This is an optimization exercise on Yosys and OpenROAD, whose aim is small area, not a production implementation.
Where RTL was checked, it was by simulation tests only, not by an equivalence proof against the original.
The series may have gaps, and a smaller design here may also do less where the tests do not look.
Only the layout flow was run in runs 6 to 10; the RTL was not checked for function there.
The clock cells of runs 8 to 11 come from the design's own scripts or RTL, not from TritonCTS.
No driver is modelled on the clock port, so clock power and skew are understated where the tree is cut down; a real chip needs a root buffer or a tree.

==> flow/design.v <==
module perceptron (
	input wire rst_n,
	input wire clk,
	input wire signed [fp_width-1:0] IN1,
	input wire signed [fp_width-1:0] IN2,
	input wire signed [fp_width-1:0] weight1_new,
	input wire signed [fp_width-1:0] weight2_new,
	input wire weight1_ld,
	input wire weight2_ld,
	output reg signed [fp_width-1:0] weight1,
	output reg signed [fp_width-1:0] weight2,
	output wire [fp_width-1:0] result
);
    parameter fp_integer_width = 4;
    parameter fp_fract_width = 12;
    localparam fp_width = fp_integer_width + fp_fract_width;
	wire signed [fp_width*2-1:0] weighted_in1;
	wire signed [fp_width*2-1:0] weighted_in2;
	wire signed [fp_width-1:0] weighted_sum;
	always @(posedge clk, negedge rst_n) begin
		if (!rst_n) begin
			weight1 <= 0;
			weight2 <= 0;
		end else begin
			if (weight1_ld) begin
				weight1 <= weight1_new;
			end 
			if (weight2_ld) begin
				weight2 <= weight2_new;
			end
		end
	end
	assign weighted_in1 = (IN1 * weight1 ) >> fp_fract_width;
	assign weighted_in2 = (IN2 * weight2 ) >> fp_fract_width;
	assign weighted_sum = (weighted_in1[fp_width-1:0]) + (weighted_in2[fp_width-1:0]);
    assign result = weighted_sum;
endmodule
module comm_controller (
    input wire rst_n,
    input wire clk,
	input wire [7:0] rx_byte,
	input wire byte_ready,
	input wire uart_busy,
	input wire [15:0] weight1,
	input wire [15:0] weight2,
	input wire [15:0] result,
	output reg [7:0]  uart_byte,
	output wire [15:0] weight1_new,
	output wire [15:0] weight2_new,
	output wire [15:0] data_in1,
	output wire [15:0] data_in2,
    output wire [4:0] controller_state,
	output reg uart_send,
	output reg uart_clear,
	output reg weight_write,
	output reg input_write
);
    parameter clock_frequency	= 12000000;
    parameter uart_baud_rate	= 9600;
    localparam integer 
        OP_READ 				= 5,
        OP_WRITE_WEIGHTS		= 50,
        OP_WRITE_INPUTS			= 51,
        OP_READ_RESPONSE		= 100,
        OP_WRITE_RESPONSE_OK 	= 101,
        OP_WRITE_RESPONSE_ERR	= 102;
    localparam integer
        WAIT_COMM_st	= 0,
        INIT_RECV_st	= 1,
        INIT_SEND_st	= 2,
        WAIT_BYTE_st	= 3,
        REG_BYTE_st		= 4,
        SEND_OK_W_st	= 5,
        SEND_OK_IN_st	= 6,
        KEEP_OK_st		= 7,
        SEND_BYTE_st	= 8,
        NEXT_VALUE_st	= 9,
        WAIT_UART_st	= 10;
    reg [4:0] state, next_state;
    reg [4:0] byte_cnt, byte_cnt_val;
    reg byte_cnt_ld;
    reg byte_cnt_en;
    reg [7:0] operation;
    reg operation_ld;
    reg [7:0] data_buffer[3:0];
    reg data_buffer_ld;
    wire [7:0] curr_data[6:0];
    assign controller_state = state; 
    assign curr_data[6] = OP_READ_RESPONSE;
    assign curr_data[5] = weight1[15:8];
    assign curr_data[4] = weight1[7:0];
    assign curr_data[3] = weight2[15:8];
    assign curr_data[2] = weight2[7:0];
    assign curr_data[1] = result[15:8];
    assign curr_data[0] = result[7:0];
    assign weight1_new = {data_buffer[3], data_buffer[2]};
    assign weight2_new = {data_buffer[1], data_buffer[0]};
    assign data_in1 = {data_buffer[3], data_buffer[2]};
    assign data_in2 = {data_buffer[1], data_buffer[0]};
    always @(posedge clk, negedge rst_n) begin
        if (!rst_n) begin
            state <= WAIT_COMM_st;
        end else begin
            state <= next_state;
        end
    end
    always @(posedge clk, negedge rst_n) begin
        if (!rst_n) begin
            byte_cnt <= 0;
        end else if (byte_cnt_ld) begin
            byte_cnt <= byte_cnt_val;
        end else if (byte_cnt_en) begin
            byte_cnt <= byte_cnt - 1;
        end
    end
    always @(posedge clk, negedge rst_n) begin
        if (!rst_n) begin
            operation <= 0;
        end else if (operation_ld) begin
            operation <= rx_byte;
        end
    end
    always @(posedge clk, negedge rst_n) begin
        if (!rst_n) begin
            data_buffer[0] <= 0;
            data_buffer[1] <= 0;
            data_buffer[2] <= 0;
            data_buffer[3] <= 0;
        end else if (data_buffer_ld) begin
            data_buffer[byte_cnt] <= rx_byte;
        end
    end
    always @(*) begin
        next_state = state;
        case (state)
            WAIT_COMM_st:
                if (byte_ready) begin
                    if (rx_byte == OP_WRITE_WEIGHTS || rx_byte == OP_WRITE_INPUTS) begin
                        next_state = INIT_RECV_st;
                    end else if (rx_byte == OP_READ) begin
                        next_state = INIT_SEND_st;
                    end
                end
            INIT_RECV_st:
                next_state = WAIT_BYTE_st;
            INIT_SEND_st:
                next_state = SEND_BYTE_st;
            WAIT_BYTE_st:
                if (byte_ready) begin
                    next_state = REG_BYTE_st;
                end
            REG_BYTE_st:
                if (byte_cnt > 0) begin
                    next_state = WAIT_BYTE_st;
                end else if (byte_cnt == 0) begin
                    if (operation == OP_WRITE_INPUTS) begin
                        next_state = SEND_OK_IN_st;
                    end else begin
                        next_state = SEND_OK_W_st;
                    end
                end
            SEND_OK_W_st:
                next_state = KEEP_OK_st;
            SEND_OK_IN_st:
                next_state = KEEP_OK_st;
            KEEP_OK_st:
                next_state = WAIT_COMM_st;
            SEND_BYTE_st:
                next_state = NEXT_VALUE_st;
            NEXT_VALUE_st:
                if (byte_cnt > 0) begin
                    next_state = WAIT_UART_st;
                end else if (byte_cnt == 0) begin
                    next_state = WAIT_COMM_st;
                end
            WAIT_UART_st:
                if (!uart_busy) begin
                    next_state = SEND_BYTE_st;
                end
        endcase
    end
    always @(*) begin
        byte_cnt_val = 0;
        byte_cnt_ld = 0;
        byte_cnt_en = 0;
        data_buffer_ld = 0;
        operation_ld = 0;
        uart_byte = 0;
        uart_send = 0;
        uart_clear = 0;
        weight_write = 0;
        input_write = 0;
        case (state)
            INIT_RECV_st: begin
                uart_clear = 1;
                operation_ld = 1;
                byte_cnt_val = 3;
                byte_cnt_ld = 1;
            end
            INIT_SEND_st: begin
                uart_clear = 1;
                operation_ld = 1;
                byte_cnt_val = 6;
                byte_cnt_ld = 1;
            end
            REG_BYTE_st: begin
                uart_clear = 1;
                byte_cnt_en = 1;
                data_buffer_ld = 1;
            end
            SEND_OK_W_st: begin
                weight_write = 1;
                uart_byte = OP_WRITE_RESPONSE_OK;
                uart_send = 1;
            end
            SEND_OK_IN_st: begin
                input_write = 1;
                uart_byte = OP_WRITE_RESPONSE_OK;
                uart_send = 1;
            end
            KEEP_OK_st: begin
                uart_byte = OP_WRITE_RESPONSE_OK;
                uart_send = 1;
            end
            SEND_BYTE_st: begin
                uart_byte = curr_data[byte_cnt]; 
                uart_send = 1;
            end
            NEXT_VALUE_st: begin
                byte_cnt_en = 1;
                uart_byte = curr_data[byte_cnt]; 
                uart_send = 1;
            end
        endcase
end
endmodule
module uart_rx (
    input wire rst_n,
    input wire clk,
    input wire rx,
    input wire clear,
    output reg [7:0] data,   
    output reg busy,
    output reg error,
    output reg new_value
);
parameter  clock_frequency        = 12000000;
parameter  baud_rate              = 9600;
localparam clock_cycles_per_pulse = clock_frequency / baud_rate;
localparam integer 
    WAIT_START_st   = 3'd0,
    INIT_SYNC_START_st  = 3'd1,
    WAIT_SYNC_START_st  = 3'd2,
    INIT_SYNC_st      = 3'd3,
    WAIT_SYNC_st    = 3'd4,
    FETCH_BIT_st    = 3'd5,
    ERROR_st        = 3'd6,
    SUCCESS_st      = 3'd7;
reg [3:0] state, next_state;
reg data_ld;
reg rx_1, rx_synced;
reg [7:0] data_int, data_int_val;
reg data_int_ld;
reg error_set;
reg new_value_set;
reg [3:0] bit_cnt;
reg bit_cnt_ld, bit_cnt_en;
reg [15:0] sync_cnt, sync_cnt_val;
reg sync_cnt_ld, sync_cnt_en;
always @(posedge clk, negedge rst_n) begin
    if (!rst_n) begin
        state <= WAIT_START_st;
    end else begin
        state <= next_state;
    end
end
always @(posedge clk, negedge rst_n) begin
    if (!rst_n) begin
        rx_1 <= 1;
        rx_synced <= 1;
    end else begin
        rx_1 <= rx;
        rx_synced <= rx_1;
    end
end
always @(posedge clk, negedge rst_n) begin
    if (!rst_n) begin
        data <= 0;
        data_int <= 0;
    end else begin
        if (data_ld) begin
            data <= data_int;
        end
        if (data_int_ld) begin
            data_int[bit_cnt] <= rx_synced;
        end
    end
end
always @(posedge clk, negedge rst_n) begin
    if (!rst_n) begin
        error <= 0;
        new_value <= 0;
    end else begin
        if (clear) begin
            error <= 0;
            new_value <= 0;
        end
        if (new_value_set) begin 
            new_value <= 1;
        end
        if (error_set) begin 
            error <= 1;
        end
    end
end
always @(posedge clk, negedge rst_n) begin
    if (!rst_n) begin
        sync_cnt <= 0;
    end else if (sync_cnt_ld) begin
        sync_cnt <= sync_cnt_val;
    end else if (sync_cnt_en) begin
        sync_cnt <= sync_cnt - 1;
    end
end
always @(posedge clk, negedge rst_n) begin
    if (!rst_n) begin
        bit_cnt <= 0;
    end else if (bit_cnt_ld) begin
        bit_cnt <= 0;
    end else if (bit_cnt_en) begin
        bit_cnt <= bit_cnt + 1;
    end
end
always @(*) begin
    next_state = state;
    case (state)
        WAIT_START_st:
            if (!rx_synced) begin
                next_state = INIT_SYNC_START_st;
            end
        INIT_SYNC_START_st:
            next_state = WAIT_SYNC_START_st;
        WAIT_SYNC_START_st:
            if (sync_cnt == 0) begin
                if (rx_synced) begin
                    next_state = WAIT_START_st;
                end else begin
                    next_state = INIT_SYNC_st;
                end
            end
        INIT_SYNC_st:
            next_state = WAIT_SYNC_st;
        WAIT_SYNC_st:
            if (sync_cnt == 0) begin
                if (bit_cnt < 8) begin
                    next_state = FETCH_BIT_st;
                end else if (bit_cnt == 8 & !rx_synced) begin
                    next_state = ERROR_st;
                end else if (bit_cnt == 8 & rx_synced) begin
                    next_state = SUCCESS_st;
                end
            end
        FETCH_BIT_st:
            next_state = INIT_SYNC_st;
        ERROR_st:
            next_state = WAIT_START_st;
        SUCCESS_st:
            next_state = WAIT_START_st;
    endcase 
end
always @(*) begin
    busy = 1;
    data_ld = 0;
    data_int_ld = 0;
    error_set = 0;
    new_value_set = 0;
    bit_cnt_ld = 0;
    bit_cnt_en = 0;
    sync_cnt_val = 0;
    sync_cnt_ld = 0;
    sync_cnt_en = 0;
    case (state)
        WAIT_START_st: begin
            busy = 0;
        end
        INIT_SYNC_START_st: begin
            sync_cnt_val = clock_cycles_per_pulse/2;  
            sync_cnt_ld = 1;
            bit_cnt_ld = 1;
        end
        WAIT_SYNC_START_st: begin
            sync_cnt_en = 1;
        end
        INIT_SYNC_st: begin
            sync_cnt_val = clock_cycles_per_pulse;   
            sync_cnt_ld = 1;
        end
        WAIT_SYNC_st: begin
            sync_cnt_en = 1;
        end
        FETCH_BIT_st: begin
            bit_cnt_en = 1;
            data_int_ld = 1;
        end
        ERROR_st: begin
            error_set = 1;
        end
        SUCCESS_st: begin
            new_value_set = 1;
            data_ld = 1;
        end
    endcase 
end
endmodule
module uart_tx (
    input wire rst_n,
    input wire clk,
    input wire start,
    input wire [7:0] data,   
    output reg tx,
    output reg busy
);
parameter  clock_frequency        = 12000000;
parameter  baud_rate              = 9600;
localparam clock_cycles_per_pulse = clock_frequency / baud_rate;
localparam integer 
    IDLE_st         	= 3'd0,
	INIT_SEND_START_st 	= 3'd1,
	WAIT_SEND_START_st 	= 3'd2,
	INIT_SEND_BIT_st 	= 3'd3,
	WAIT_SEND_BIT_st 	= 3'd4,
	NEXT_BIT_st			= 3'd5,
	INIT_SEND_STOP_st	= 3'd6,
	WAIT_SEND_STOP_st	= 3'd7;
reg [2:0] state, next_state;
reg [15:0] sync_cnt;
reg sync_cnt_ld, sync_cnt_en;
reg [2:0] bit_cnt;
reg bit_cnt_ld, bit_cnt_en;
reg [7:0] input_data;
reg input_data_ld;
always @(posedge clk, negedge rst_n) begin
    if (!rst_n) begin
        state <= IDLE_st;
    end else begin
        state <= next_state;
    end
end
always @(posedge clk, negedge rst_n) begin
	if (!rst_n) begin
		input_data <= 0;
	end else if (input_data_ld) begin
		input_data <= data;
	end
end
always @(posedge clk, negedge rst_n) begin
    if (!rst_n) begin
        bit_cnt <= 0;
    end else if (bit_cnt_ld) begin
        bit_cnt <= 0;
    end else if (bit_cnt_en) begin
        bit_cnt <= bit_cnt + 1;
    end
end
always @(posedge clk, negedge rst_n) begin
    if (!rst_n) begin
        sync_cnt <= 0;
    end else if (sync_cnt_ld) begin
        sync_cnt <= clock_cycles_per_pulse;
    end else if (sync_cnt_en) begin
        sync_cnt <= sync_cnt - 1;
    end
end
always @(*) begin
    next_state = state;
    case (state)
	 	IDLE_st:
			if (start) begin
				next_state = INIT_SEND_START_st;
			end
		INIT_SEND_START_st:
			next_state = WAIT_SEND_START_st;
		WAIT_SEND_START_st:
			if (sync_cnt == 0) begin
				next_state = INIT_SEND_BIT_st;
			end
		INIT_SEND_BIT_st:
			next_state = WAIT_SEND_BIT_st;
		WAIT_SEND_BIT_st:
			if (sync_cnt == 0) begin
				if (bit_cnt < 7) begin
					next_state = NEXT_BIT_st;
				end else if (bit_cnt == 7) begin
					next_state = INIT_SEND_STOP_st;
				end
			end
		NEXT_BIT_st:
			next_state = INIT_SEND_BIT_st;
		INIT_SEND_STOP_st:
			next_state = WAIT_SEND_STOP_st;
		WAIT_SEND_STOP_st:
			if (sync_cnt == 0) begin
				next_state = IDLE_st;
			end
    endcase 
end
always @(*) begin
	tx = 1;
	busy = 1;
	sync_cnt_ld = 0;
	sync_cnt_en = 0;
	bit_cnt_ld = 0; 
	bit_cnt_en = 0;
	input_data_ld = 0;
    case (state)
	 	IDLE_st: begin
			busy = 0;
		end
		INIT_SEND_START_st: begin
			tx = 0;
			input_data_ld = 1;
			bit_cnt_ld = 1;
			sync_cnt_ld = 1;
		end
		WAIT_SEND_START_st: begin
			tx = 0;
			sync_cnt_en = 1;
		end
		INIT_SEND_BIT_st: begin
			tx = input_data[bit_cnt];
			sync_cnt_ld = 1;
		end
		WAIT_SEND_BIT_st: begin
			tx = input_data[bit_cnt];
			sync_cnt_en = 1;
		end
		INIT_SEND_STOP_st: begin
			tx = 1;
			sync_cnt_ld = 1;
		end
		WAIT_SEND_STOP_st: begin
			tx = 1;
			sync_cnt_en = 1;
		end
		NEXT_BIT_st: begin
            tx = input_data[bit_cnt];
			bit_cnt_en = 1;
		end
    endcase 
end
endmodule
module uart (
    input wire rst_n,
    input wire clk,
    input wire rx,
	output wire tx,
    input wire clear,
	input wire start_transmit,
    output wire tx_busy,
	output wire rx_busy,
    output wire error,
    output wire new_value,
	input wire [7:0] data_to_send,
    output wire [7:0] recvd_data
);
parameter  clock_frequency        = 12000000;
parameter  baud_rate              = 9600;
localparam clock_cycles_per_pulse = clock_frequency / baud_rate;
uart_rx #(
	.clock_frequency(clock_frequency),
	.baud_rate(baud_rate) 
) uart_rx(
	.rst_n(rst_n),
	.clk(clk),
	.rx(rx),
	.clear(clear),
	.data(recvd_data),
	.busy(rx_busy),
    .error(error),
    .new_value(new_value)
);
uart_tx #(
	.clock_frequency(clock_frequency),
	.baud_rate(baud_rate) 
) uart_tx(
	.rst_n(rst_n),
	.clk(clk),
	.start(start_transmit),
	.data(data_to_send),
	.tx(tx),
	.busy(tx_busy)
);
endmodule
module perceptron_top (
    input wire rst_n,
    input wire clk,
    output wire [4:0] cont_state,
    input wire rx,
	output wire tx
);
parameter fp_integer_width = 4;
parameter fp_fract_width = 12;
parameter clock_frequency	= 12000000;
parameter uart_baud_rate	= 9600;
localparam fp_width = fp_integer_width + fp_fract_width;
wire uart_clear;
wire uart_transmit;
wire [7:0] uart_data_to_send;
wire uart_tx_busy, uart_rx_busy, uart_error, uart_new_value;
wire [7:0] uart_received_data;
wire neur_IN_ld;
reg [fp_width-1:0] neur_IN1, neur_IN2;
wire [fp_width-1:0] neur_IN1_new, neur_IN2_new;
wire [fp_width-1:0] neur_weight1_new, neur_weight2_new;
wire neur_weight1_ld, neur_weight2_ld;
wire neur_weight_ld;
wire [fp_width-1:0] neur_weight1_curr, neur_weight2_curr;
wire [fp_width-1:0] neur_result;
wire [15:0] cont_IN1, cont_IN2_int;
wire [15:0] cont_IN1_new, cont_IN2_new;
wire [15:0] cont_weight1_new, cont_weight2_new;
wire [15:0] cont_weight1_curr, cont_weight2_curr;
wire [15:0] cont_result;
always @(posedge clk, negedge rst_n) begin
	if (!rst_n) begin
		neur_IN1 <= 0;
		neur_IN2 <= 0;
	end else if (neur_IN_ld) begin
		neur_IN1 <= neur_IN1_new;
		neur_IN2 <= neur_IN2_new;		
	end
end
perceptron #(
    .fp_integer_width(fp_integer_width),
    .fp_fract_width(fp_fract_width)
    ) perceptron (
	.rst_n(rst_n),
	.clk(clk),
	.IN1(neur_IN1),
	.IN2(neur_IN2),
	.weight1_new(neur_weight1_new),
	.weight2_new(neur_weight2_new),
	.weight1_ld(neur_weight1_ld),
	.weight2_ld(neur_weight2_ld),
	.weight1(neur_weight1_curr),
	.weight2(neur_weight2_curr),
    .result(neur_result)
);
uart #(
	.clock_frequency(clock_frequency),
	.baud_rate(uart_baud_rate)
) uart (
    .rst_n(rst_n),
    .clk(clk),
    .rx(rx),
	.tx(tx),
    .clear(uart_clear),
	.start_transmit(uart_transmit),
    .tx_busy(uart_tx_busy),
	.rx_busy(uart_rx_busy),
    .error(uart_error),
    .new_value(uart_new_value),
	.data_to_send(uart_data_to_send),
    .recvd_data(uart_received_data)
);
assign cont_weight1_curr = {{(16-fp_width){1'b0}}, neur_weight1_curr};
assign cont_weight2_curr = {{(16-fp_width){1'b0}}, neur_weight2_curr};
assign cont_result = {{(16-fp_width){1'b0}}, neur_result};
comm_controller comm_controller (
    .rst_n(rst_n),
    .clk(clk),
	.rx_byte(uart_received_data),
	.byte_ready(uart_new_value),
	.uart_busy(uart_rx_busy | uart_tx_busy),
	.weight1(cont_weight1_curr),
	.weight2(cont_weight2_curr),
	.result(cont_result),
	.uart_byte(uart_data_to_send),
	.weight1_new(cont_weight1_new),
	.weight2_new(cont_weight2_new),
	.data_in1(cont_IN1_new),
	.data_in2(cont_IN2_new),
    .controller_state(cont_state),
	.uart_send(uart_transmit),
	.uart_clear(uart_clear),
	.weight_write(neur_weight_ld),
	.input_write(neur_IN_ld)
);
assign neur_IN1_new = cont_IN1_new[fp_width-1:0];
assign neur_IN2_new = cont_IN2_new[fp_width-1:0];
assign neur_weight1_new = cont_weight1_new[fp_width-1:0];
assign neur_weight2_new = cont_weight2_new[fp_width-1:0];
assign neur_weight1_ld = neur_weight_ld;
assign neur_weight2_ld = neur_weight_ld;
endmodule
module perceptron_uart (
    input  wire rst_n,
    input  wire clk,
    input  wire rx,
    output wire tx
);
perceptron_top #(
    .fp_integer_width(4),
    .fp_fract_width(12),
    .clock_frequency(12000000),
    .uart_baud_rate(9600)
) perceptron_top (
    .rst_n(rst_n),
    .clk(clk),
    .cont_state(),
    .rx(rx),
    .tx(tx)
);
endmodule
==> flow/run.sh <==
#!/bin/bash
# synth_recipe.tcl (not shown) runs the flow's synth.tcl, then flattens the netlist and writes it again
# the make line also repeats each setting of config.mk as NAME=value (left out here)
make -C /OpenROAD-flow-scripts/flow DESIGN_CONFIG=/design/flow/config.mk WORK_HOME=/design/flow/orfs CLKGATE_MAP_FILE= SYNTH_SCRIPT=/design/flow/synth_recipe.tcl finish
==> flow/config.mk <==
export PLATFORM = sky130hd
export DESIGN_NAME = perceptron_uart
export DESIGN_NICKNAME = perceptron_uart
export VERILOG_FILES = /design/flow/design.v
export SDC_FILE = /design/flow/constraint.sdc
export NUM_CORES = 4
export LEC_CHECK = 0
export CAP_MARGIN = 20
export CORE_MARGIN = 2
export CORE_UTILIZATION = 40
export SLEW_MARGIN = 20
==> flow/constraint.sdc <==
create_clock -name core_clock -period 12.0 [get_ports {clk}]
set_input_delay 2.4000 -clock core_clock [delete_from_list [all_inputs] [get_ports {clk}]]
set_output_delay 2.4000 -clock core_clock [all_outputs]
set_load 0.01 [all_outputs]
Fig. 1: run 1, clock network drawn from the DEF
Drawn at 1.5 px/um.
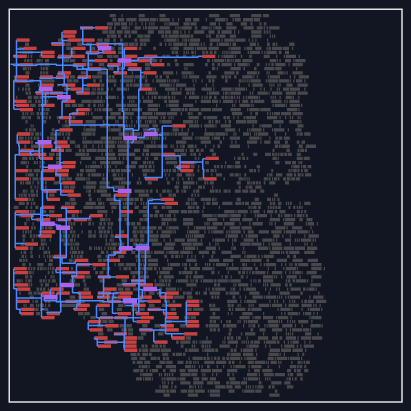
[flip-flops] red | count: 185
[clock wires] blue | length: 2470 um
[clock-net drivers] purple | count: 17
routed clock nets: 18

Fig. 2: run 1, routed metal per tile
Drawn at 1.5 px/um. 26 x 26 tiles, from dark purple (low) to yellow (high), scaled to the fullest tile. Values are wire area over tile area, all layers added.
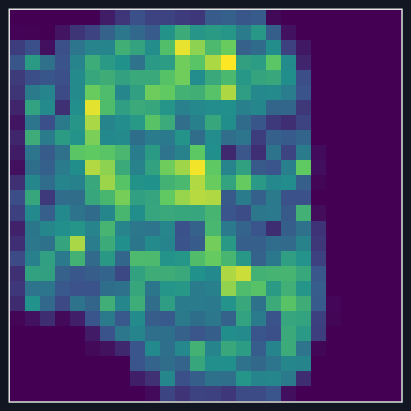
fullest tile: 0.48
mean over tiles: 0.15
tiles over half the peak: 25%
nearly empty tiles: 29%
emptiest ninth of the die: top right

==> impl_metrics.env, run 1 <==
export IMPL_status="no timing/DRC/antenna violations"
export IMPL_holdCritStartpoint="perceptron_top.uart.uart_rx.rx_1"
export IMPL_final_setup_viol_count=0
export IMPL_cp_depth=28
export IMPL_finalCriticalPeriod_ns=8.56
export IMPL_drive_gt1_share_pct=6.99
export IMPL_final_cell_count_no_fill=3567
export IMPL_rows=94
export IMPL_ctsHoldBuffers=0
export IMPL_insertedDiodeCount=0
export IMPL_num_vias=18500
export IMPL_fill_cells=6323
export IMPL_port_buffers=3
export IMPL_numCtsBuffers=17
export IMPL_synthToLayoutAreaGrowth_pct=5.25
export IMPL_insertion_delay_ns=0.46
export IMPL_synth_distinct_cells=76
export IMPL_synth_seq_area_share_pct=17.6
export IMPL_cp_max_fo=18
export IMPL_synth_top_area_share_pct=34.7
export IMPL_fin_ws_ns=3.44
export IMPL_start_util_pct=40.3
export IMPL_cp_startpoint="perceptron_top.perceptron.weight2[1]"
export IMPL_clkSlewWorstSetupHoldPaths_ns=0.07
export IMPL_ctsResizeCount=0
export IMPL_r2r_setup_slack_ns=3.44
export IMPL_fmax_ghz=0.117
export IMPL_grt_usage_pct=20.1
export IMPL_final_max_slew_viol_count=0
export IMPL_wire_per_inst_um=18.0
export IMPL_syn_instance_count=2772
export IMPL_finalHoldViolCount=0
export IMPL_cts_buffer_depth=2
export IMPL_final_cell_mix="inv_1 (543), fa_1 (457), nand2_1 (315)"
export IMPL_critPathBufInv=3
export IMPL_overflow=0
export IMPL_cp_end_kind="flip-flop"
export IMPL_fin_skew_ns=0.0126
export IMPL_fin_crit_sh_pct=71.3
export IMPL_yosysTopAreaCell="fa_1"
export IMPL_htreeDepth=4
export IMPL_cts_sinks=185
export IMPL_ctsRootBufferMaster="clkbuf_16"
export IMPL_antenna_left=0
export IMPL_final_net_count=3327
export IMPL_drt_pass1_iterations=5
export IMPL_hold_depth=0
export IMPL_core_area_um2=65500
export IMPL_synth_area_leaders="fa_1 (35%), dfrtp_1 (17%), ha_1 (8.4%), inv_1 (7.7%), and2_1 (5.5%)"
export IMPL_yosysWarnings=6
export IMPL_syn_area_um2=26400
export IMPL_hp_class="flip-flop to flip-flop"
export IMPL_multiInputGateArea_um2=19300
Fig. 3: run 1, top view of the die
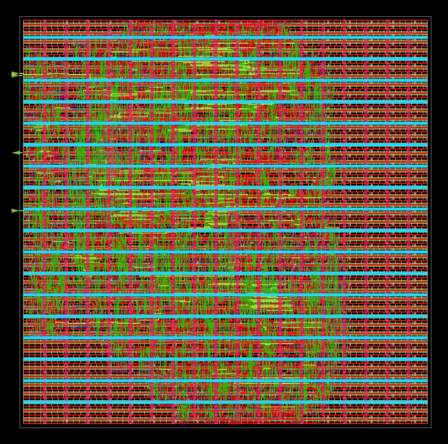
io pins: 4
Die H: 261 um
WL final: 64300 um

Fig. 4: run 1, placement density heat map
Drawn at 1.5 px/um. 26 x 26 tiles, from dark purple (low) to yellow (high), 0 to 100% covered.
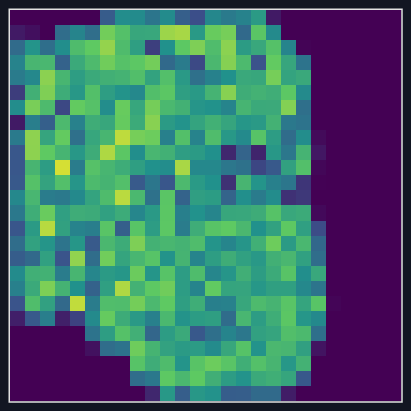
tiles over 75% full: 7.2%
emptiest ninth of the die: top right
nearly empty tiles: 28%
mean over tiles: 39%
fullest tile: 94%

## run 1: metal layers
metal / wire [um] / track usage (%) / part of all wire [%]
met4: 1850 / 6.52 / 2.9
met3: 3110 / 2.14 / 4.8
met5: 0 / 0 / 0
met1: 28300 / 27.5 / 44
met2: 31000 / 33.3 / 48
## run 1: registers in the layout, summed over array words and instances, names as in the netlist, 3 cells and up
register	flops
perceptron_top.uart.uart_tx.sync_cnt	16
perceptron_top.comm_controller.state	4
perceptron_top.perceptron.weight2	16
perceptron_top.perceptron.weight1	16
perceptron_top.uart.uart_tx.input_data	8
perceptron_top.uart.uart_rx.sync_cnt	16
perceptron_top.neur_IN2	16
perceptron_top.uart.uart_rx.state	3
perceptron_top.uart.uart_rx.data	8
perceptron_top.uart.uart_tx.state	3
perceptron_top.comm_controller.operation	8
perceptron_top.comm_controller.byte_cnt	5
perceptron_top.comm_controller.data_buffer	32
perceptron_top.neur_IN1	16
perceptron_top.uart.uart_rx.bit_cnt	4
perceptron_top.uart.uart_rx.data_int	8
perceptron_top.uart.uart_tx.bit_cnt	3
## run 1: final cells by class
cell class              count  share of cell area, %
clock buffers              20                   1.61
clock inverters            12                  0.559
inverters                 545                   7.37
multi-input cells        1922                   69.3
flip-flops and latches    185                   16.7
well taps                 864                   3.89
repair buffers             19                  0.545
## run 1: how the worst min path moves through the flow
stage	endpoint	slack, ns
final	perceptron_top.uart.uart_rx.rx_synced	0.36
after global routing	perceptron_top.uart.uart_rx.rx_synced	0.37
after CTS	perceptron_top.uart.uart_rx.rx_synced	0.36
after detailed placement	perceptron_top.uart.uart_rx.rx_synced	0.35
after global placement	perceptron_top.uart.uart_rx.rx_synced	0.35
after floorplan	perceptron_top.uart.uart_rx.rx_synced	0.35
## run 1: kinds of logic (layout without fill, tap and decap cells)
logic type | after synthesis | after routing | share of synthesized area, %
simple gates | 825 | 825 | 15.5
buf+inv | 665 | 596 | 9.49
fa+ha+maj | 634 | 634 | 43.1
compound gates | 247 | 247 | 5.90
flops | 185 | 185 | 17.6
mux | 120 | 120 | 5.21
xor+xnor | 96 | 96 | 3.24
Fig. 5: run 1, port wiring
Drawn at 2 px/um.
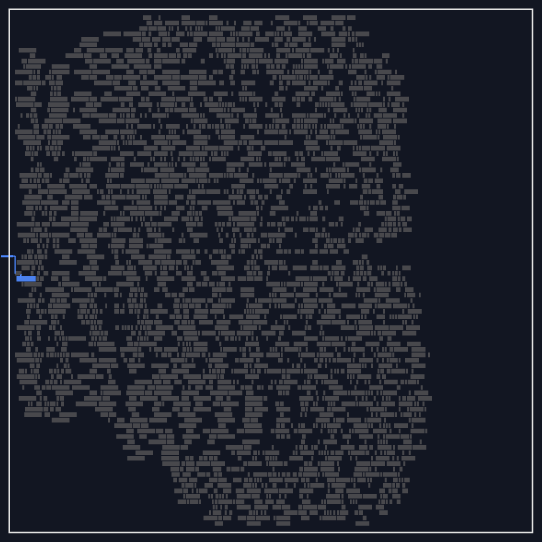

## Run 2: files that changed since run 1, shown whole
==> flow/design.v <==
module perceptron_uart (
    input  wire rst_n,
    input  wire clk,
    input  wire rx,
    output wire tx
);
    reg [4:0] p;                  
    reg [5:0] m;                  
    wire rev_end = (p == 5'd31);
    always @(posedge clk) begin
        p <= p + 5'd1;
        if (rev_end) m <= m[5] ? 6'd0 : m + 6'd1;
    end
    reg rxs;                      
    reg rxm, txm;                 
    reg clr;                      
    reg txq;                      
    reg [2:0] bc;                 
    reg [5:0] q;                  
    reg [3:0] k;                  
    reg [1:0] op;                 
    reg bb;                       
    assign tx = txq;
    wire tick = rev_end && (q == 6'd38);
    wire idle = !rxm && !txm;
    wire start = idle && !rxs;
    reg [31:0] wr;
    reg [32:0] ir;
    wire wt = wr[0];
    wire it = ir[32];
    wire [3:0] a = p[3:0];
    wire [5:0] d = m - {2'b00, a};
    wire valid = (d[5:4] == 2'b00);           
    wire [3:0] tgt = {~bc[0], k[2:0]};
    wire sel_in = op[1] & op[0];
    wire [3:0] cmpv = sel_in ? d[3:0] : a;
    wire hit = (p[4] == bc[1]) && (cmpv == tgt) && (!sel_in || valid);
    wire dwin = !k[3] && !bc[2];              
    wire ins = rxm && dwin && hit;
    wire w_in = !clr && ((ins && !op[0]) ? bb : wt);
    wire i_in = !clr && ((ins &&  op[0]) ? bb : it);
    always @(posedge clk) begin
        wr <= {w_in, wr[31:1]};
        ir <= {ir[31:0], i_in};
    end
    reg [4:0] ca, cb;             
    reg cr;                       
    wire a15 = (a == 4'd15);
    wire b15 = (d[3:0] == 4'd15);
    wire pp = (wt & it) ^ (a15 ^ b15);
    wire cst = (m == 6'd16) && (a == 4'd0);   
    wire inc = valid ? pp : cst;
    wire [4:0] an = ca + {4'd0, inc & !p[4]};
    wire [4:0] bn = cb + {4'd0, inc &  p[4]};
    wire sbit = an[0] ^ bn[0] ^ cr;
    wire cout = (an[0] & bn[0]) | (cr & (an[0] ^ bn[0]));
    always @(posedge clk) begin
        if (rev_end) begin
            if (m[5]) begin
                ca <= 5'd0;
                cb <= 5'd0;
            end else begin
                ca <= {1'b0, an[4:1]};
                cb <= {1'b0, bn[4:1]};
            end
            cr <= (m >= 6'd12) ? cout : 1'b0;
        end else begin
            ca <= an;
            cb <= bn;
        end
    end
    wire [5:0] rcol = 6'd12 + {2'b00, ~bc[0], k[2:0]};
    wire [2:0] e = k[2:0];
    wire cbit = (e == 3'd0) ? op[1] :
                (e == 3'd2) || (e == 3'd5) || (e == 3'd6);
    wire expb = op[1] ? (k == 4'd3 || k == 4'd4) : (k == 4'd1);
    always @(posedge clk) begin
        if (start) q <= 6'd19;
        else if (rev_end) q <= (q == 6'd38) ? 6'd0 : q + 6'd1;
        if (start) k <= 4'd14;
        else if (tick) begin
            if ((rxm && k == 4'd7) || (txm && k == 4'd9)) k <= 4'd0;
            else k <= k + 4'd1;
        end
        if (rxm && tick && bc == 3'd7) begin
            if (k == 4'd15) op[0] <= rxs;
            else if (k == 4'd0) op[1] <= rxs;
            else if (k <= 4'd6 && rxs != expb) op <= 2'b00;
        end
        if (rxm) begin
            if (tick) bb <= rxs;
        end else if (txm && !k[3]) begin
            if (bc == 3'd7) bb <= cbit;
            else if (!bc[2]) begin
                if (hit) bb <= wt;
            end else if (rev_end && m == rcol) bb <= sbit;
        end
    end
    always @(posedge clk or negedge rst_n) begin
        if (!rst_n) begin
            rxs <= 1'b1;
            rxm <= 1'b0;
            txm <= 1'b0;
            clr <= 1'b1;
            txq <= 1'b1;
            bc  <= 3'd7;
        end else begin
            rxs <= rx;
            if (tick && rxm) clr <= 1'b0;
            if (start) rxm <= 1'b1;
            if (rxm && tick && k == 4'd7) begin
                rxm <= 1'b0;
                if (bc == 3'd7) begin
                    if (op == 2'b01) begin
                        txm <= 1'b1;
                        txq <= 1'b0;
                    end else if (op[1]) begin
                        bc <= 3'd0;
                    end
                end else if (bc == 3'd3) begin
                    txm <= 1'b1;
                    txq <= 1'b0;
                    bc  <= 3'd7;
                end else begin
                    bc <= bc + 3'd1;
                end
            end
            if (txm && tick) begin
                if (!k[3]) txq <= bb;
                else if (k == 4'd8) txq <= 1'b1;
                else if ((bc == 3'd7 && op[1]) || bc == 3'd5) begin
                    txm <= 1'b0;
                    bc  <= 3'd7;
                end else begin
                    txq <= 1'b0;
                    bc  <= bc + 3'd1;
                end
            end
        end
    end
endmodule
==> flow/config.mk <==
export PLATFORM = sky130hd
export DESIGN_NAME = perceptron_uart
export DESIGN_NICKNAME = perceptron_uart
export VERILOG_FILES = /design/flow/design.v
export SDC_FILE = /design/flow/constraint.sdc
export NUM_CORES = 4
export LEC_CHECK = 0
export CAP_MARGIN = 20
export CORE_MARGIN = 2
export CORE_UTILIZATION = 60
export CTS_BUF_LIST = sky130_fd_sc_hd__clkbuf_16
export CTS_CLUSTER_DIAMETER = 500
export CTS_CLUSTER_SIZE = 100
export SLEW_MARGIN = 20
Fig. 6: run 2, port wiring
Drawn at 6 px/um.
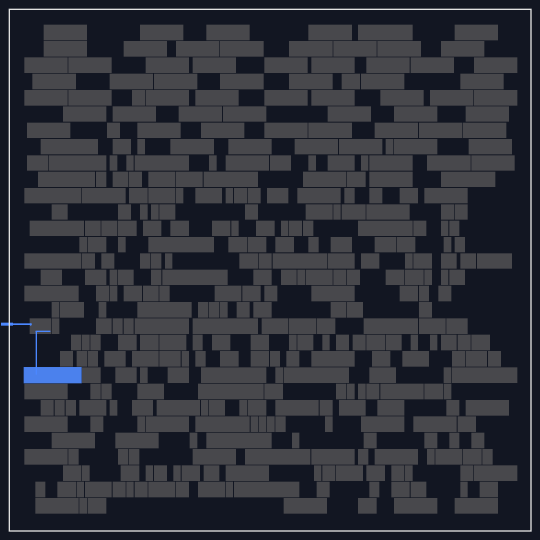
[`rx`] blue | bits: 1 | direction: input | end cells: 1 | buffers: 1 | wire: 12.6 um

Fig. 7: run 2, placement density heat map
Drawn at 4 px/um. 9 x 9 tiles, from dark purple (low) to yellow (high), 0 to 100% covered.
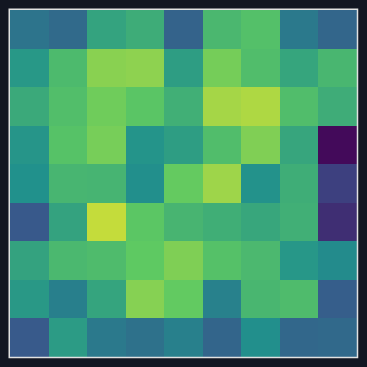
mean over tiles: 58%
fullest tile: 91%
tiles over 75% full: 17%

Fig. 8: run 2, top view of the die
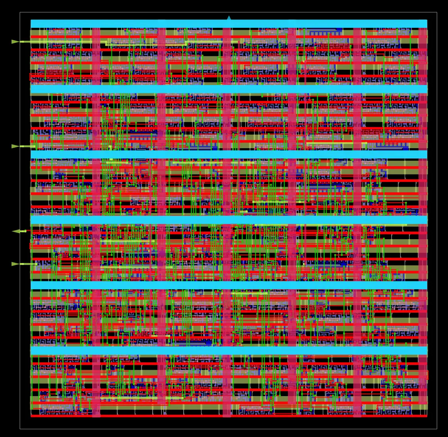
die width: 86.7 um
WL final: 7120 um
post-route design area: 4480 um2
Die ar.: 7520 um2
Die H: 86.7 um

==> impl_metrics.env, run 2 <==
export IMPL_hp_class="flip-flop to flip-flop"
export IMPL_rows=30
export IMPL_min_to="wr[16]"
export IMPL_drive_gt1_share_pct=7.18
export IMPL_antenna_left=0
export IMPL_numCtsBuffers=9
export IMPL_largest_register_ffs=33
export IMPL_start_util_pct=61.1
export IMPL_ctsResizeCount=0
export IMPL_top_regs="ir x33, wr x32"
export IMPL_syn_area_um2=4100
export IMPL_cp_end_kind="primary output"
export IMPL_final_max_slew_viol_count=0
export IMPL_status="no timing/DRC/antenna violations"
export IMPL_fin_crit_sh_pct=31.7
export IMPL_drt_pass1_iterations=4
export IMPL_clkSlewWorstSetupHoldPaths_ns=0.07
export IMPL_fin_skew_ns=0.00776
export IMPL_wire_per_inst_um=15.6
export IMPL_final_setup_viol_count=0
export IMPL_hold_depth=0
export IMPL_synthToLayoutAreaGrowth_pct=9.27
export IMPL_num_vias=2540
export IMPL_htreeDepth=3
export IMPL_synth_area_leaders="dfxtp_1 (44%), edfxtp_1 (7.3%), ha_1 (7.3%), dfstp_2 (3.8%), xnor2_1 (3.0%)"
export IMPL_cp_max_fo=2
export IMPL_finalHoldViolCount=0
export IMPL_holdCritStartpoint="wr[17]"
export IMPL_ctsHoldBuffers=0
export IMPL_insertion_delay_ns=0.34
export IMPL_cts_buffer_depth=2
export IMPL_core_area_um2=6720
export IMPL_yosysTopAreaCell="dfxtp_1"
export IMPL_port_buffers=3
export IMPL_overflow=0
export IMPL_top_register="ir"
export IMPL_fill_cells=516
export IMPL_synth_top_area_share_pct=43.9
run 2: changes by cell type after synthesis, sizes merged, moves of 153 or more:
cell,previous run,this run
inv,543,22
ha,177,24
dfrtp,183,2
fa,457,2
nand2,316,14
and2,234,2
run 2: worst max path at each step:
stage | start | end | slack [ns] | cells past startpoint
3_5_place_dp | m[0] | bb | 8.34 | 14
6_report | txq | tx | 8.20 | 1
5_1_grt | m[0] | bb | 8.02 | 14
3_3_place_gp | m[0] | bb | 8.35 | 14
2_1_floorplan | m[0] | bb | 8.60 | 14
4_1_cts | txq | tx | 8.18 | 1
run 2: area by class of cell:
type	count	area, um2	area share [%]
Clock inverter	6	45.0	1.00
Multi-Input combinational cell	225	1660	36.9
Tap cell	80	100	2.23
Inverter	23	86.3	1.93
Timing Repair Buffer	4	37.5	0.837
Sequential cell	108	2310	51.5
Clock buffer	10	250	5.58
run 2: cell families (layout without fill, tap and decap cells):
family / Yosys count / after routing / synth area share, %
compound gates: 61 / 61 / 10.7
mux: 7 / 7 / 1.71
xor+xnor: 28 / 28 / 5.98
buf+inv: 34 / 43 / 3.38
fa+ha+maj: 26 / 26 / 8.29
simple gates: 103 / 103 / 13.7
flops: 108 / 108 / 56.3
run 2: layer usage:
layer / part of all wire (%) / track usage, % / vias up
met3: 2.7 / 4.29 / 9
met1: 52 / 29.7 / 1203
met5: 0 / 0 / -
li1: - / - / 1298
met4: 1.6 / 7.81 / 0
met2: 44 / 30.3 / 30
run 2: metrics by stage:
stage / setup slack [ns] / hold WS (ns) / std cells / instance area, um2 / util [%]
6_report: 8.20 / 0.323 / 456 / 4480 / 66.7
5_1_grt: 8.02 / 0.326 / 456 / 4480 / 66.7
4_1_cts: 8.18 / 0.324 / 456 / 4480 / 66.7
3_5_place_dp: 8.34 / 0.312 / 440 / 4190 / 62.3
3_3_place_gp: 8.35 / 0.310 / 440 / 4190 / 62.3
2_1_floorplan: 8.60 / 0.310 / 367 / 4100 / -
Fig. 9: run 2, routed metal per tile
Drawn at 4 px/um. 17 x 17 tiles, from dark purple (low) to yellow (high), scaled to the fullest tile. Values are wire area over tile area, all layers added.
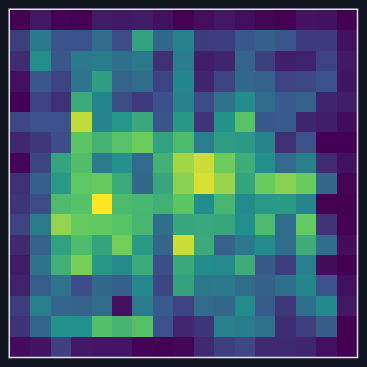

## Run 3: what changed since run 2
--- a/flow/config.mk
+++ b/flow/config.mk
@@ -7,8 +7,5 @@
 export LEC_CHECK = 0
 export CAP_MARGIN = 20
 export CORE_MARGIN = 2
-export CORE_UTILIZATION = 60
-export CTS_BUF_LIST = sky130_fd_sc_hd__clkbuf_16
-export CTS_CLUSTER_DIAMETER = 500
-export CTS_CLUSTER_SIZE = 100
+export CORE_UTILIZATION = 40
 export SLEW_MARGIN = 20
Fig. 10: run 3, routed metal per tile
Drawn at 4 px/um. 21 x 21 tiles, from dark purple (low) to yellow (high), scaled to the fullest tile. Values are wire area over tile area, all layers added.
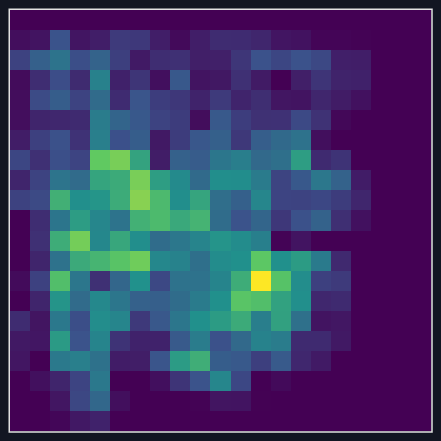
emptiest ninth of the die: bottom right
nearly empty tiles: 32%
mean over tiles: 0.097

Fig. 11: run 3, top view of the die
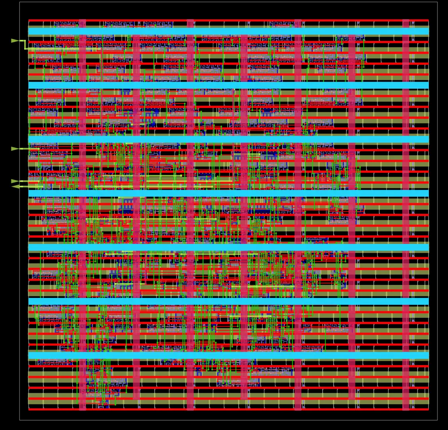
post-route design area: 4460 um2
Final Instance Count excl. Fillers: 509

Fig. 12: run 3, port wiring
Drawn at 6 px/um.
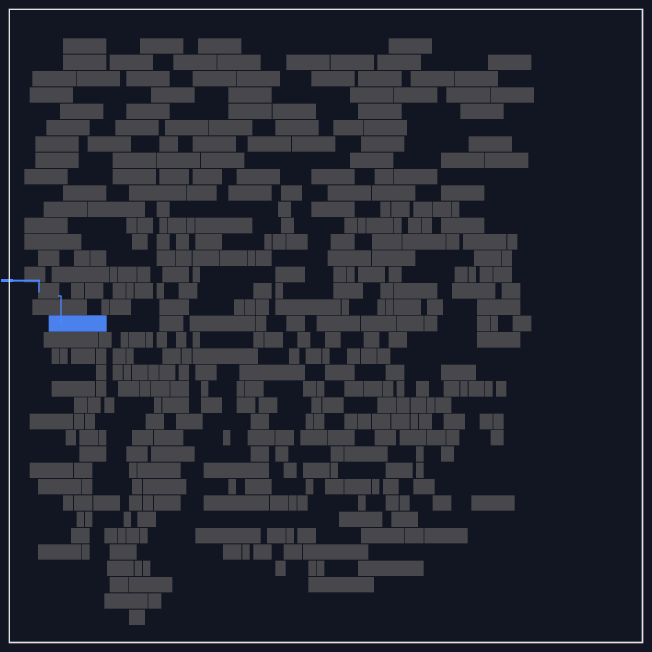
[`rx`] blue | bits: 1 | direction: input | end cells: 1 | buffers: 1 | wire: 11.5 um

==> impl_metrics.env, run 3 <==
export IMPL_htreeDepth=3
export IMPL_overflow=0
export IMPL_top_regs="ir x33, wr x32"
export IMPL_wire_per_inst_um=13.6
export IMPL_synth_area_leaders="dfxtp_1 (44%), edfxtp_1 (7.3%), ha_1 (7.3%), dfstp_2 (3.8%), xnor2_1 (3.0%)"
export IMPL_final_max_slew_viol_count=0
export IMPL_drt_pass1_iterations=4
export IMPL_largest_register_ffs=33
export IMPL_routed_wl_um=6940
export IMPL_fin_skew_ns=0.0124
export IMPL_finalHoldViolCount=0
export IMPL_syn_instance_count=367
export IMPL_status="no timing/DRC/antenna violations"
export IMPL_rows=36
export IMPL_synth_top_area_share_pct=43.9
export IMPL_synthToLayoutAreaGrowth_pct=8.63
export IMPL_ctsResizeCount=0
export IMPL_final_setup_tns_ns=0
export IMPL_place_inst=493
export IMPL_top_register="ir"
export IMPL_num_vias=2549
export IMPL_die_y_um=105
export IMPL_fin_crit_sh_pct=31.9
export IMPL_cp_max_fo=2
export IMPL_drive_gt1_share_pct=7.71
export IMPL_path_cells="clkdlybuf4s50_1"
export IMPL_clkSlewWorstSetupHoldPaths_ns=0.11
export IMPL_numCtsBuffers=9
export IMPL_start_util_pct=41.6
export IMPL_die_area_um2=11100
export IMPL_final_setup_viol_count=0
export IMPL_syn_area_um2=4100
export IMPL_hp_class="flip-flop to flip-flop"
export IMPL_placed_cell_area_um2=4260
## run 3: cell types whose count changed in the layout (fill, tap and decap cells not counted), sizes merged
cell,change
clkinv,+1
inv,-1
## run 3: final timing paths
kind,end,from,cells after the start
worst max-delay path,tx,txq,1
worst min-delay path,ir[10],ir[9],0
worst max register to register,bb,m[0],14
worst min register to register,ir[10],ir[9],0
max in group asynchronous,bc[1],rst_n,1
min in group asynchronous,txm,rst_n,1
## run 3: layout make-up
type                    count  area (um2)
fillers                   912        5410
clock buffers              10         138
repair buffers              4        37.5
multi-input cells         225        1660
well taps                 133         166
clock inverters             6        65.1
flip-flops and latches    108        2310
inverters                  23        86.3
## run 3: kinds of logic (layout without fill, tap and decap cells)
family                   after synthesis  after routing  share of synthesized area (%)
AO/OA/AOI/OAI                         61             61                           10.7
multiplexers                           7              7                           1.71
XOR/XNOR                              28             28                           5.98
buffers and inverters                 34             43                           3.38
adder cells (fa/ha/maj)               26             26                           8.29
AND/OR/NAND/NOR                      103            103                           13.7
flip-flops                           108            108                           56.3
## run 3: stage by stage
step	hold slack, ns	worst slack, ns	utilization (%)
final	0.327	8.17	45.2
after global routing	0.332	7.85	45.2
after CTS	0.329	8.15	45.2
after detailed placement	0.312	8.29	43.1
after global placement	0.312	8.42	43.1
after floorplan	0.310	8.60	-
## run 3: per-layer routing
layer	share of wire (%)	vias up	track usage, %
li1	-	1298	-
met1	50	1211	19.0
met2	45	29	21.4
met3	3.4	11	2.60
met4	1.5	0	5.43
met5	0	-	0
Fig. 13: run 3, clock network drawn from the DEF
Drawn at 4 px/um.
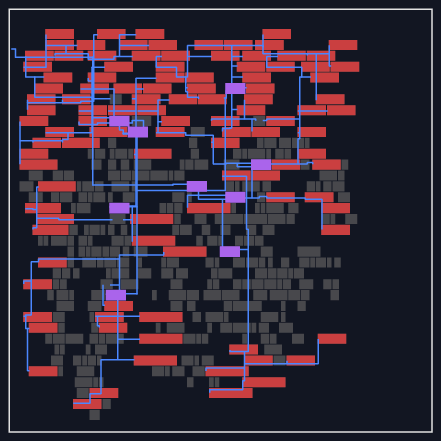

## Run 4: what changed since run 3
--- a/flow/config.mk
+++ b/flow/config.mk
@@ -5,6 +5,7 @@
 export SDC_FILE = /design/flow/constraint.sdc
 export NUM_CORES = 4
 export LEC_CHECK = 0
+export ABC_AREA = 1
 export CAP_MARGIN = 20
 export CORE_MARGIN = 2
 export CORE_UTILIZATION = 40
Fig. 14: run 4, clock network drawn from the DEF
Drawn at 4 px/um.
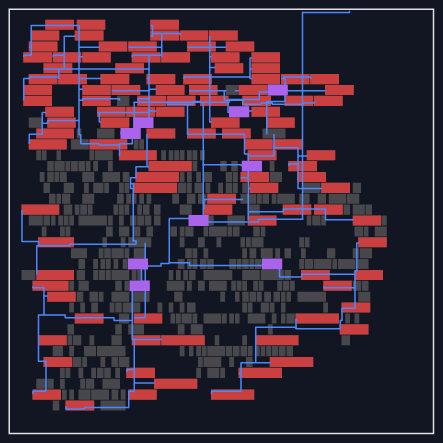
[clock-net drivers] purple | count: 9
[clock wires] blue | length: 1120 um
[flip-flops] red | count: 108
routed clock nets: 10

Fig. 15: run 4, placement density heat map
Drawn at 4 px/um. 11 x 11 tiles, from dark purple (low) to yellow (high), 0 to 100% covered.
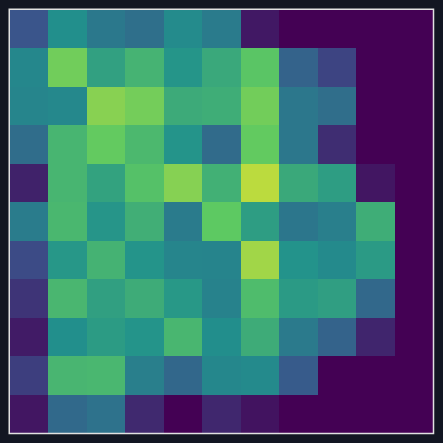
fullest tile: 90%
tiles over 75% full: 7.4%
densest ninth of the die: middle
emptiest ninth of the die: top right

Fig. 16: run 4, routed metal per tile
Drawn at 4 px/um. 21 x 21 tiles, from dark purple (low) to yellow (high), scaled to the fullest tile. Values are wire area over tile area, all layers added.
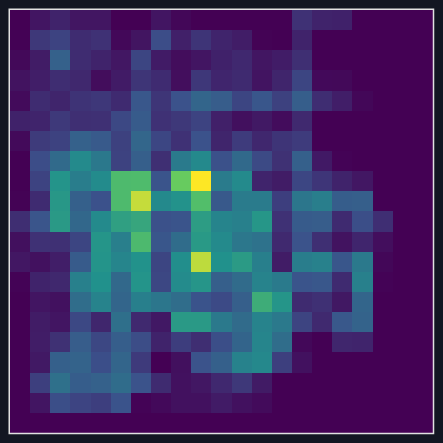
emptiest ninth of the die: top right
mean over tiles: 0.097
tiles over half the peak: 6.6%
nearly empty tiles: 30%
fullest tile: 0.56
densest ninth of the die: middle

==> impl_metrics.env, run 4 <==
export IMPL_largest_register_ffs=33
export IMPL_grt_use_met1_pct=18.0
export IMPL_grt_use_met3_pct=3.40
export IMPL_num_vias=2768
export IMPL_multiInputGateArea_um2=1560
export IMPL_grt_pass1_vias=2767
export IMPL_drive_gt1_share_pct=8.17
export IMPL_final_max_slew_viol_count=0
export IMPL_routed_wl_um=6930
export IMPL_die_area_um2=11200
export IMPL_critPathBufInv=1
export IMPL_finalCoreUtilization_pct=44.6
export IMPL_final_setup_tns_ns=0
export IMPL_path_cells="clkdlybuf4s50_1"
export IMPL_top_register="ir"
export IMPL_cp_arrival_ns=1.44
export IMPL_synth_seq_cells=108
export IMPL_top_regs="ir x33, wr x32"
export IMPL_ctsResizeCount=0
export IMPL_status="no timing/DRC/antenna violations"
export IMPL_hp_class="flip-flop to flip-flop"
export IMPL_fill_cells=1023
export IMPL_top_usage_layer="met2"
export IMPL_start_util_pct=40.6
export IMPL_dr_first_iter_drc_count=88
export IMPL_rows=37
export IMPL_htreeDepth=3
export IMPL_fmax_ghz=0.261
export IMPL_synthToLayoutAreaGrowth_pct=9.74
export IMPL_numCtsBuffers=9
export IMPL_die_y_um=106
export IMPL_fin_skew_ns=0.00714
export IMPL_holdCritStartpoint="wr[12]"
export IMPL_port_buffers=3
export IMPL_finalHoldViolCount=0
export IMPL_cp_max_fo=2
export IMPL_overflow=0
export IMPL_cpPeakStageDelay_ns=0.55
export IMPL_drt_pass1_iterations=4
export IMPL_syn_area_um2=4140
export IMPL_fin_crit_sh_pct=32.0
export IMPL_final_cell_count_no_fill=589
export IMPL_clkSlewWorstSetupHoldPaths_ns=0.11
export IMPL_grtUsageMet2_pct=21.5
export IMPL_synth_top_area_share_pct=43.6
export IMPL_wire_per_inst_um=11.8
export IMPL_cp_startpoint="txq"
export IMPL_postSynthAreaPerCell_um2=9.46
export IMPL_final_setup_viol_count=0
export IMPL_synth_area_leaders="dfxtp_1 (44%), edfxtp_1 (7.3%), ha_1 (7.3%), nand2_1 (6.5%), inv_1 (5.6%)"
export IMPL_via_per_inst=4.70
export IMPL_seqCellArea_um2=2310
export IMPL_syn_instance_count=437
export IMPL_worst_slew_pin_slew_ns=0.470
export IMPL_cts_buffer_depth=2
export IMPL_required_ns=9.60
export IMPL_hold_slack_ns=0.333
export IMPL_r2r_start="m[0]"
export IMPL_place_inst=573
export IMPL_ioPinCount=4
==> run 4: cell count changes in the layout (fill, tap and decap cells not counted), moves of 7 or more <==
cell	change
nand2_1	+58
mux2i_1	-7
nand2b_1	-12
nor2_1	+8
a21oi_1	+9
nand3_1	+20
inv_1	+40
xnor2_1	-9
==> run 4: cells by family after synthesis <==
| kind of cell | Yosys count | synth area share, % |
|---|---|---|
| and+or+nand+nor | 166 | 18.7 |
| DFF | 108 | 55.9 |
| buffers and inverters | 68 | 6.35 |
| AOI/OAI and AO/OA | 55 | 7.90 |
| adders and majority gates | 26 | 8.23 |
| xor gates and xnor gates | 14 | 2.97 |
==> run 4: cell type report <==
type / count / area share, %
clock buffer: 9 / 2.73
clock inverter: 7 / 1.96
inverter: 64 / 5.40
multi-input combinational: 261 / 34.4
sequential: 108 / 50.9
tap: 136 / 3.75
timing repair buffer: 4 / 0.827
==> run 4: through the flow <==
| step | area (um2) | setup WS (ns) |
|---|---|---|
| final | 4540 | 8.16 |
| after global routing | 4540 | 8.12 |
| after CTS | 4540 | 8.15 |
| after detailed placement | 4330 | 8.57 |
| after global placement | 4330 | 8.57 |
| after floorplan | 4140 | 8.98 |
==> run 4: worst paths after layout <==
| check | slack, ns | end | cells after the start |
|---|---|---|---|
| max in group asynchronous | 9.39 | clr | 1 |
| max reg2reg | 8.61 | bb | 15 |
| min | 0.33 | wr[11] | 0 |
| min in group asynchronous | 2.30 | txm | 1 |
| min reg2reg | 0.33 | wr[11] | 0 |
| max | 8.16 | tx | 1 |
==> run 4: routing by layer <==
layer / routed length [um] / up-vias
li1: - / 1449
met1: 3440 / 1271
met2: 3150 / 34
met3: 211 / 14
met4: 133 / 0
met5: 0 / -
Fig. 17: run 4, port wiring
Drawn at 6 px/um.
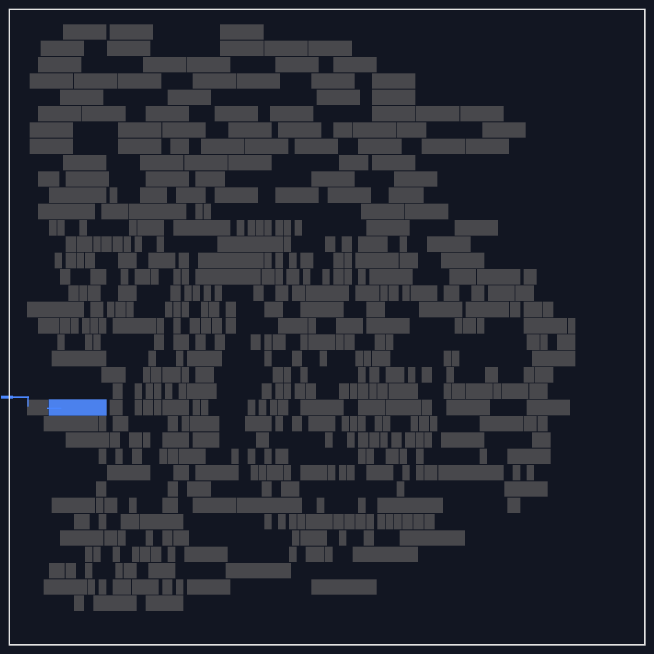

## Run 5: what changed since run 4
--- a/flow/design.v
+++ b/flow/design.v
@@ -5,17 +5,17 @@
     output wire tx
 );
     reg [4:0] p;                  
-    reg [5:0] m;                  
+    reg [5:0] j;                  
     wire rev_end = (p == 5'd31);
     always @(posedge clk) begin
         p <= p + 5'd1;
-        if (rev_end) m <= m[5] ? 6'd0 : m + 6'd1;
+        j <= (j == 6'd0) ? 6'd32 : j - 6'd1;
     end
     reg rxs;                      
     reg rxm, txm;                 
-    reg clr;                      
     reg txq;                      
     reg [2:0] bc;                 
+    wire clr = (bc == 3'd6);
     reg [5:0] q;                  
     reg [3:0] k;                  
     reg [1:0] op;                 
@@ -29,12 +29,11 @@
     wire wt = wr[0];
     wire it = ir[32];
     wire [3:0] a = p[3:0];
-    wire [5:0] d = m - {2'b00, a};
-    wire valid = (d[5:4] == 2'b00);           
+    wire valid = !j[5] && (j[4] != p[4]);      
     wire [3:0] tgt = {~bc[0], k[2:0]};
     wire sel_in = op[1] & op[0];
-    wire [3:0] cmpv = sel_in ? d[3:0] : a;
-    wire hit = (p[4] == bc[1]) && (cmpv == tgt) && (!sel_in || valid);
+    wire [4:0] cmpv = sel_in ? {~j[4], j[3:0]} : p;
+    wire hit = (cmpv == {bc[1], tgt}) && !(sel_in && j[5]);
     wire dwin = !k[3] && !bc[2];              
     wire ins = rxm && dwin && hit;
     wire w_in = !clr && ((ins && !op[0]) ? bb : wt);
@@ -46,9 +45,9 @@
     reg [4:0] ca, cb;             
     reg cr;                       
     wire a15 = (a == 4'd15);
-    wire b15 = (d[3:0] == 4'd15);
+    wire b15 = (j[3:0] == 4'd15);
     wire pp = (wt & it) ^ (a15 ^ b15);
-    wire cst = (m == 6'd16) && (a == 4'd0);   
+    wire cst = (p == 5'd0) && (j == 6'd0);    
     wire inc = valid ? pp : cst;
     wire [4:0] an = ca + {4'd0, inc & !p[4]};
     wire [4:0] bn = cb + {4'd0, inc &  p[4]};
@@ -56,20 +55,21 @@
     wire cout = (an[0] & bn[0]) | (cr & (an[0] ^ bn[0]));
     always @(posedge clk) begin
         if (rev_end) begin
-            if (m[5]) begin
+            if (j == 6'd17) begin             
                 ca <= 5'd0;
                 cb <= 5'd0;
             end else begin
                 ca <= {1'b0, an[4:1]};
                 cb <= {1'b0, bn[4:1]};
             end
-            cr <= (m >= 6'd12) ? cout : 1'b0;
+            cr <= (j == 6'd29) ? 1'b0 : cout;  
         end else begin
             ca <= an;
             cb <= bn;
         end
     end
-    wire [5:0] rcol = 6'd12 + {2'b00, ~bc[0], k[2:0]};
+    wire [5:0] rn = {2'b00, ~bc[0], k[2:0]};
+    wire [5:0] rcol = (rn < 6'd3) ? rn + 6'd30 : rn - 6'd3;
     wire [2:0] e = k[2:0];
     wire cbit = (e == 3'd0) ? op[1] :
                 (e == 3'd2) || (e == 3'd5) || (e == 3'd6);
@@ -93,7 +93,7 @@
             if (bc == 3'd7) bb <= cbit;
             else if (!bc[2]) begin
                 if (hit) bb <= wt;
-            end else if (rev_end && m == rcol) bb <= sbit;
+            end else if (rev_end && j == rcol) bb <= sbit;
         end
     end
     always @(posedge clk or negedge rst_n) begin
@@ -101,12 +101,11 @@
             rxs <= 1'b1;
             rxm <= 1'b0;
             txm <= 1'b0;
-            clr <= 1'b1;
             txq <= 1'b1;
-            bc  <= 3'd7;
+            bc  <= 3'd6;
         end else begin
             rxs <= rx;
-            if (tick && rxm) clr <= 1'b0;
+            if (tick && rxm && clr) bc <= 3'd7;
             if (start) rxm <= 1'b1;
             if (rxm && tick && k == 4'd7) begin
                 rxm <= 1'b0;
--- a/flow/config.mk
+++ b/flow/config.mk
@@ -5,7 +5,6 @@
 export SDC_FILE = /design/flow/constraint.sdc
 export NUM_CORES = 4
 export LEC_CHECK = 0
-export ABC_AREA = 1
 export CAP_MARGIN = 20
 export CORE_MARGIN = 2
 export CORE_UTILIZATION = 40
Fig. 18: run 5, port wiring
Drawn at 6 px/um.
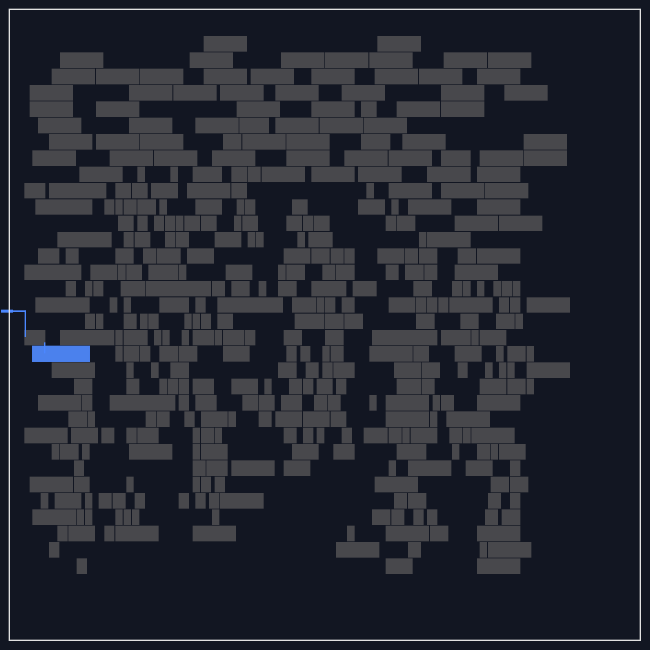
[`rx`] blue | bits: 1 | direction: input | end cells: 1 | buffers: 1 | wire: 8.00 um

Fig. 19: run 5, routed metal per tile
Drawn at 4 px/um. 21 x 21 tiles, from dark purple (low) to yellow (high), scaled to the fullest tile. Values are wire area over tile area, all layers added.
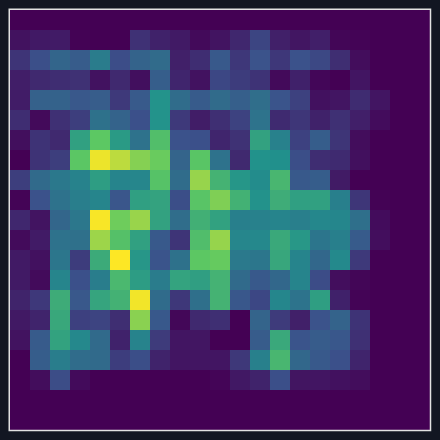
densest ninth of the die: middle
tiles over half the peak: 14%
mean over tiles: 0.10
emptiest ninth of the die: top right

Fig. 20: run 5, clock network drawn from the DEF
Drawn at 4 px/um.
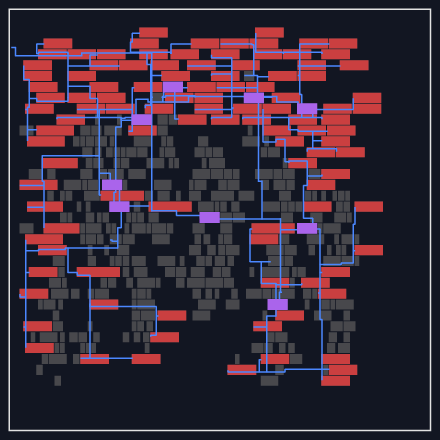
[clock-net drivers] purple | count: 9
[flip-flops] red | count: 107
[clock wires] blue | length: 1110 um
flops lie: widely spread

==> impl_metrics.env, run 5 <==
export IMPL_drt_pass1_iterations=4
export IMPL_final_setup_tns_ns=0
export IMPL_die_y_um=105
export IMPL_status="no timing/DRC/antenna violations"
export IMPL_start_util_pct=41.5
export IMPL_numCtsBuffers=9
export IMPL_cpPeakStageDelay_ns=0.54
export IMPL_highest_layer="met4"
export IMPL_required_ns=9.60
export IMPL_critPathBufInv=1
export IMPL_ctsResizeCount=0
export IMPL_clkSlewWorstSetupHoldPaths_ns=0.10
export IMPL_htreeDepth=3
export IMPL_hp_class="flip-flop to flip-flop"
export IMPL_rows=36
export IMPL_synth_top_family_by_area="simple AND/OR/NAND/NOR gates"
export IMPL_finalCoreUtilization_pct=44.8
export IMPL_synth_seq_cells=107
export IMPL_ioPinCount=4
export IMPL_die_area_um2=11000
export IMPL_final_max_slew_viol_count=0
export IMPL_synthSimpleGateAreaFrac_pct=14.4
export IMPL_r2r_setup_slack_ns=8.96
export IMPL_largest_register_ffs=33
export IMPL_multiInputGateArea_um2=1710
export IMPL_final_setup_viol_count=0
export IMPL_wire_per_inst_um=13.5
export IMPL_port_buffers=3
export IMPL_finalHoldViolCount=0
export IMPL_fmax_ghz=0.261
export IMPL_met1_length_um=3570
export IMPL_fin_crit_sh_pct=31.9
export IMPL_top_regs="ir x33, wr x32"
export IMPL_cp_startpoint="txq"
export IMPL_syn_area_um2=4070
export IMPL_synth_area_leaders="dfxtp_1 (47%), ha_1 (8.0%), xor2_1 (3.0%), edfxtp_1 (2.9%), dfstp_2 (2.6%)"
export IMPL_synthToLayoutAreaGrowth_pct=7.99
export IMPL_route_met2_wl_um=3280
export IMPL_overflow=0
export IMPL_drive_gt1_share_pct=8.12
export IMPL_yosys_area_share_xor_xnor_pct=5.37
export IMPL_num_vias=2672
export IMPL_wl_met3_um=182
export IMPL_syn_instance_count=389
export IMPL_crit_type="flip-flop to primary output"
export IMPL_worst_slew_pin_slew_ns=0.846
export IMPL_fin_skew_ns=0.0155
export IMPL_via_per_inst=5.07
-- run 5: per-stage QoR --
step / hold WS [ns] / area (um2) / worst slack [ns] / instances
6_report: 0.328 / 4400 / 8.17 / 527
3_5_place_dp: 0.312 / 4220 / 8.57 / 511
3_3_place_gp: 0.312 / 4220 / 8.56 / 511
2_1_floorplan: 0.310 / 4070 / 9.07 / 389
5_1_grt: 0.335 / 4400 / 8.13 / 527
4_1_cts: 0.328 / 4400 / 8.15 / 527
-- run 5: cell families after synthesis --
kind of cell	Yosys count
adders and majority gates	27
xor gates and xnor gates	25
DFF	107
AOI/OAI and AO/OA	74
muxes	6
and+or+nand+nor	113
buffers and inverters	37
-- run 5: cell type report --
type,count,share of cell area [%]
Sequential cell,107,50.5
Clock buffer,10,2.90
Clock inverter,6,1.28
Timing Repair Buffer,4,0.853
Inverter,22,1.88
Multi-Input combinational cell,245,38.8
Tap cell,133,3.78
-- run 5: final timing paths --
check,cells after the start,end
max in group asynchronous,1,txq
max,1,tx
max reg2reg,8,bb
min in group asynchronous,1,bc[0]
min,0,wr[20]
min reg2reg,0,wr[20]
-- run 5: layer usage --
layer | vias up | global-route usage (%)
met3 | 9 | 3.24
met4 | 0 | 5.90
met2 | 34 | 22.3
li1 | 1344 | -
met5 | - | 0
met1 | 1285 | 18.5
Fig. 21: run 5, placement density heat map
Drawn at 4 px/um. 10 x 10 tiles, from dark purple (low) to yellow (high), 0 to 100% covered.
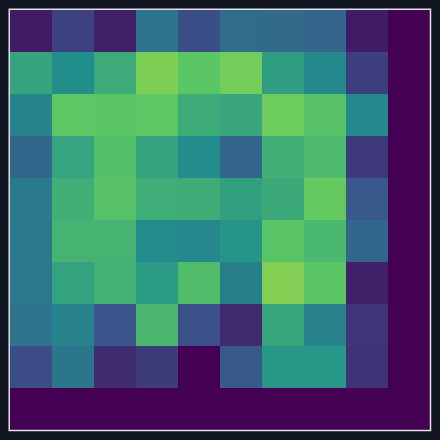

## Run 6: what changed since run 5
--- a/flow/design.v
+++ b/flow/design.v
@@ -47,7 +47,7 @@
     wire a15 = (a == 4'd15);
     wire b15 = (j[3:0] == 4'd15);
     wire pp = (wt & it) ^ (a15 ^ b15);
-    wire cst = (p == 5'd0) && (j == 6'd0);    
+    wire cst = (p == 5'd1) && j[5];           
     wire inc = valid ? pp : cst;
     wire [4:0] an = ca + {4'd0, inc & !p[4]};
     wire [4:0] bn = cb + {4'd0, inc &  p[4]};
@@ -69,7 +69,9 @@
         end
     end
     wire [5:0] rn = {2'b00, ~bc[0], k[2:0]};
-    wire [5:0] rcol = (rn < 6'd3) ? rn + 6'd30 : rn - 6'd3;
+    wire [5:0] jp3 = j + 6'd3;
+    wire rmatch = (jp3[5:4] == 2'b00 && jp3[3:0] == rn[3:0]) ||
+                  (jp3[5:2] == 4'b1000 && rn[3:2] == 2'b00 && rn[1:0] != 2'd3 && jp3[1:0] == rn[1:0] + 2'd1);
     wire [2:0] e = k[2:0];
     wire cbit = (e == 3'd0) ? op[1] :
                 (e == 3'd2) || (e == 3'd5) || (e == 3'd6);
@@ -93,7 +95,7 @@
             if (bc == 3'd7) bb <= cbit;
             else if (!bc[2]) begin
                 if (hit) bb <= wt;
-            end else if (rev_end && j == rcol) bb <= sbit;
+            end else if (rev_end && rmatch) bb <= sbit;
         end
     end
     always @(posedge clk or negedge rst_n) begin
==> flow/flow/run.sh (new file) <==
#!/bin/bash
# Own layout flow: the standard ORFS flow, with an area-oriented ABC script
# for the combinational logic, adders left to ABC, and a leaner clock tree.
# Registers come out of synthesis exactly as in the standard flow (same
# dfflibmap step); only the combinational mapping and CTS settings differ.
set -euo pipefail
W=$(pwd)
rm -rf "$W/scripts_mod"
cp -r "$FLOW_HOME/scripts" "$W/scripts_mod"
cp "$W/flow/abc_area.script" "$W/scripts_mod/abc_area.script"
CTS="${CTS_OVERRIDE:-$(cat "$W/flow/cts_args.txt")}"
bash "$W/standard.sh" SCRIPTS_DIR="$W/scripts_mod" ABC_AREA=1 ADDER_MAP_FILE= \
    "CTS_ARGS=$CTS" finish > "$W/standard.log" 2>&1
==> flow/flow/abc_area.script (new file) <==
strash
dch -f
map -a
mfs2
strash
dch -f
map -a
topo
==> flow/flow/cts_args.txt (new file) <==
-sink_clustering_enable -repair_clock_nets -dont_use_dummy_load -buf_list sky130_fd_sc_hd__clkbuf_16 -sink_clustering_size 60 -sink_clustering_max_diameter 200
==> flow/standard.sh (new file) <==
#!/bin/bash
# synth_recipe.tcl (not shown) runs the flow's synth.tcl, then flattens the netlist and writes it again
# the make line also repeats each setting of config.mk as NAME=value (left out here)
make -C /OpenROAD-flow-scripts/flow DESIGN_CONFIG=/design/flow/config.mk WORK_HOME=/design/flow/orfs CLKGATE_MAP_FILE= SYNTH_SCRIPT=/design/flow/synth_recipe.tcl "${@:-finish}"
--- a/flow/config.mk
+++ b/flow/config.mk
@@ -7,5 +7,5 @@
 export LEC_CHECK = 0
 export CAP_MARGIN = 20
 export CORE_MARGIN = 2
-export CORE_UTILIZATION = 40
+export CORE_UTILIZATION = 60
 export SLEW_MARGIN = 20
removed: flow/run.sh
Fig. 22: run 6, placement density heat map
Drawn at 4 px/um. 8 x 8 tiles, from dark purple (low) to yellow (high), 0 to 100% covered.
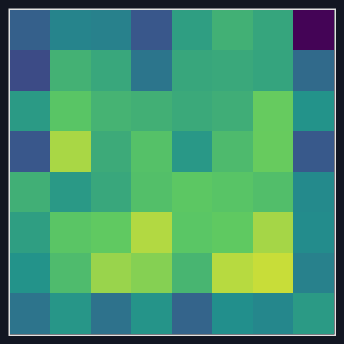
fullest tile: 92%
nearly empty tiles: 1.6%
mean over tiles: 58%
tiles over 75% full: 17%

Fig. 23: run 6, clock network drawn from the DEF
Drawn at 4 px/um.
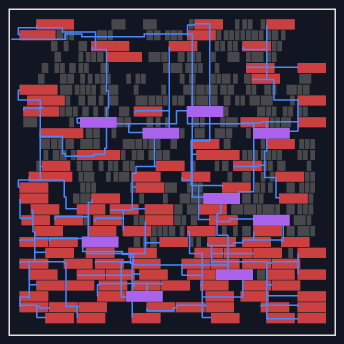
[clock wires] blue | length: 1080 um
[flip-flops] red | count: 107
[clock-net drivers] purple | count: 9
routed clock nets: 10
flops lie: widely spread

==> impl_metrics.env, run 6 <==
export IMPL_r2r_end="txq"
export IMPL_numCtsBuffers=9
export IMPL_worst_slew_pin_slew_ns=0.562
export IMPL_hp_class="flip-flop to flip-flop"
export IMPL_synth_area_leaders="dfxtp_1 (54%), nor2_1 (6.7%), clkinv_1 (6.2%), nand2_1 (4.9%), edfxtp_1 (3.4%)"
export IMPL_fin_crit_sh_pct=31.6
export IMPL_wire_per_inst_um=12.9
export IMPL_clkSlewWorstSetupHoldPaths_ns=0.07
export IMPL_drive_gt1_share_pct=4.46
export IMPL_min_to="ir[32]"
export IMPL_die_y_um=81.1
export IMPL_htreeDepth=3
export IMPL_status="no timing/DRC/antenna violations"
export IMPL_via_per_inst=5.29
export IMPL_cpPeakStageDelay_ns=0.53
export IMPL_critPathBufInv=1
export IMPL_reg2reg_depth=13
export IMPL_r2r_setup_slack_ns=9.03
export IMPL_top_regs="ir x33, wr x32"
export IMPL_crit_type="flip-flop to primary output"
export IMPL_syn_instance_count=391
export IMPL_final_max_slew_viol_count=0
export IMPL_synthToLayoutAreaGrowth_pct=9.99
export IMPL_fin_skew_ns=0.0196
export IMPL_hold_depth=0
export IMPL_rows=28
export IMPL_finalCoreUtilization_pct=67.1
export IMPL_cp_depth=1
export IMPL_finalHoldViolCount=0
export IMPL_syn_area_um2=3570
export IMPL_ioPinCount=4
export IMPL_start_util_pct=61.0
Fig. 24: run 6, routed metal per tile
Drawn at 4 px/um. 16 x 16 tiles, from dark purple (low) to yellow (high), scaled to the fullest tile. Values are wire area over tile area, all layers added.
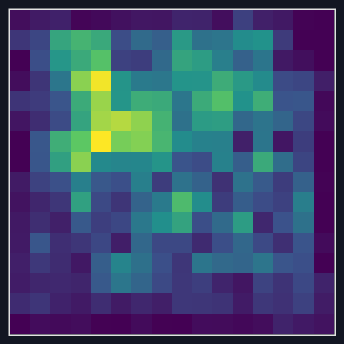
fullest tile: 0.53
nearly empty tiles: 7.8%
mean over tiles: 0.15

run 6: changes by cell type in the layout (fill, tap and decap cells not counted), sizes merged, moves of 6 or more:
cell / change
clkinv: +57
ha: -26
inv: -25
nand2: +20
nand3: -6
nor2: +37
xnor2: -9
run 6: how the worst max path moves through the flow:
stage               endpoint  startpoint  slack (ns)
global placement          tx         txq        8.57
floorplan                 tx         txq        9.07
detailed placement        tx         txq        8.57
global route              tx         txq        8.17
finish                    tx         txq        8.21
CTS                       tx         txq        8.20
run 6: cell families (layout without fill, tap and decap cells):
kind of cell	after synthesis	after routing	share of synthesized area, %
AO/OA/AOI/OAI	71	71	12.1
XOR/XNOR	13	13	3.19
buffers and inverters	59	72	6.21
flip-flops	107	107	62.3
AND/OR/NAND/NOR	141	141	16.3
run 6: layer usage:
metal	share of wire (%)	GRT usage, %	vias to the layer above
li1	-	-	1312
met1	50	27.2	1173
met2	44	31.1	48
met3	4.7	7.00	2
met4	0.65	8.64	0
met5	0	0	-
run 6: metrics by stage:
step / instances / setup WS [ns] / cell area, um2
after floorplan: 391 / 9.07 / 3570
after global placement: 470 / 8.57 / 3700
after detailed placement: 470 / 8.57 / 3700
after global routing: 479 / 8.17 / 3930
after CTS: 479 / 8.20 / 3930
final: 479 / 8.21 / 3930
run 6: area by class of cell:
| class | count | area (um2) | area share (%) |
|---|---|---|---|
| flip-flops and latches | 107 | 2220 | 56.6 |
| multi-input cells | 225 | 1120 | 28.7 |
| clock buffers | 9 | 225 | 5.74 |
| inverters | 59 | 221 | 5.64 |
| well taps | 75 | 93.8 | 2.39 |
| repair buffers | 4 | 37.5 | 0.956 |
Fig. 25: run 6, port wiring
Drawn at 8 px/um.
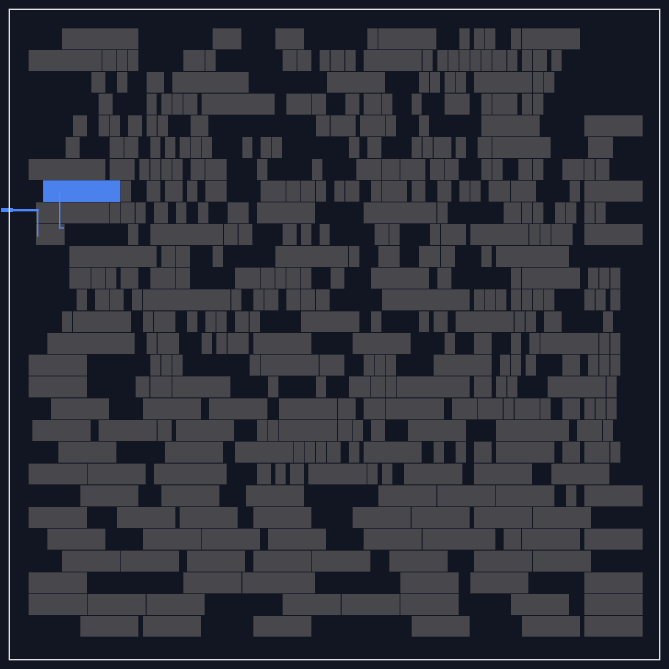

## Run 7: what changed since run 6
==> flow/flow/cts_args.txt (replaced) <==
-sink_clustering_enable -repair_clock_nets -dont_use_dummy_load -buf_list sky130_fd_sc_hd__clkbuf_8 -sink_clustering_size 30 -sink_clustering_max_diameter 100
Fig. 26: run 7, port wiring
Drawn at 8 px/um.
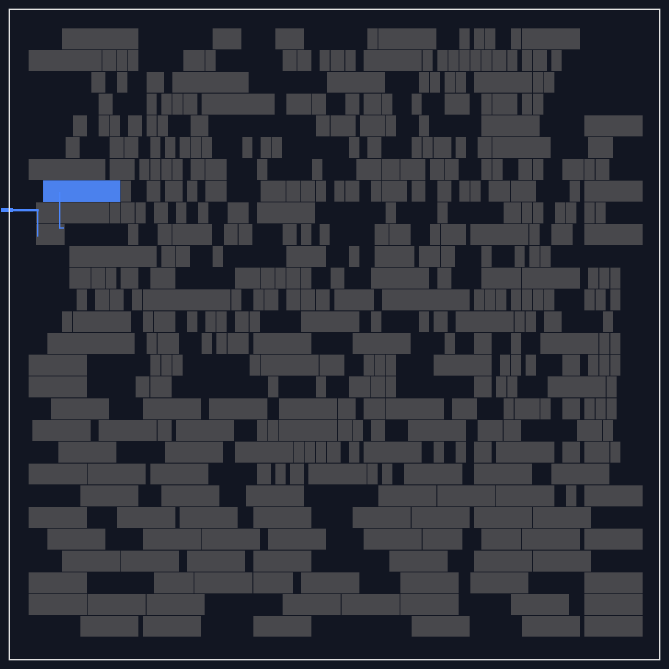
[`rx`] blue | bits: 1 | direction: input | end cells: 1 | buffers: 1 | wire: 11.1 um

Fig. 27: run 7, routed metal per tile
Drawn at 4 px/um. 16 x 16 tiles, from dark purple (low) to yellow (high), scaled to the fullest tile. Values are wire area over tile area, all layers added.
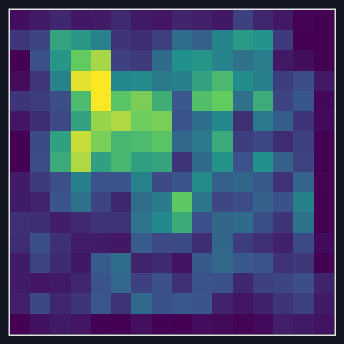
densest ninth of the die: middle
mean over tiles: 0.14
nearly empty tiles: 7.8%

==> impl_metrics.env, run 7 <==
export IMPL_status="no timing/DRC/antenna violations"
export IMPL_fin_skew_ns=0.0305
export IMPL_clkSlewWorstSetupHoldPaths_ns=0.10
export IMPL_critPathBufInv=1
export IMPL_synth_area_leaders="dfxtp_1 (54%), nor2_1 (6.7%), clkinv_1 (6.2%), nand2_1 (4.9%), edfxtp_1 (3.4%)"
export IMPL_grtUsageMet2_pct=29.6
export IMPL_synth_most_common_cell="dfxtp_1"
export IMPL_synth_compound_area_share_pct=12.1
export IMPL_multiInputGateArea_um2=1120
export IMPL_finalHoldViolCount=0
export IMPL_die_y_um=81.1
export IMPL_top_usage_layer="met2"
export IMPL_place_inst=470
export IMPL_syn_area_um2=3570
export IMPL_synthSimpleGateAreaFrac_pct=16.3
export IMPL_grt_use_met1_pct=26.9
export IMPL_htreeDepth=3
export IMPL_asyncSetResetFlopFracSynth_pct=6.54
export IMPL_final_cell_count_no_fill=479
export IMPL_grt_use_met3_pct=6.11
export IMPL_top_regs="ir x33, wr x32"
export IMPL_wire_per_inst_um=12.5
export IMPL_finalCoreUtilization_pct=65.4
export IMPL_syn_instance_count=391
export IMPL_worst_slew_pin_slew_ns=0.575
export IMPL_yosys_area_share_xor_xnor_pct=3.19
export IMPL_synthMuxAreaShare_pct=0
export IMPL_seqCellArea_um2=2220
export IMPL_synth_top_family_by_area="simple AND/OR/NAND/NOR gates"
export IMPL_rows=28
export IMPL_numCtsBuffers=9
export IMPL_grt_setup_unrepaired="no"
export IMPL_via_per_inst=5.30
export IMPL_start_util_pct=61.0
export IMPL_ioPinCount=4
export IMPL_cpPeakStageDelay_ns=0.54
export IMPL_antenna_found_initial=0
export IMPL_synthAdderAreaFrac_pct=0
export IMPL_fin_crit_sh_pct=31.7
export IMPL_crit_type="flip-flop to primary output"
export IMPL_drive_gt1_share_pct=4.46
export IMPL_final_max_slew_viol_count=0
export IMPL_hp_class="flip-flop to flip-flop"
export IMPL_synthToLayoutAreaGrowth_pct=7.15
export IMPL_synth_seq_cells=107
Fig. 28: run 7, clock network drawn from the DEF
Drawn at 4 px/um.
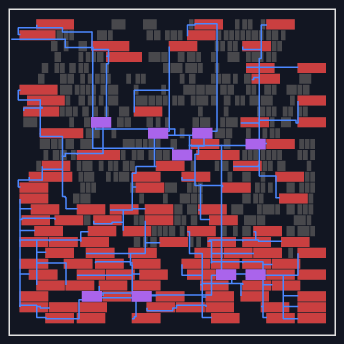
[clock-net drivers] purple | count: 9
[flip-flops] red | count: 107
[clock wires] blue | length: 999 um
routed clock nets: 10
flops lie: widely spread

run 7: changes by cell type in the layout (fill, tap and decap cells not counted):
cell / delta
clkbuf_8: +9
clkbuf_16: -9
run 7: metal layers:
metal | vias to the layer above | wire [um]
met2 | 54 | 2580
met1 | 1165 | 3050
met5 | - | 0
li1 | 1310 | -
met3 | 10 | 255
met4 | 0 | 78
run 7: final timing paths:
kind | startpoint | endpoint | cells past startpoint
max | txq | tx | 1
max in group asynchronous | rst_n | rxs | 1
min | ir[16] | ir[17] | 0
max reg2reg | p[1] | txq | 13
min reg2reg | ir[16] | ir[17] | 0
min in group asynchronous | rst_n | txm | 1
run 7: final cells by class:
class	instances	share of cell area [%]
repair buffers	4	0.982
flip-flops and latches	107	58.1
multi-input cells	225	29.4
clock buffers	9	3.24
inverters	59	5.79
well taps	75	2.45
run 7: cells by family after synthesis:
logic type / after synthesis
compound gates: 71
xor+xnor: 13
buf+inv: 59
flops: 107
simple gates: 141
run 7: per-stage QoR:
step	setup WS (ns)	area (um2)	hold slack [ns]
global route	8.14	3820	0.317
global placement	8.57	3700	0.312
floorplan	9.07	3570	0.310
finish	8.19	3820	0.306
detailed placement	8.57	3700	0.312
CTS	8.18	3820	0.311
Fig. 29: run 7, placement density heat map
Drawn at 4 px/um. 8 x 8 tiles, from dark purple (low) to yellow (high), 0 to 100% covered.
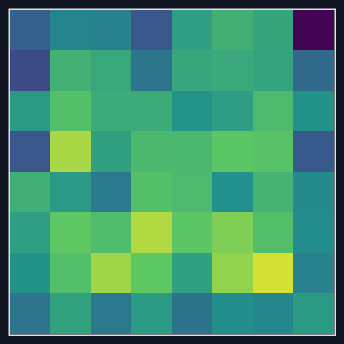

## Run 8: what changed since run 7
--- a/flow/design.v
+++ b/flow/design.v
@@ -11,7 +11,7 @@
         p <= p + 5'd1;
         j <= (j == 6'd0) ? 6'd32 : j - 6'd1;
     end
-    reg rxs;                      
+    wire rxs = rx;                
     reg rxm, txm;                 
     reg txq;                      
     reg [2:0] bc;                 
@@ -21,7 +21,7 @@
     reg [1:0] op;                 
     reg bb;                       
     assign tx = txq;
-    wire tick = rev_end && (q == 6'd38);
+    wire tick = rev_end && (q == 6'd63);
     wire idle = !rxm && !txm;
     wire start = idle && !rxs;
     reg [31:0] wr;
@@ -77,8 +77,8 @@
                 (e == 3'd2) || (e == 3'd5) || (e == 3'd6);
     wire expb = op[1] ? (k == 4'd3 || k == 4'd4) : (k == 4'd1);
     always @(posedge clk) begin
-        if (start) q <= 6'd19;
-        else if (rev_end) q <= (q == 6'd38) ? 6'd0 : q + 6'd1;
+        if (start) q <= 6'd44;
+        else if (rev_end) q <= (q == 6'd63) ? 6'd25 : q + 6'd1;
         if (start) k <= 4'd14;
         else if (tick) begin
             if ((rxm && k == 4'd7) || (txm && k == 4'd9)) k <= 4'd0;
@@ -100,13 +100,11 @@
     end
     always @(posedge clk or negedge rst_n) begin
         if (!rst_n) begin
-            rxs <= 1'b1;
             rxm <= 1'b0;
             txm <= 1'b0;
             txq <= 1'b1;
             bc  <= 3'd6;
         end else begin
-            rxs <= rx;
             if (tick && rxm && clr) bc <= 3'd7;
             if (start) rxm <= 1'b1;
             if (rxm && tick && k == 4'd7) begin
==> flow/flow/run.sh (replaced) <==
#!/bin/bash
# Own layout flow: the standard ORFS flow (standard.sh) with three changes:
#  - an area-oriented ABC script for the combinational logic, and adders left
#    to ABC instead of the half/full-adder map (registers are mapped exactly as
#    in the standard synthesis: the dfflibmap step is untouched);
#  - plain buf_1 cells as the port buffers;
#  - a flat clock distribution (mycts.tcl) in place of clock_tree_synthesis:
#    a few clock buffers, all fed straight from the clk port, each driving one
#    group of registers, so every register sees the same buffer delay.
# Every tool's output stays in the ORFS logs under orfs/logs; make's own output
# goes to standard.log.
set -euo pipefail
W=$(pwd)
rm -rf "$W/scripts_mod"
cp -r "$FLOW_HOME/scripts" "$W/scripts_mod"
cp "$W/flow/abc_area.script" "$W/scripts_mod/abc_area.script"
# swap the clock_tree_synthesis call for the flat distribution
sed -i "s|^log_cmd clock_tree_synthesis {\*}\$cts_args|source $W/flow/mycts.tcl|" "$W/scripts_mod/cts.tcl"
grep -q "mycts.tcl" "$W/scripts_mod/cts.tcl"
bash "$W/standard.sh" SCRIPTS_DIR="$W/scripts_mod" ABC_AREA=1 ADDER_MAP_FILE= \
    "BUFFER_PORTS_ARGS=-buffer_cell sky130_fd_sc_hd__buf_1" \
    "MY_CLK_BUF=$(cat "$W/flow/clkbuf.txt")" finish > "$W/standard.log" 2>&1
==> flow/flow/abc_area.script (replaced) <==
&get -n
&st
&dch -f
&nf -p -R 1000 -F 10 -A 10 -C 32
&put
mfs2
strash
&get -n
&st
&dch -f
&nf -p -R 1000 -F 10 -A 10 -C 32
&put
topo
==> flow/flow/clkbuf.txt (new file) <==
sky130_fd_sc_hd__clkbuf_16 4
==> flow/flow/mycts.tcl (new file) <==
# Flat clock distribution, run in ORFS's CTS step instead of clock_tree_synthesis.
# MY_CLK_BUF is "<cell> <count>": count buffers of that cell, each fed from the
# clk port net and driving one group of registers. The groups come from k-means
# on the register positions; each buffer is placed at its group's centroid.
set cfg $::env(MY_CLK_BUF)
set bufcell [lindex $cfg 0]
set nbuf [lindex $cfg 1]
set db [ord::get_db]
set block [ord::get_db_block]
set clknet [$block findNet clk]
set master [$db findMaster $bufcell]
set pts {}
foreach it [$clknet getITerms] {
  set box [[$it getInst] getBBox]
  lappend pts [list [expr {([$box xMin] + [$box xMax]) / 2.0}] [expr {([$box yMin] + [$box yMax]) / 2.0}] $it]
}
set n [llength $pts]
puts "mycts: $n clock sinks, $nbuf x $bufcell"
# seeds: spread along the sorted-by-x list, then Lloyd iterations
set sorted [lsort -real -index 0 $pts]
set cents {}
for {set g 0} {$g < $nbuf} {incr g} {
  set p [lindex $sorted [expr {int(($g + 0.5) * $n / $nbuf)}]]
  lappend cents [list [lindex $p 0] [lindex $p 1]]
}
for {set iter 0} {$iter < 50} {incr iter} {
  set groups {}
  for {set g 0} {$g < $nbuf} {incr g} { lappend groups {} }
  foreach p $pts {
    set best 0
    set bd 1e30
    for {set g 0} {$g < $nbuf} {incr g} {
      set c [lindex $cents $g]
      set d [expr {abs([lindex $p 0] - [lindex $c 0]) + abs([lindex $p 1] - [lindex $c 1])}]
      if {$d < $bd} { set bd $d; set best $g }
    }
    lset groups $best [concat [lindex $groups $best] [list $p]]
  }
  set newc {}
  for {set g 0} {$g < $nbuf} {incr g} {
    set grp [lindex $groups $g]
    if {[llength $grp] == 0} { lappend newc [lindex $cents $g]; continue }
    set sx 0.0
    set sy 0.0
    foreach p $grp { set sx [expr {$sx + [lindex $p 0]}]; set sy [expr {$sy + [lindex $p 1]}] }
    lappend newc [list [expr {$sx / [llength $grp]}] [expr {$sy / [llength $grp]}]]
  }
  set cents $newc
}
for {set g 0} {$g < $nbuf} {incr g} {
  set grp [lindex $groups $g]
  if {[llength $grp] == 0} { continue }
  set c [lindex $cents $g]
  set inst [odb::dbInst_create $block $master "clkbuf_flat_$g"]
  set net [odb::dbNet_create $block "clknet_flat_$g"]
  $net setSigType CLOCK
  foreach p $grp {
    set it [lindex $p 2]
    $it disconnect
    $it connect $net
  }
  [$inst findITerm A] connect $clknet
  [$inst findITerm X] connect $net
  $inst setLocation [expr {int([lindex $c 0])}] [expr {int([lindex $c 1])}]
  $inst setPlacementStatus PLACED
  puts "mycts: clkbuf_flat_$g drives [llength $grp] sinks at $c"
}
set_propagated_clock [all_clocks]
removed: flow/flow/cts_args.txt
Fig. 30: run 8, placement density heat map
Drawn at 4 px/um. 8 x 8 tiles, from dark purple (low) to yellow (high), 0 to 100% covered.
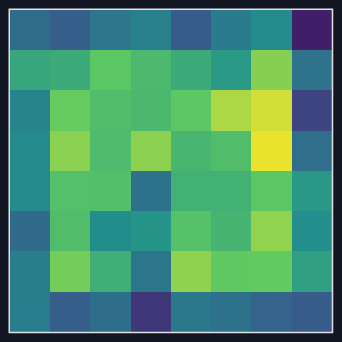
fullest tile: 97%
tiles over 75% full: 19%
mean over tiles: 56%

Fig. 31: run 8, port wiring
Drawn at 8 px/um.
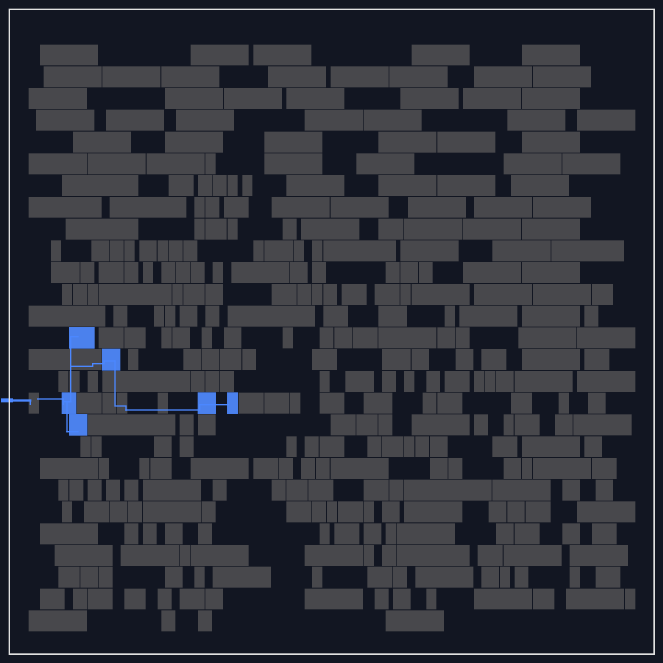
[`rx`] blue | bits: 1 | direction: input | end cells: 6 | buffers: 1 | wire: 49.3 um

==> impl_metrics.env, run 8 <==
export IMPL_ioPinCount=4
export IMPL_crit_type="input port to flip-flop"
export IMPL_final_cell_count_no_fill=409
export IMPL_antenna_found_initial=0
export IMPL_synth_seq_cells=106
export IMPL_placed_cell_area_um2=3610
export IMPL_fin_crit_sh_pct=27.9
export IMPL_drc=0
export IMPL_via_per_inst=5.80
export IMPL_final_cell_mix="dfxtp_1 (96), nand2_1 (29), nor2_1 (23)"
export IMPL_die_y_um=80.4
export IMPL_worst_slew_pin_slew_ns=0.888
export IMPL_holdCritStartpoint="wr[19]"
export IMPL_clkSlewWorstSetupHoldPaths_ns=0.09
export IMPL_syn_area_um2=3500
export IMPL_finalHoldViolCount=0
export IMPL_highest_layer="met4"
export IMPL_route_met2_wl_um=2700
export IMPL_wire_per_inst_um=14.7
export IMPL_asyncSetResetFlopFracSynth_pct=5.66
export IMPL_drv_cap=0
export IMPL_reg2reg_depth=10
export IMPL_synth_most_common_cell="dfxtp_1"
export IMPL_final_max_slew_viol_count=0
export IMPL_finalCriticalPeriod_ns=3.34
export IMPL_grt_setup_unrepaired="no"
export IMPL_ctsHoldBuffers=0
export IMPL_place_inst=405
export IMPL_status="no timing/DRC/antenna violations"
export IMPL_fin_area_um2=3710
export IMPL_hp_class="flip-flop to flip-flop"
export IMPL_r2r_end="txq"
export IMPL_rows=27
export IMPL_top_regs="ir x33, wr x32"
export IMPL_synth_area_leaders="dfxtp_1 (55%), xnor2_1 (3.7%), xor2_1 (3.7%), edfxtp_1 (3.4%), a21oi_1 (3.1%)"
export IMPL_hold_depth=0
export IMPL_fin_skew_ns=0.0361
export IMPL_synthToLayoutAreaGrowth_pct=5.96
export IMPL_ys_flop_type="dfxtp_1"
export IMPL_r2r_start="p[0]"
export IMPL_min_to="wr[18]"
export IMPL_syn_instance_count=329
export IMPL_met1_length_um=2930
export IMPL_start_util_pct=62.9
Fig. 32: run 8, routed metal per tile
Drawn at 4 px/um. 16 x 16 tiles, from dark purple (low) to yellow (high), scaled to the fullest tile. Values are wire area over tile area, all layers added.
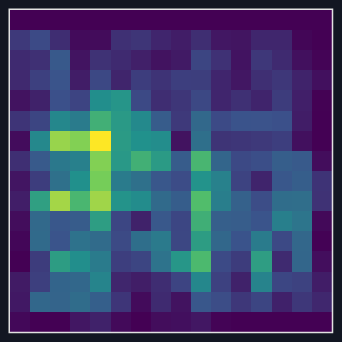
densest ninth of the die: left middle
tiles over half the peak: 11%
nearly empty tiles: 13%
emptiest ninth of the die: top right
fullest tile: 0.63
mean over tiles: 0.15

-- run 8: cell count changes in the layout (fill, tap and decap cells not counted), sizes merged, moves of 5 or more --
| cell | delta |
|---|---|
| and3 | +5 |
| xnor2 | +13 |
| clkbuf | -5 |
| clkinv | -53 |
| mux2i | +5 |
| nor2b | +6 |
| nand3 | +7 |
| nor3 | -6 |
| nand2 | -18 |
| nor2 | -41 |
-- run 8: cell families after synthesis --
| kind of cell | Yosys count | synth area share [%] |
|---|---|---|
| AOI/OAI and AO/OA | 73 | 12.6 |
| xor gates and xnor gates | 30 | 7.50 |
| buffers and inverters | 6 | 0.643 |
| DFF | 106 | 62.7 |
| muxes | 5 | 1.43 |
| and+or+nand+nor | 109 | 15.2 |
-- run 8: final cells by class --
cell class | count | area (um2)
inverter | 6 | 22.5
fill | 443 | 1860
buffer | 4 | 100
timing repair buffer | 4 | 18.8
tap | 72 | 90.1
sequential | 106 | 2200
multi-input combinational | 217 | 1290
-- run 8: per-stage QoR --
stage	setup slack, ns	hold WS [ns]	utilization (%)
after global routing	8.44	0.312	66.6
final	8.66	0.311	66.6
after CTS	8.67	0.313	66.6
after global placement	8.54	0.311	64.8
after floorplan	8.83	0.310	-
after detailed placement	8.50	0.312	64.8
-- run 8: worst max-delay path, cell delays in order --
cell and delay [ns]:
buf_1 0.15, nor3_1 0.68, nor3b_1 0.13
-- run 8: worst max-delay path by stage --
stage	from	end	slack, ns	depth (start not counted)
after CTS	rx	rxm	8.67	4
after global placement	rx	q[1]	8.54	3
after floorplan	rx	op[0]	8.83	3
after detailed placement	rx	q[1]	8.50	3
after global routing	rx	rxm	8.44	4
final	rx	q[1]	8.66	3
-- run 8: per-layer routing --
metal	track usage [%]	up-vias
li1	-	1190
met1	28.6	1121
met5	0	-
met4	3.73	0
met3	1.46	9
met2	31.8	52
Fig. 33: run 8, clock network drawn from the DEF
Drawn at 4 px/um.
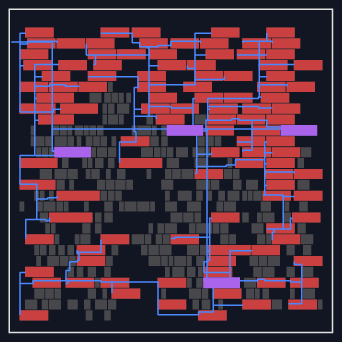

## Run 9: what changed since run 8
==> flow/flow/clkbuf.txt (replaced) <==
sky130_fd_sc_hd__clkbuf_4 10 sky130_fd_sc_hd__clkbuf_8
--- a/flow/flow/mycts.tcl
+++ b/flow/flow/mycts.tcl
@@ -1,10 +1,14 @@
 # Flat clock distribution, run in ORFS's CTS step instead of clock_tree_synthesis.
-# MY_CLK_BUF is "<cell> <count>": count buffers of that cell, each fed from the
-# clk port net and driving one group of registers. The groups come from k-means
-# on the register positions; each buffer is placed at its group's centroid.
+# MY_CLK_BUF is "<cell> <count> [<root cell>]": count leaf buffers of that cell,
+# each driving one group of registers. The groups come from k-means on the
+# register positions (balanced: equal group sizes); each leaf buffer is placed
+# at its group's centroid. The
+# leaves are fed from the clk port net, or, with a root cell, from one root
+# buffer (fed from the port) placed at the leaves' centroid.
 set cfg $::env(MY_CLK_BUF)
 set bufcell [lindex $cfg 0]
 set nbuf [lindex $cfg 1]
+set rootcell [lindex $cfg 2]
 set db [ord::get_db]
 set block [ord::get_db_block]
 set clknet [$block findNet clk]
@@ -23,18 +27,29 @@
   set p [lindex $sorted [expr {int(($g + 0.5) * $n / $nbuf)}]]
   lappend cents [list [lindex $p 0] [lindex $p 1]]
 }
-for {set iter 0} {$iter < 50} {incr iter} {
-  set groups {}
-  for {set g 0} {$g < $nbuf} {incr g} { lappend groups {} }
-  foreach p $pts {
-    set best 0
-    set bd 1e30
+# Lloyd iterations with balanced groups: each group takes at most
+# ceil(n / nbuf) registers, assigned nearest-first.
+set cap [expr {($n + $nbuf - 1) / $nbuf}]
+for {set iter 0} {$iter < 30} {incr iter} {
+  set cand {}
+  for {set i 0} {$i < $n} {incr i} {
+    set p [lindex $pts $i]
     for {set g 0} {$g < $nbuf} {incr g} {
       set c [lindex $cents $g]
-      set d [expr {abs([lindex $p 0] - [lindex $c 0]) + abs([lindex $p 1] - [lindex $c 1])}]
-      if {$d < $bd} { set bd $d; set best $g }
+      lappend cand [list [expr {abs([lindex $p 0] - [lindex $c 0]) + abs([lindex $p 1] - [lindex $c 1])}] $i $g]
     }
-    lset groups $best [concat [lindex $groups $best] [list $p]]
+  }
+  set cand [lsort -real -index 0 $cand]
+  set taken {}
+  set fill {}
+  set groups {}
+  for {set g 0} {$g < $nbuf} {incr g} { lappend fill 0; lappend groups {} }
+  foreach c $cand {
+    lassign $c d i g
+    if {[dict exists $taken $i] || [lindex $fill $g] >= $cap} { continue }
+    dict set taken $i 1
+    lset fill $g [expr {[lindex $fill $g] + 1}]
+    lset groups $g [concat [lindex $groups $g] [list [lindex $pts $i]]]
   }
   set newc {}
   for {set g 0} {$g < $nbuf} {incr g} {
@@ -46,6 +61,20 @@
     lappend newc [list [expr {$sx / [llength $grp]}] [expr {$sy / [llength $grp]}]]
   }
   set cents $newc
+}
+set feed $clknet
+if {$rootcell ne ""} {
+  set rx 0.0
+  set ry 0.0
+  foreach c $cents { set rx [expr {$rx + [lindex $c 0]}]; set ry [expr {$ry + [lindex $c 1]}] }
+  set rinst [odb::dbInst_create $block [$db findMaster $rootcell] "clkbuf_flat_root"]
+  set feed [odb::dbNet_create $block "clknet_flat_root"]
+  $feed setSigType CLOCK
+  [$rinst findITerm A] connect $clknet
+  [$rinst findITerm X] connect $feed
+  $rinst setLocation [expr {int($rx / $nbuf)}] [expr {int($ry / $nbuf)}]
+  $rinst setPlacementStatus PLACED
+  puts "mycts: root clkbuf_flat_root ($rootcell)"
 }
 for {set g 0} {$g < $nbuf} {incr g} {
   set grp [lindex $groups $g]
@@ -59,7 +88,7 @@
     $it disconnect
     $it connect $net
   }
-  [$inst findITerm A] connect $clknet
+  [$inst findITerm A] connect $feed
   [$inst findITerm X] connect $net
   $inst setLocation [expr {int([lindex $c 0])}] [expr {int([lindex $c 1])}]
   $inst setPlacementStatus PLACED
Fig. 34: run 9, clock network drawn from the DEF
Drawn at 4 px/um.
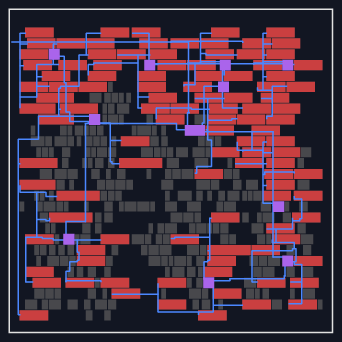
[clock-net drivers] purple | count: 11
[clock wires] blue | length: 981 um
[flip-flops] red | count: 106
flops lie: widely spread

Fig. 35: run 9, port wiring
Drawn at 8 px/um.
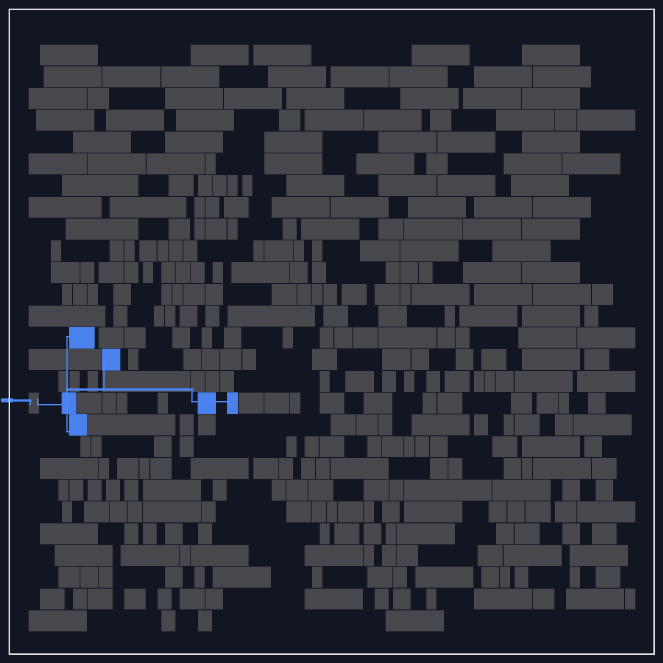
[`rx`] blue | bits: 1 | direction: input | end cells: 6 | buffers: 1 | wire: 47.3 um

Fig. 36: run 9, routed metal per tile
Drawn at 4 px/um. 16 x 16 tiles, from dark purple (low) to yellow (high), scaled to the fullest tile. Values are wire area over tile area, all layers added.
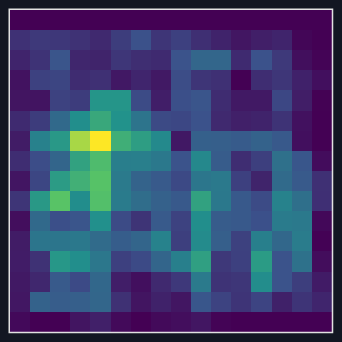
densest ninth of the die: left middle
fullest tile: 0.67
tiles over half the peak: 8.2%

==> impl_metrics.env, run 9 <==
export IMPL_rows=27
export IMPL_cp_startpoint="txq"
export IMPL_placed_cell_area_um2=3610
export IMPL_r2r_end="txq"
export IMPL_top_regs="ir x33, wr x32"
export IMPL_r2r_start="p[0]"
export IMPL_reg2reg_depth=10
export IMPL_grt_setup_unrepaired="no"
export IMPL_fin_area_um2=3700
export IMPL_wire_per_inst_um=14.8
export IMPL_final_cell_mix="dfxtp_1 (96), nand2_1 (29), nor2_1 (23)"
export IMPL_synth_seq_cells=106
export IMPL_status="no timing/DRC/antenna violations"
export IMPL_drc=0
export IMPL_crit_type="flip-flop to primary output"
export IMPL_asyncSetResetFlopFracSynth_pct=5.66
export IMPL_min_to="wr[18]"
export IMPL_fin_crit_sh_pct=28.9
export IMPL_finalHoldViolCount=0
export IMPL_finalCriticalPeriod_ns=3.47
export IMPL_cp_top_family="flip-flops"
export IMPL_ys_flop_type="dfxtp_1"
export IMPL_ioPinCount=4
export IMPL_path_cells="buf_1"
export IMPL_synth_area_leaders="dfxtp_1 (55%), xnor2_1 (3.7%), xor2_1 (3.7%), edfxtp_1 (3.4%), a21oi_1 (3.1%)"
run 9: worst max-delay path by stage:
stage | cells past startpoint | slack [ns] | end
CTS | 1 | 8.50 | tx
finish | 1 | 8.53 | tx
detailed placement | 3 | 8.50 | q[1]
global placement | 3 | 8.54 | q[1]
global route | 1 | 8.48 | tx
floorplan | 3 | 8.83 | op[0]
run 9: final cells by class:
class | count | area, um2 | area share (%)
Buffer | 11 | 88.8 | 2.40
Inverter | 6 | 22.5 | 0.608
Multi-Input combinational cell | 217 | 1290 | 34.7
Sequential cell | 106 | 2200 | 59.3
Tap cell | 72 | 90.1 | 2.43
Timing Repair Buffer | 4 | 18.8 | 0.507
run 9: logic make-up (layout without fill, tap and decap cells):
logic type / count (synthesis) / in the layout / synth area share [%]
AOI/OAI and AO/OA: 73 / 73 / 12.6
xor gates and xnor gates: 30 / 30 / 7.50
buffers and inverters: 6 / 21 / 0.643
DFF: 106 / 106 / 62.7
muxes: 5 / 5 / 1.43
and+or+nand+nor: 109 / 109 / 15.2
run 9: metal layers:
layer  vias to the layer above  share of wire (%)  global-route usage (%)
met1                      1160                 48                    27.5
li1                       1202                  -                       -
met3                        11                4.5                    2.92
met5                         -                  0                       0
met2                        56                 46                    32.8
met4                         0                1.8                    5.08
run 9: through the flow:
stage	setup WS, ns
floorplan	8.83
global placement	8.54
detailed placement	8.50
CTS	8.50
global route	8.48
finish	8.53
Fig. 37: run 9, placement density heat map
Drawn at 4 px/um. 8 x 8 tiles, from dark purple (low) to yellow (high), 0 to 100% covered.
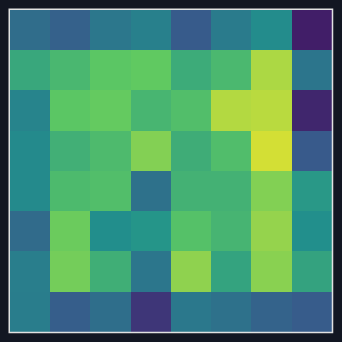

## Run 10: what changed since run 9
==> flow/flow/clkbuf.txt (replaced) <==
sky130_fd_sc_hd__clkbuf_16 4
Fig. 38: run 10, placement density heat map
Drawn at 4 px/um. 8 x 8 tiles, from dark purple (low) to yellow (high), 0 to 100% covered.
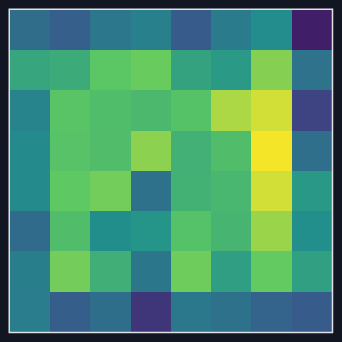
tiles over 75% full: 19%
mean over tiles: 56%
fullest tile: 99%

Fig. 39: run 10, routed metal per tile
Drawn at 4 px/um. 16 x 16 tiles, from dark purple (low) to yellow (high), scaled to the fullest tile. Values are wire area over tile area, all layers added.
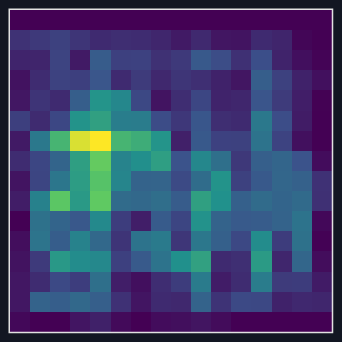
fullest tile: 0.66
mean over tiles: 0.15
densest ninth of the die: left middle

==> impl_metrics.env, run 10 <==
export IMPL_status="no timing/DRC/antenna violations"
export IMPL_top_register="ir"
export IMPL_rows=27
export IMPL_fill_cells=445
export IMPL_grt_max_degree=28
export IMPL_cp_start_kind="input port"
export IMPL_syn_nets=332
export IMPL_wire_per_inst_um=14.9
export IMPL_via_per_inst=5.75
export IMPL_cp_max_fo=8
export IMPL_finalCriticalPeriod_ns=3.32
export IMPL_antenna_found_initial=0
export IMPL_drc=0
export IMPL_required_ns=12.02
export IMPL_grt_pass1_wl_um=10300
export IMPL_yosysTopAreaCell="dfxtp_1"
export IMPL_final_common_cell="dfxtp_1"
export IMPL_synthToLayoutAreaGrowth_pct=5.96
export IMPL_fin_crit_sh_pct=27.7
export IMPL_asyncSetResetFlopFracSynth_pct=5.66
export IMPL_r2r_setup_slack_ns=9.25
export IMPL_ctsHoldBuffers=0
export IMPL_drive_gt1_share_pct=2.37
export IMPL_start_util_pct=62.9
export IMPL_syn_area_um2=3500
export IMPL_synth_seq_cells=106
export IMPL_synth_most_common_cell="dfxtp_1"
export IMPL_synth_area_leaders="dfxtp_1 (55%), xnor2_1 (3.7%), xor2_1 (3.7%), edfxtp_1 (3.4%), a21oi_1 (3.1%)"
export IMPL_path_cells="buf_1 -> nor3_1 -> nor3b_1"
export IMPL_grt_setup_unrepaired="no"
export IMPL_drt_pass1_iterations=4
export IMPL_die_area_um2=6470
export IMPL_ys_flop_type="dfxtp_1"
export IMPL_cp_top_family="simple AND/OR/NAND/NOR gates"
export IMPL_post_cts_buffers=0
export IMPL_cpMaxStageDelayCell="nor3_1"
export IMPL_final_cell_mix="dfxtp_1 (96), nand2_1 (29), nor2_1 (23)"
export IMPL_final_setup_viol_count=0
export IMPL_finalHoldViolCount=0
export IMPL_ioPinCount=4
export IMPL_critPathBufInv=1
export IMPL_crit_type="input port to flip-flop"
export IMPL_ctsResizeCount=0
export IMPL_top_regs="ir x33, wr x32"
Fig. 40: run 10, port wiring
Drawn at 8 px/um.
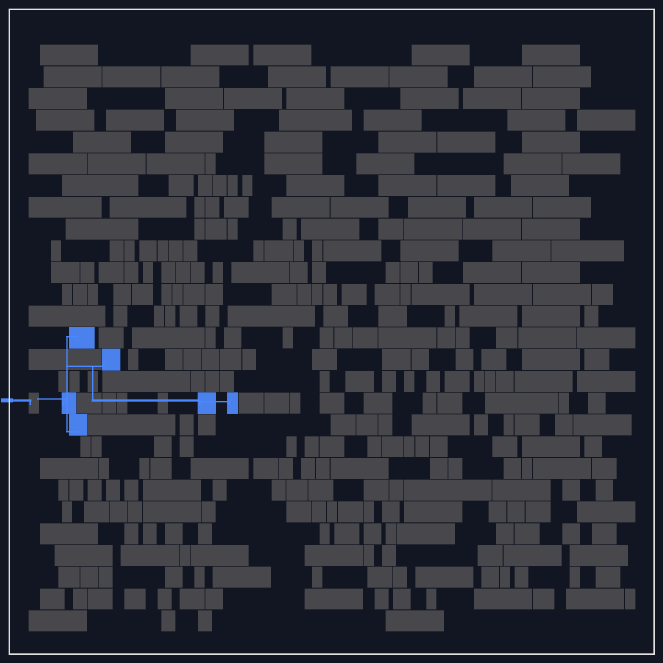
[`rx`] blue | bits: 1 | direction: input | end cells: 6 | buffers: 1 | wire: 49.5 um

==> run 10: cell counts after synthesis <==
No cell type changed its count.
==> run 10: layout make-up <==
class | count | area, um2 | share of cell area [%]
plain buffers | 4 | 100 | 2.70
inverters | 6 | 22.5 | 0.606
multi-input cells | 217 | 1290 | 34.6
repair buffers | 4 | 18.8 | 0.505
well taps | 72 | 90.1 | 2.43
flip-flops and latches | 106 | 2200 | 59.1
==> run 10: cell families (layout without fill, tap and decap cells) <==
kind of cell              count (synthesis)  count (layout)  synth area share [%]
and+or+nand+nor                         109             109                  15.2
DFF                                     106             106                  62.7
AOI/OAI and AO/OA                        73              73                  12.6
xor gates and xnor gates                 30              30                  7.50
buffers and inverters                     6              14                 0.643
muxes                                     5               5                  1.43
==> run 10: final timing paths <==
path                       startpoint    end  depth (start not counted)
setup / recovery                   rx   q[1]                          3
hold / removal                  ir[8]  ir[9]                          0
setup reg to reg                 p[0]    txq                         10
hold reg to reg                 ir[8]  ir[9]                          0
max in group asynchronous       rst_n    txq                          1
min in group asynchronous       rst_n    txm                          1
==> run 10: metrics by stage <==
step                util (%)  area (um2)  worst slack, ns  hold slack (ns)
floorplan                  -        3500             8.83            0.310
global placement        64.8        3610             8.54            0.311
detailed placement      64.8        3610             8.50            0.312
CTS                     66.6        3710             8.70            0.322
global route            66.6        3710             8.47            0.331
finish                  66.6        3710             8.68            0.328
==> run 10: worst register-to-register path: stages (launching register included) <==
cell and delay [ns]:
dfxtp_1 0.48, nand4_1 0.23, nor2b_1 0.17, buf_4 0.27, and3_1 0.45, nand4_1 0.17, nor2_1 0.35, nand4_1 0.17
o21ai_0 0.17, o21ai_0 0.10, o311a_1 0.12
==> run 10: per-layer routing <==
| metal | routed length (um) | GRT usage [%] |
|---|---|---|
| met1 | 2910 | 27.8 |
| met2 | 2850 | 33.5 |
| met3 | 264 | 1.46 |
| met4 | 93 | 4.24 |
| met5 | 0 | 0 |
Fig. 41: run 10, clock network drawn from the DEF
Drawn at 4 px/um.
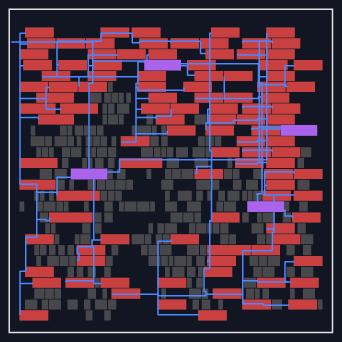

## Run 11: what changed since run 10
--- a/flow/design.v
+++ b/flow/design.v
@@ -51,27 +51,20 @@
     wire inc = valid ? pp : cst;
     wire [4:0] an = ca + {4'd0, inc & !p[4]};
     wire [4:0] bn = cb + {4'd0, inc &  p[4]};
-    wire sbit = an[0] ^ bn[0] ^ cr;
-    wire cout = (an[0] & bn[0]) | (cr & (an[0] ^ bn[0]));
+    wire sbit = ca[0] ^ bn[0] ^ cr;           
+    wire cout = (ca[0] & bn[0]) | (cr & (ca[0] ^ bn[0]));
     always @(posedge clk) begin
         if (rev_end) begin
-            if (j == 6'd17) begin             
-                ca <= 5'd0;
-                cb <= 5'd0;
-            end else begin
-                ca <= {1'b0, an[4:1]};
-                cb <= {1'b0, bn[4:1]};
-            end
+            ca <= {1'b0, an[4:1]};
+            cb <= {1'b0, bn[4:1]};
             cr <= (j == 6'd29) ? 1'b0 : cout;  
         end else begin
             ca <= an;
             cb <= bn;
         end
     end
-    wire [5:0] rn = {2'b00, ~bc[0], k[2:0]};
-    wire [5:0] jp3 = j + 6'd3;
-    wire rmatch = (jp3[5:4] == 2'b00 && jp3[3:0] == rn[3:0]) ||
-                  (jp3[5:2] == 4'b1000 && rn[3:2] == 2'b00 && rn[1:0] != 2'd3 && jp3[1:0] == rn[1:0] + 2'd1);
+    reg sb;
+    always @(posedge clk) if (rev_end) sb <= sbit;
     wire [2:0] e = k[2:0];
     wire cbit = (e == 3'd0) ? op[1] :
                 (e == 3'd2) || (e == 3'd5) || (e == 3'd6);
@@ -95,7 +88,7 @@
             if (bc == 3'd7) bb <= cbit;
             else if (!bc[2]) begin
                 if (hit) bb <= wt;
-            end else if (rev_end && rmatch) bb <= sbit;
+            end else if (hit && j == 6'd29) bb <= sb;
         end
     end
     always @(posedge clk or negedge rst_n) begin
==> flow/flow/clkbuf.txt (replaced) <==
sky130_fd_sc_hd__clkbuf_4 10 sky130_fd_sc_hd__clkbuf_8
Fig. 42: run 11, clock network drawn from the DEF
Drawn at 4 px/um.
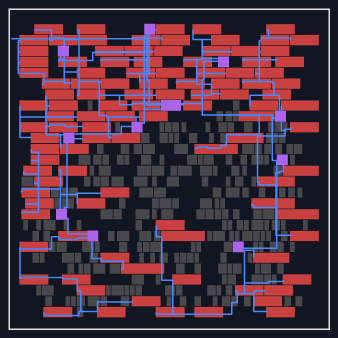
[clock wires] blue | length: 987 um
[flip-flops] red | count: 107
[clock-net drivers] purple | count: 11
routed clock nets: 12

Fig. 43: run 11, placement density heat map
Drawn at 4 px/um. 8 x 8 tiles, from dark purple (low) to yellow (high), 0 to 100% covered.
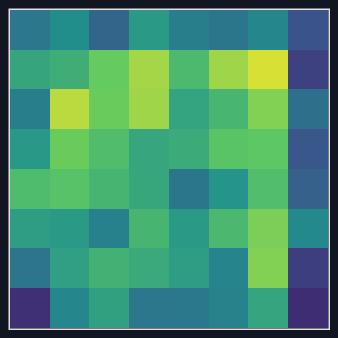
tiles over 75% full: 17%
fullest tile: 94%
mean over tiles: 56%

==> impl_metrics.env, run 11 <==
export IMPL_fill_cells=455
export IMPL_top_regs="ir x33, wr x32"
export IMPL_cp_top_family="flip-flops"
export IMPL_final_cell_mix="dfxtp_1 (96), nor2_1 (31), nand2_1 (30)"
export IMPL_synth_area_leaders="dfxtp_1 (56%), edfxtp_1 (4.4%), a21oi_1 (4.2%), xnor2_1 (4.1%), nor2_1 (3.4%)"
export IMPL_post_cts_buffers=0
export IMPL_ys_flop_type="dfxtp_1"
export IMPL_die_area_um2=6340
export IMPL_fin_crit_sh_pct=28.8
export IMPL_via_per_inst=5.35
export IMPL_rows=27
export IMPL_required_ns=9.60
export IMPL_final_common_cell="dfxtp_1"
export IMPL_finalHoldViolCount=0
export IMPL_hold_slack_ns=0.325
export IMPL_synth_most_common_cell="dfxtp_1"
export IMPL_status="no timing/DRC/antenna violations"
export IMPL_critPathBufInv=1
export IMPL_syn_area_um2=3430
export IMPL_wire_per_inst_um=13.6
export IMPL_r2r_start="p[0]"
export IMPL_start_util_pct=62.3
export IMPL_antenna_found_initial=0
export IMPL_synthToLayoutAreaGrowth_pct=5.54
export IMPL_synth_seq_cells=107
export IMPL_drt_pass1_iterations=4
export IMPL_asyncSetResetFlopFracSynth_pct=5.61
export IMPL_holdCritStartpoint="wr[29]"
export IMPL_path_cells="buf_1"
Fig. 44: run 11, routed metal per tile
Drawn at 4 px/um. 16 x 16 tiles, from dark purple (low) to yellow (high), scaled to the fullest tile. Values are wire area over tile area, all layers added.
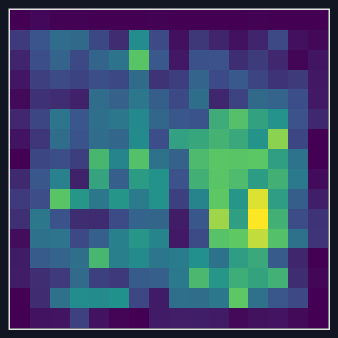
emptiest ninth of the die: top right
nearly empty tiles: 11%
tiles over half the peak: 21%
mean over tiles: 0.14
fullest tile: 0.45

## run 11: per-layer routing
metal | GRT usage (%) | wire [um] | up-vias
li1 | - | - | 1142
met1 | 29.4 | 2950 | 1005
met2 | 27.5 | 2370 | 24
met3 | 1.81 | 155 | 8
met4 | 3.10 | 59 | 0
met5 | 0 | 0 | -
## run 11: cells by family after synthesis
logic type | share of synthesized area [%]
XOR/XNOR | 5.87
AO/OA/AOI/OAI | 10.9
flip-flops | 64.9
buffers and inverters | 0.547
AND/OR/NAND/NOR | 16.3
multiplexers | 1.46
## run 11: worst paths after layout
check / end / slack (ns) / depth (start not counted)
max in group asynchronous: txq / 9.81 / 1
hold reg to reg: wr[28] / 0.33 / 0
setup reg to reg: op[0] / 8.88 / 10
hold / removal: wr[28] / 0.33 / 0
setup / recovery: tx / 8.55 / 1
min in group asynchronous: rxm / 1.89 / 1
## run 11: cell type report
cell class / count / area [um2] / area share, %
flip-flops and latches: 107 / 2230 / 61.5
multi-input cells: 209 / 1190 / 32.8
well taps: 72 / 90.1 / 2.49
plain buffers: 11 / 88.8 / 2.45
inverters: 5 / 18.8 / 0.518
repair buffers: 3 / 11.3 / 0.311
## run 11: through the flow
step	utilization (%)	std cells	area, um2
5_1_grt	65.8	407	3620
2_1_floorplan	-	321	3430
4_1_cts	65.8	407	3620
3_3_place_gp	64.1	396	3530
3_5_place_dp	64.1	396	3530
6_report	65.8	407	3620

==> layout pictures side by side <==
Top view of the die.
panel A
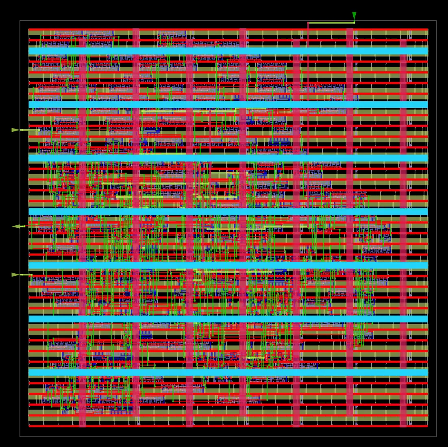
panel B
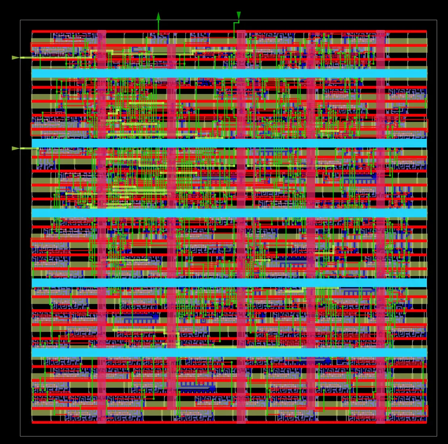
panel C
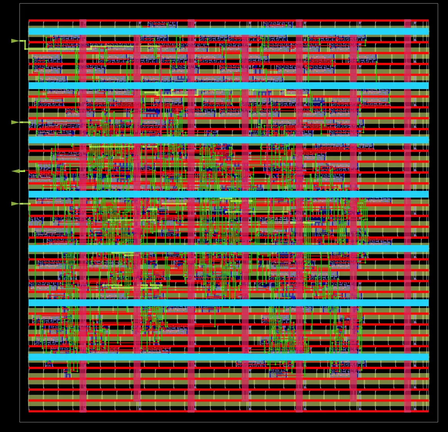
Panel B comes from run 6.
Panel A comes from run 4.
Panel C comes from run 5.

static timing again, ports no longer ideal:
In the flow no input, the clock included, has a driving cell. The finished layouts below were timed again as built, in two steps. Step 1 sets driving cells, clkbuf_16 on the clock port and buf_2 on the other inputs (assumed; they add their load-dependent delay and slew). Step 2 also shifts input and output timing later by t, the mid clock arrival at the registers, as if the neighbouring blocks saw the same clock. a / b / c = ideal ports / drivers / drivers and shift; a / b = the first two.
run | t (ns) | setup WS [ns] | hold WS [ns] | latest minus earliest clock arrival (ns) | worst slew at a driven data input, ns
run 1 | 0.500 | 3.439 / 3.439 / 3.439 | 0.363 / 0.363 / 0.363 | 0.012 / 0.013 | 0.04
run 2 | 0.372 | 8.195 / 8.160 / 8.259 | 0.323 / 0.323 / 0.323 | 0.010 / 0.009 | 0.03
run 3 | 0.388 | 8.173 / 8.143 / 8.236 | 0.327 / 0.327 / 0.327 | 0.013 / 0.014 | 0.03
run 4 | 0.392 | 8.164 / 8.133 / 8.524 | 0.333 / 0.333 / 0.333 | 0.012 / 0.011 | 0.03
run 5 | 0.388 | 8.173 / 8.141 / 8.529 | 0.328 / 0.328 / 0.328 | 0.018 / 0.017 | 0.03
run 6 | 0.366 | 8.214 / 8.175 / 8.541 | 0.310 / 0.310 / 0.310 | 0.023 / 0.023 | 0.03
run 7 | 0.368 | 8.191 / 8.159 / 8.527 | 0.306 / 0.306 / 0.306 | 0.036 / 0.036 | 0.03
run 8 | 0.230 | 8.657 / 8.703 / 8.482 | 0.311 / 0.311 / 0.311 | 0.036 / 0.036 | 0.03
run 9 | 0.390 | 8.534 / 8.505 / 8.507 | 0.314 / 0.314 / 0.314 | 0.017 / 0.017 | 0.03
run 10 | 0.230 | 8.677 / 8.674 / 8.501 | 0.328 / 0.328 / 0.328 | 0.011 / 0.011 | 0.03
run 11 | 0.384 | 8.549 / 8.524 / 8.524 | 0.325 / 0.325 / 0.325 | 0.016 / 0.016 | 0.03
After both steps setup and hold are still met in every run listed. The setup slack of run 10, which loses most, moves by -0.003 ns with the drivers and by -0.176 ns with both steps.
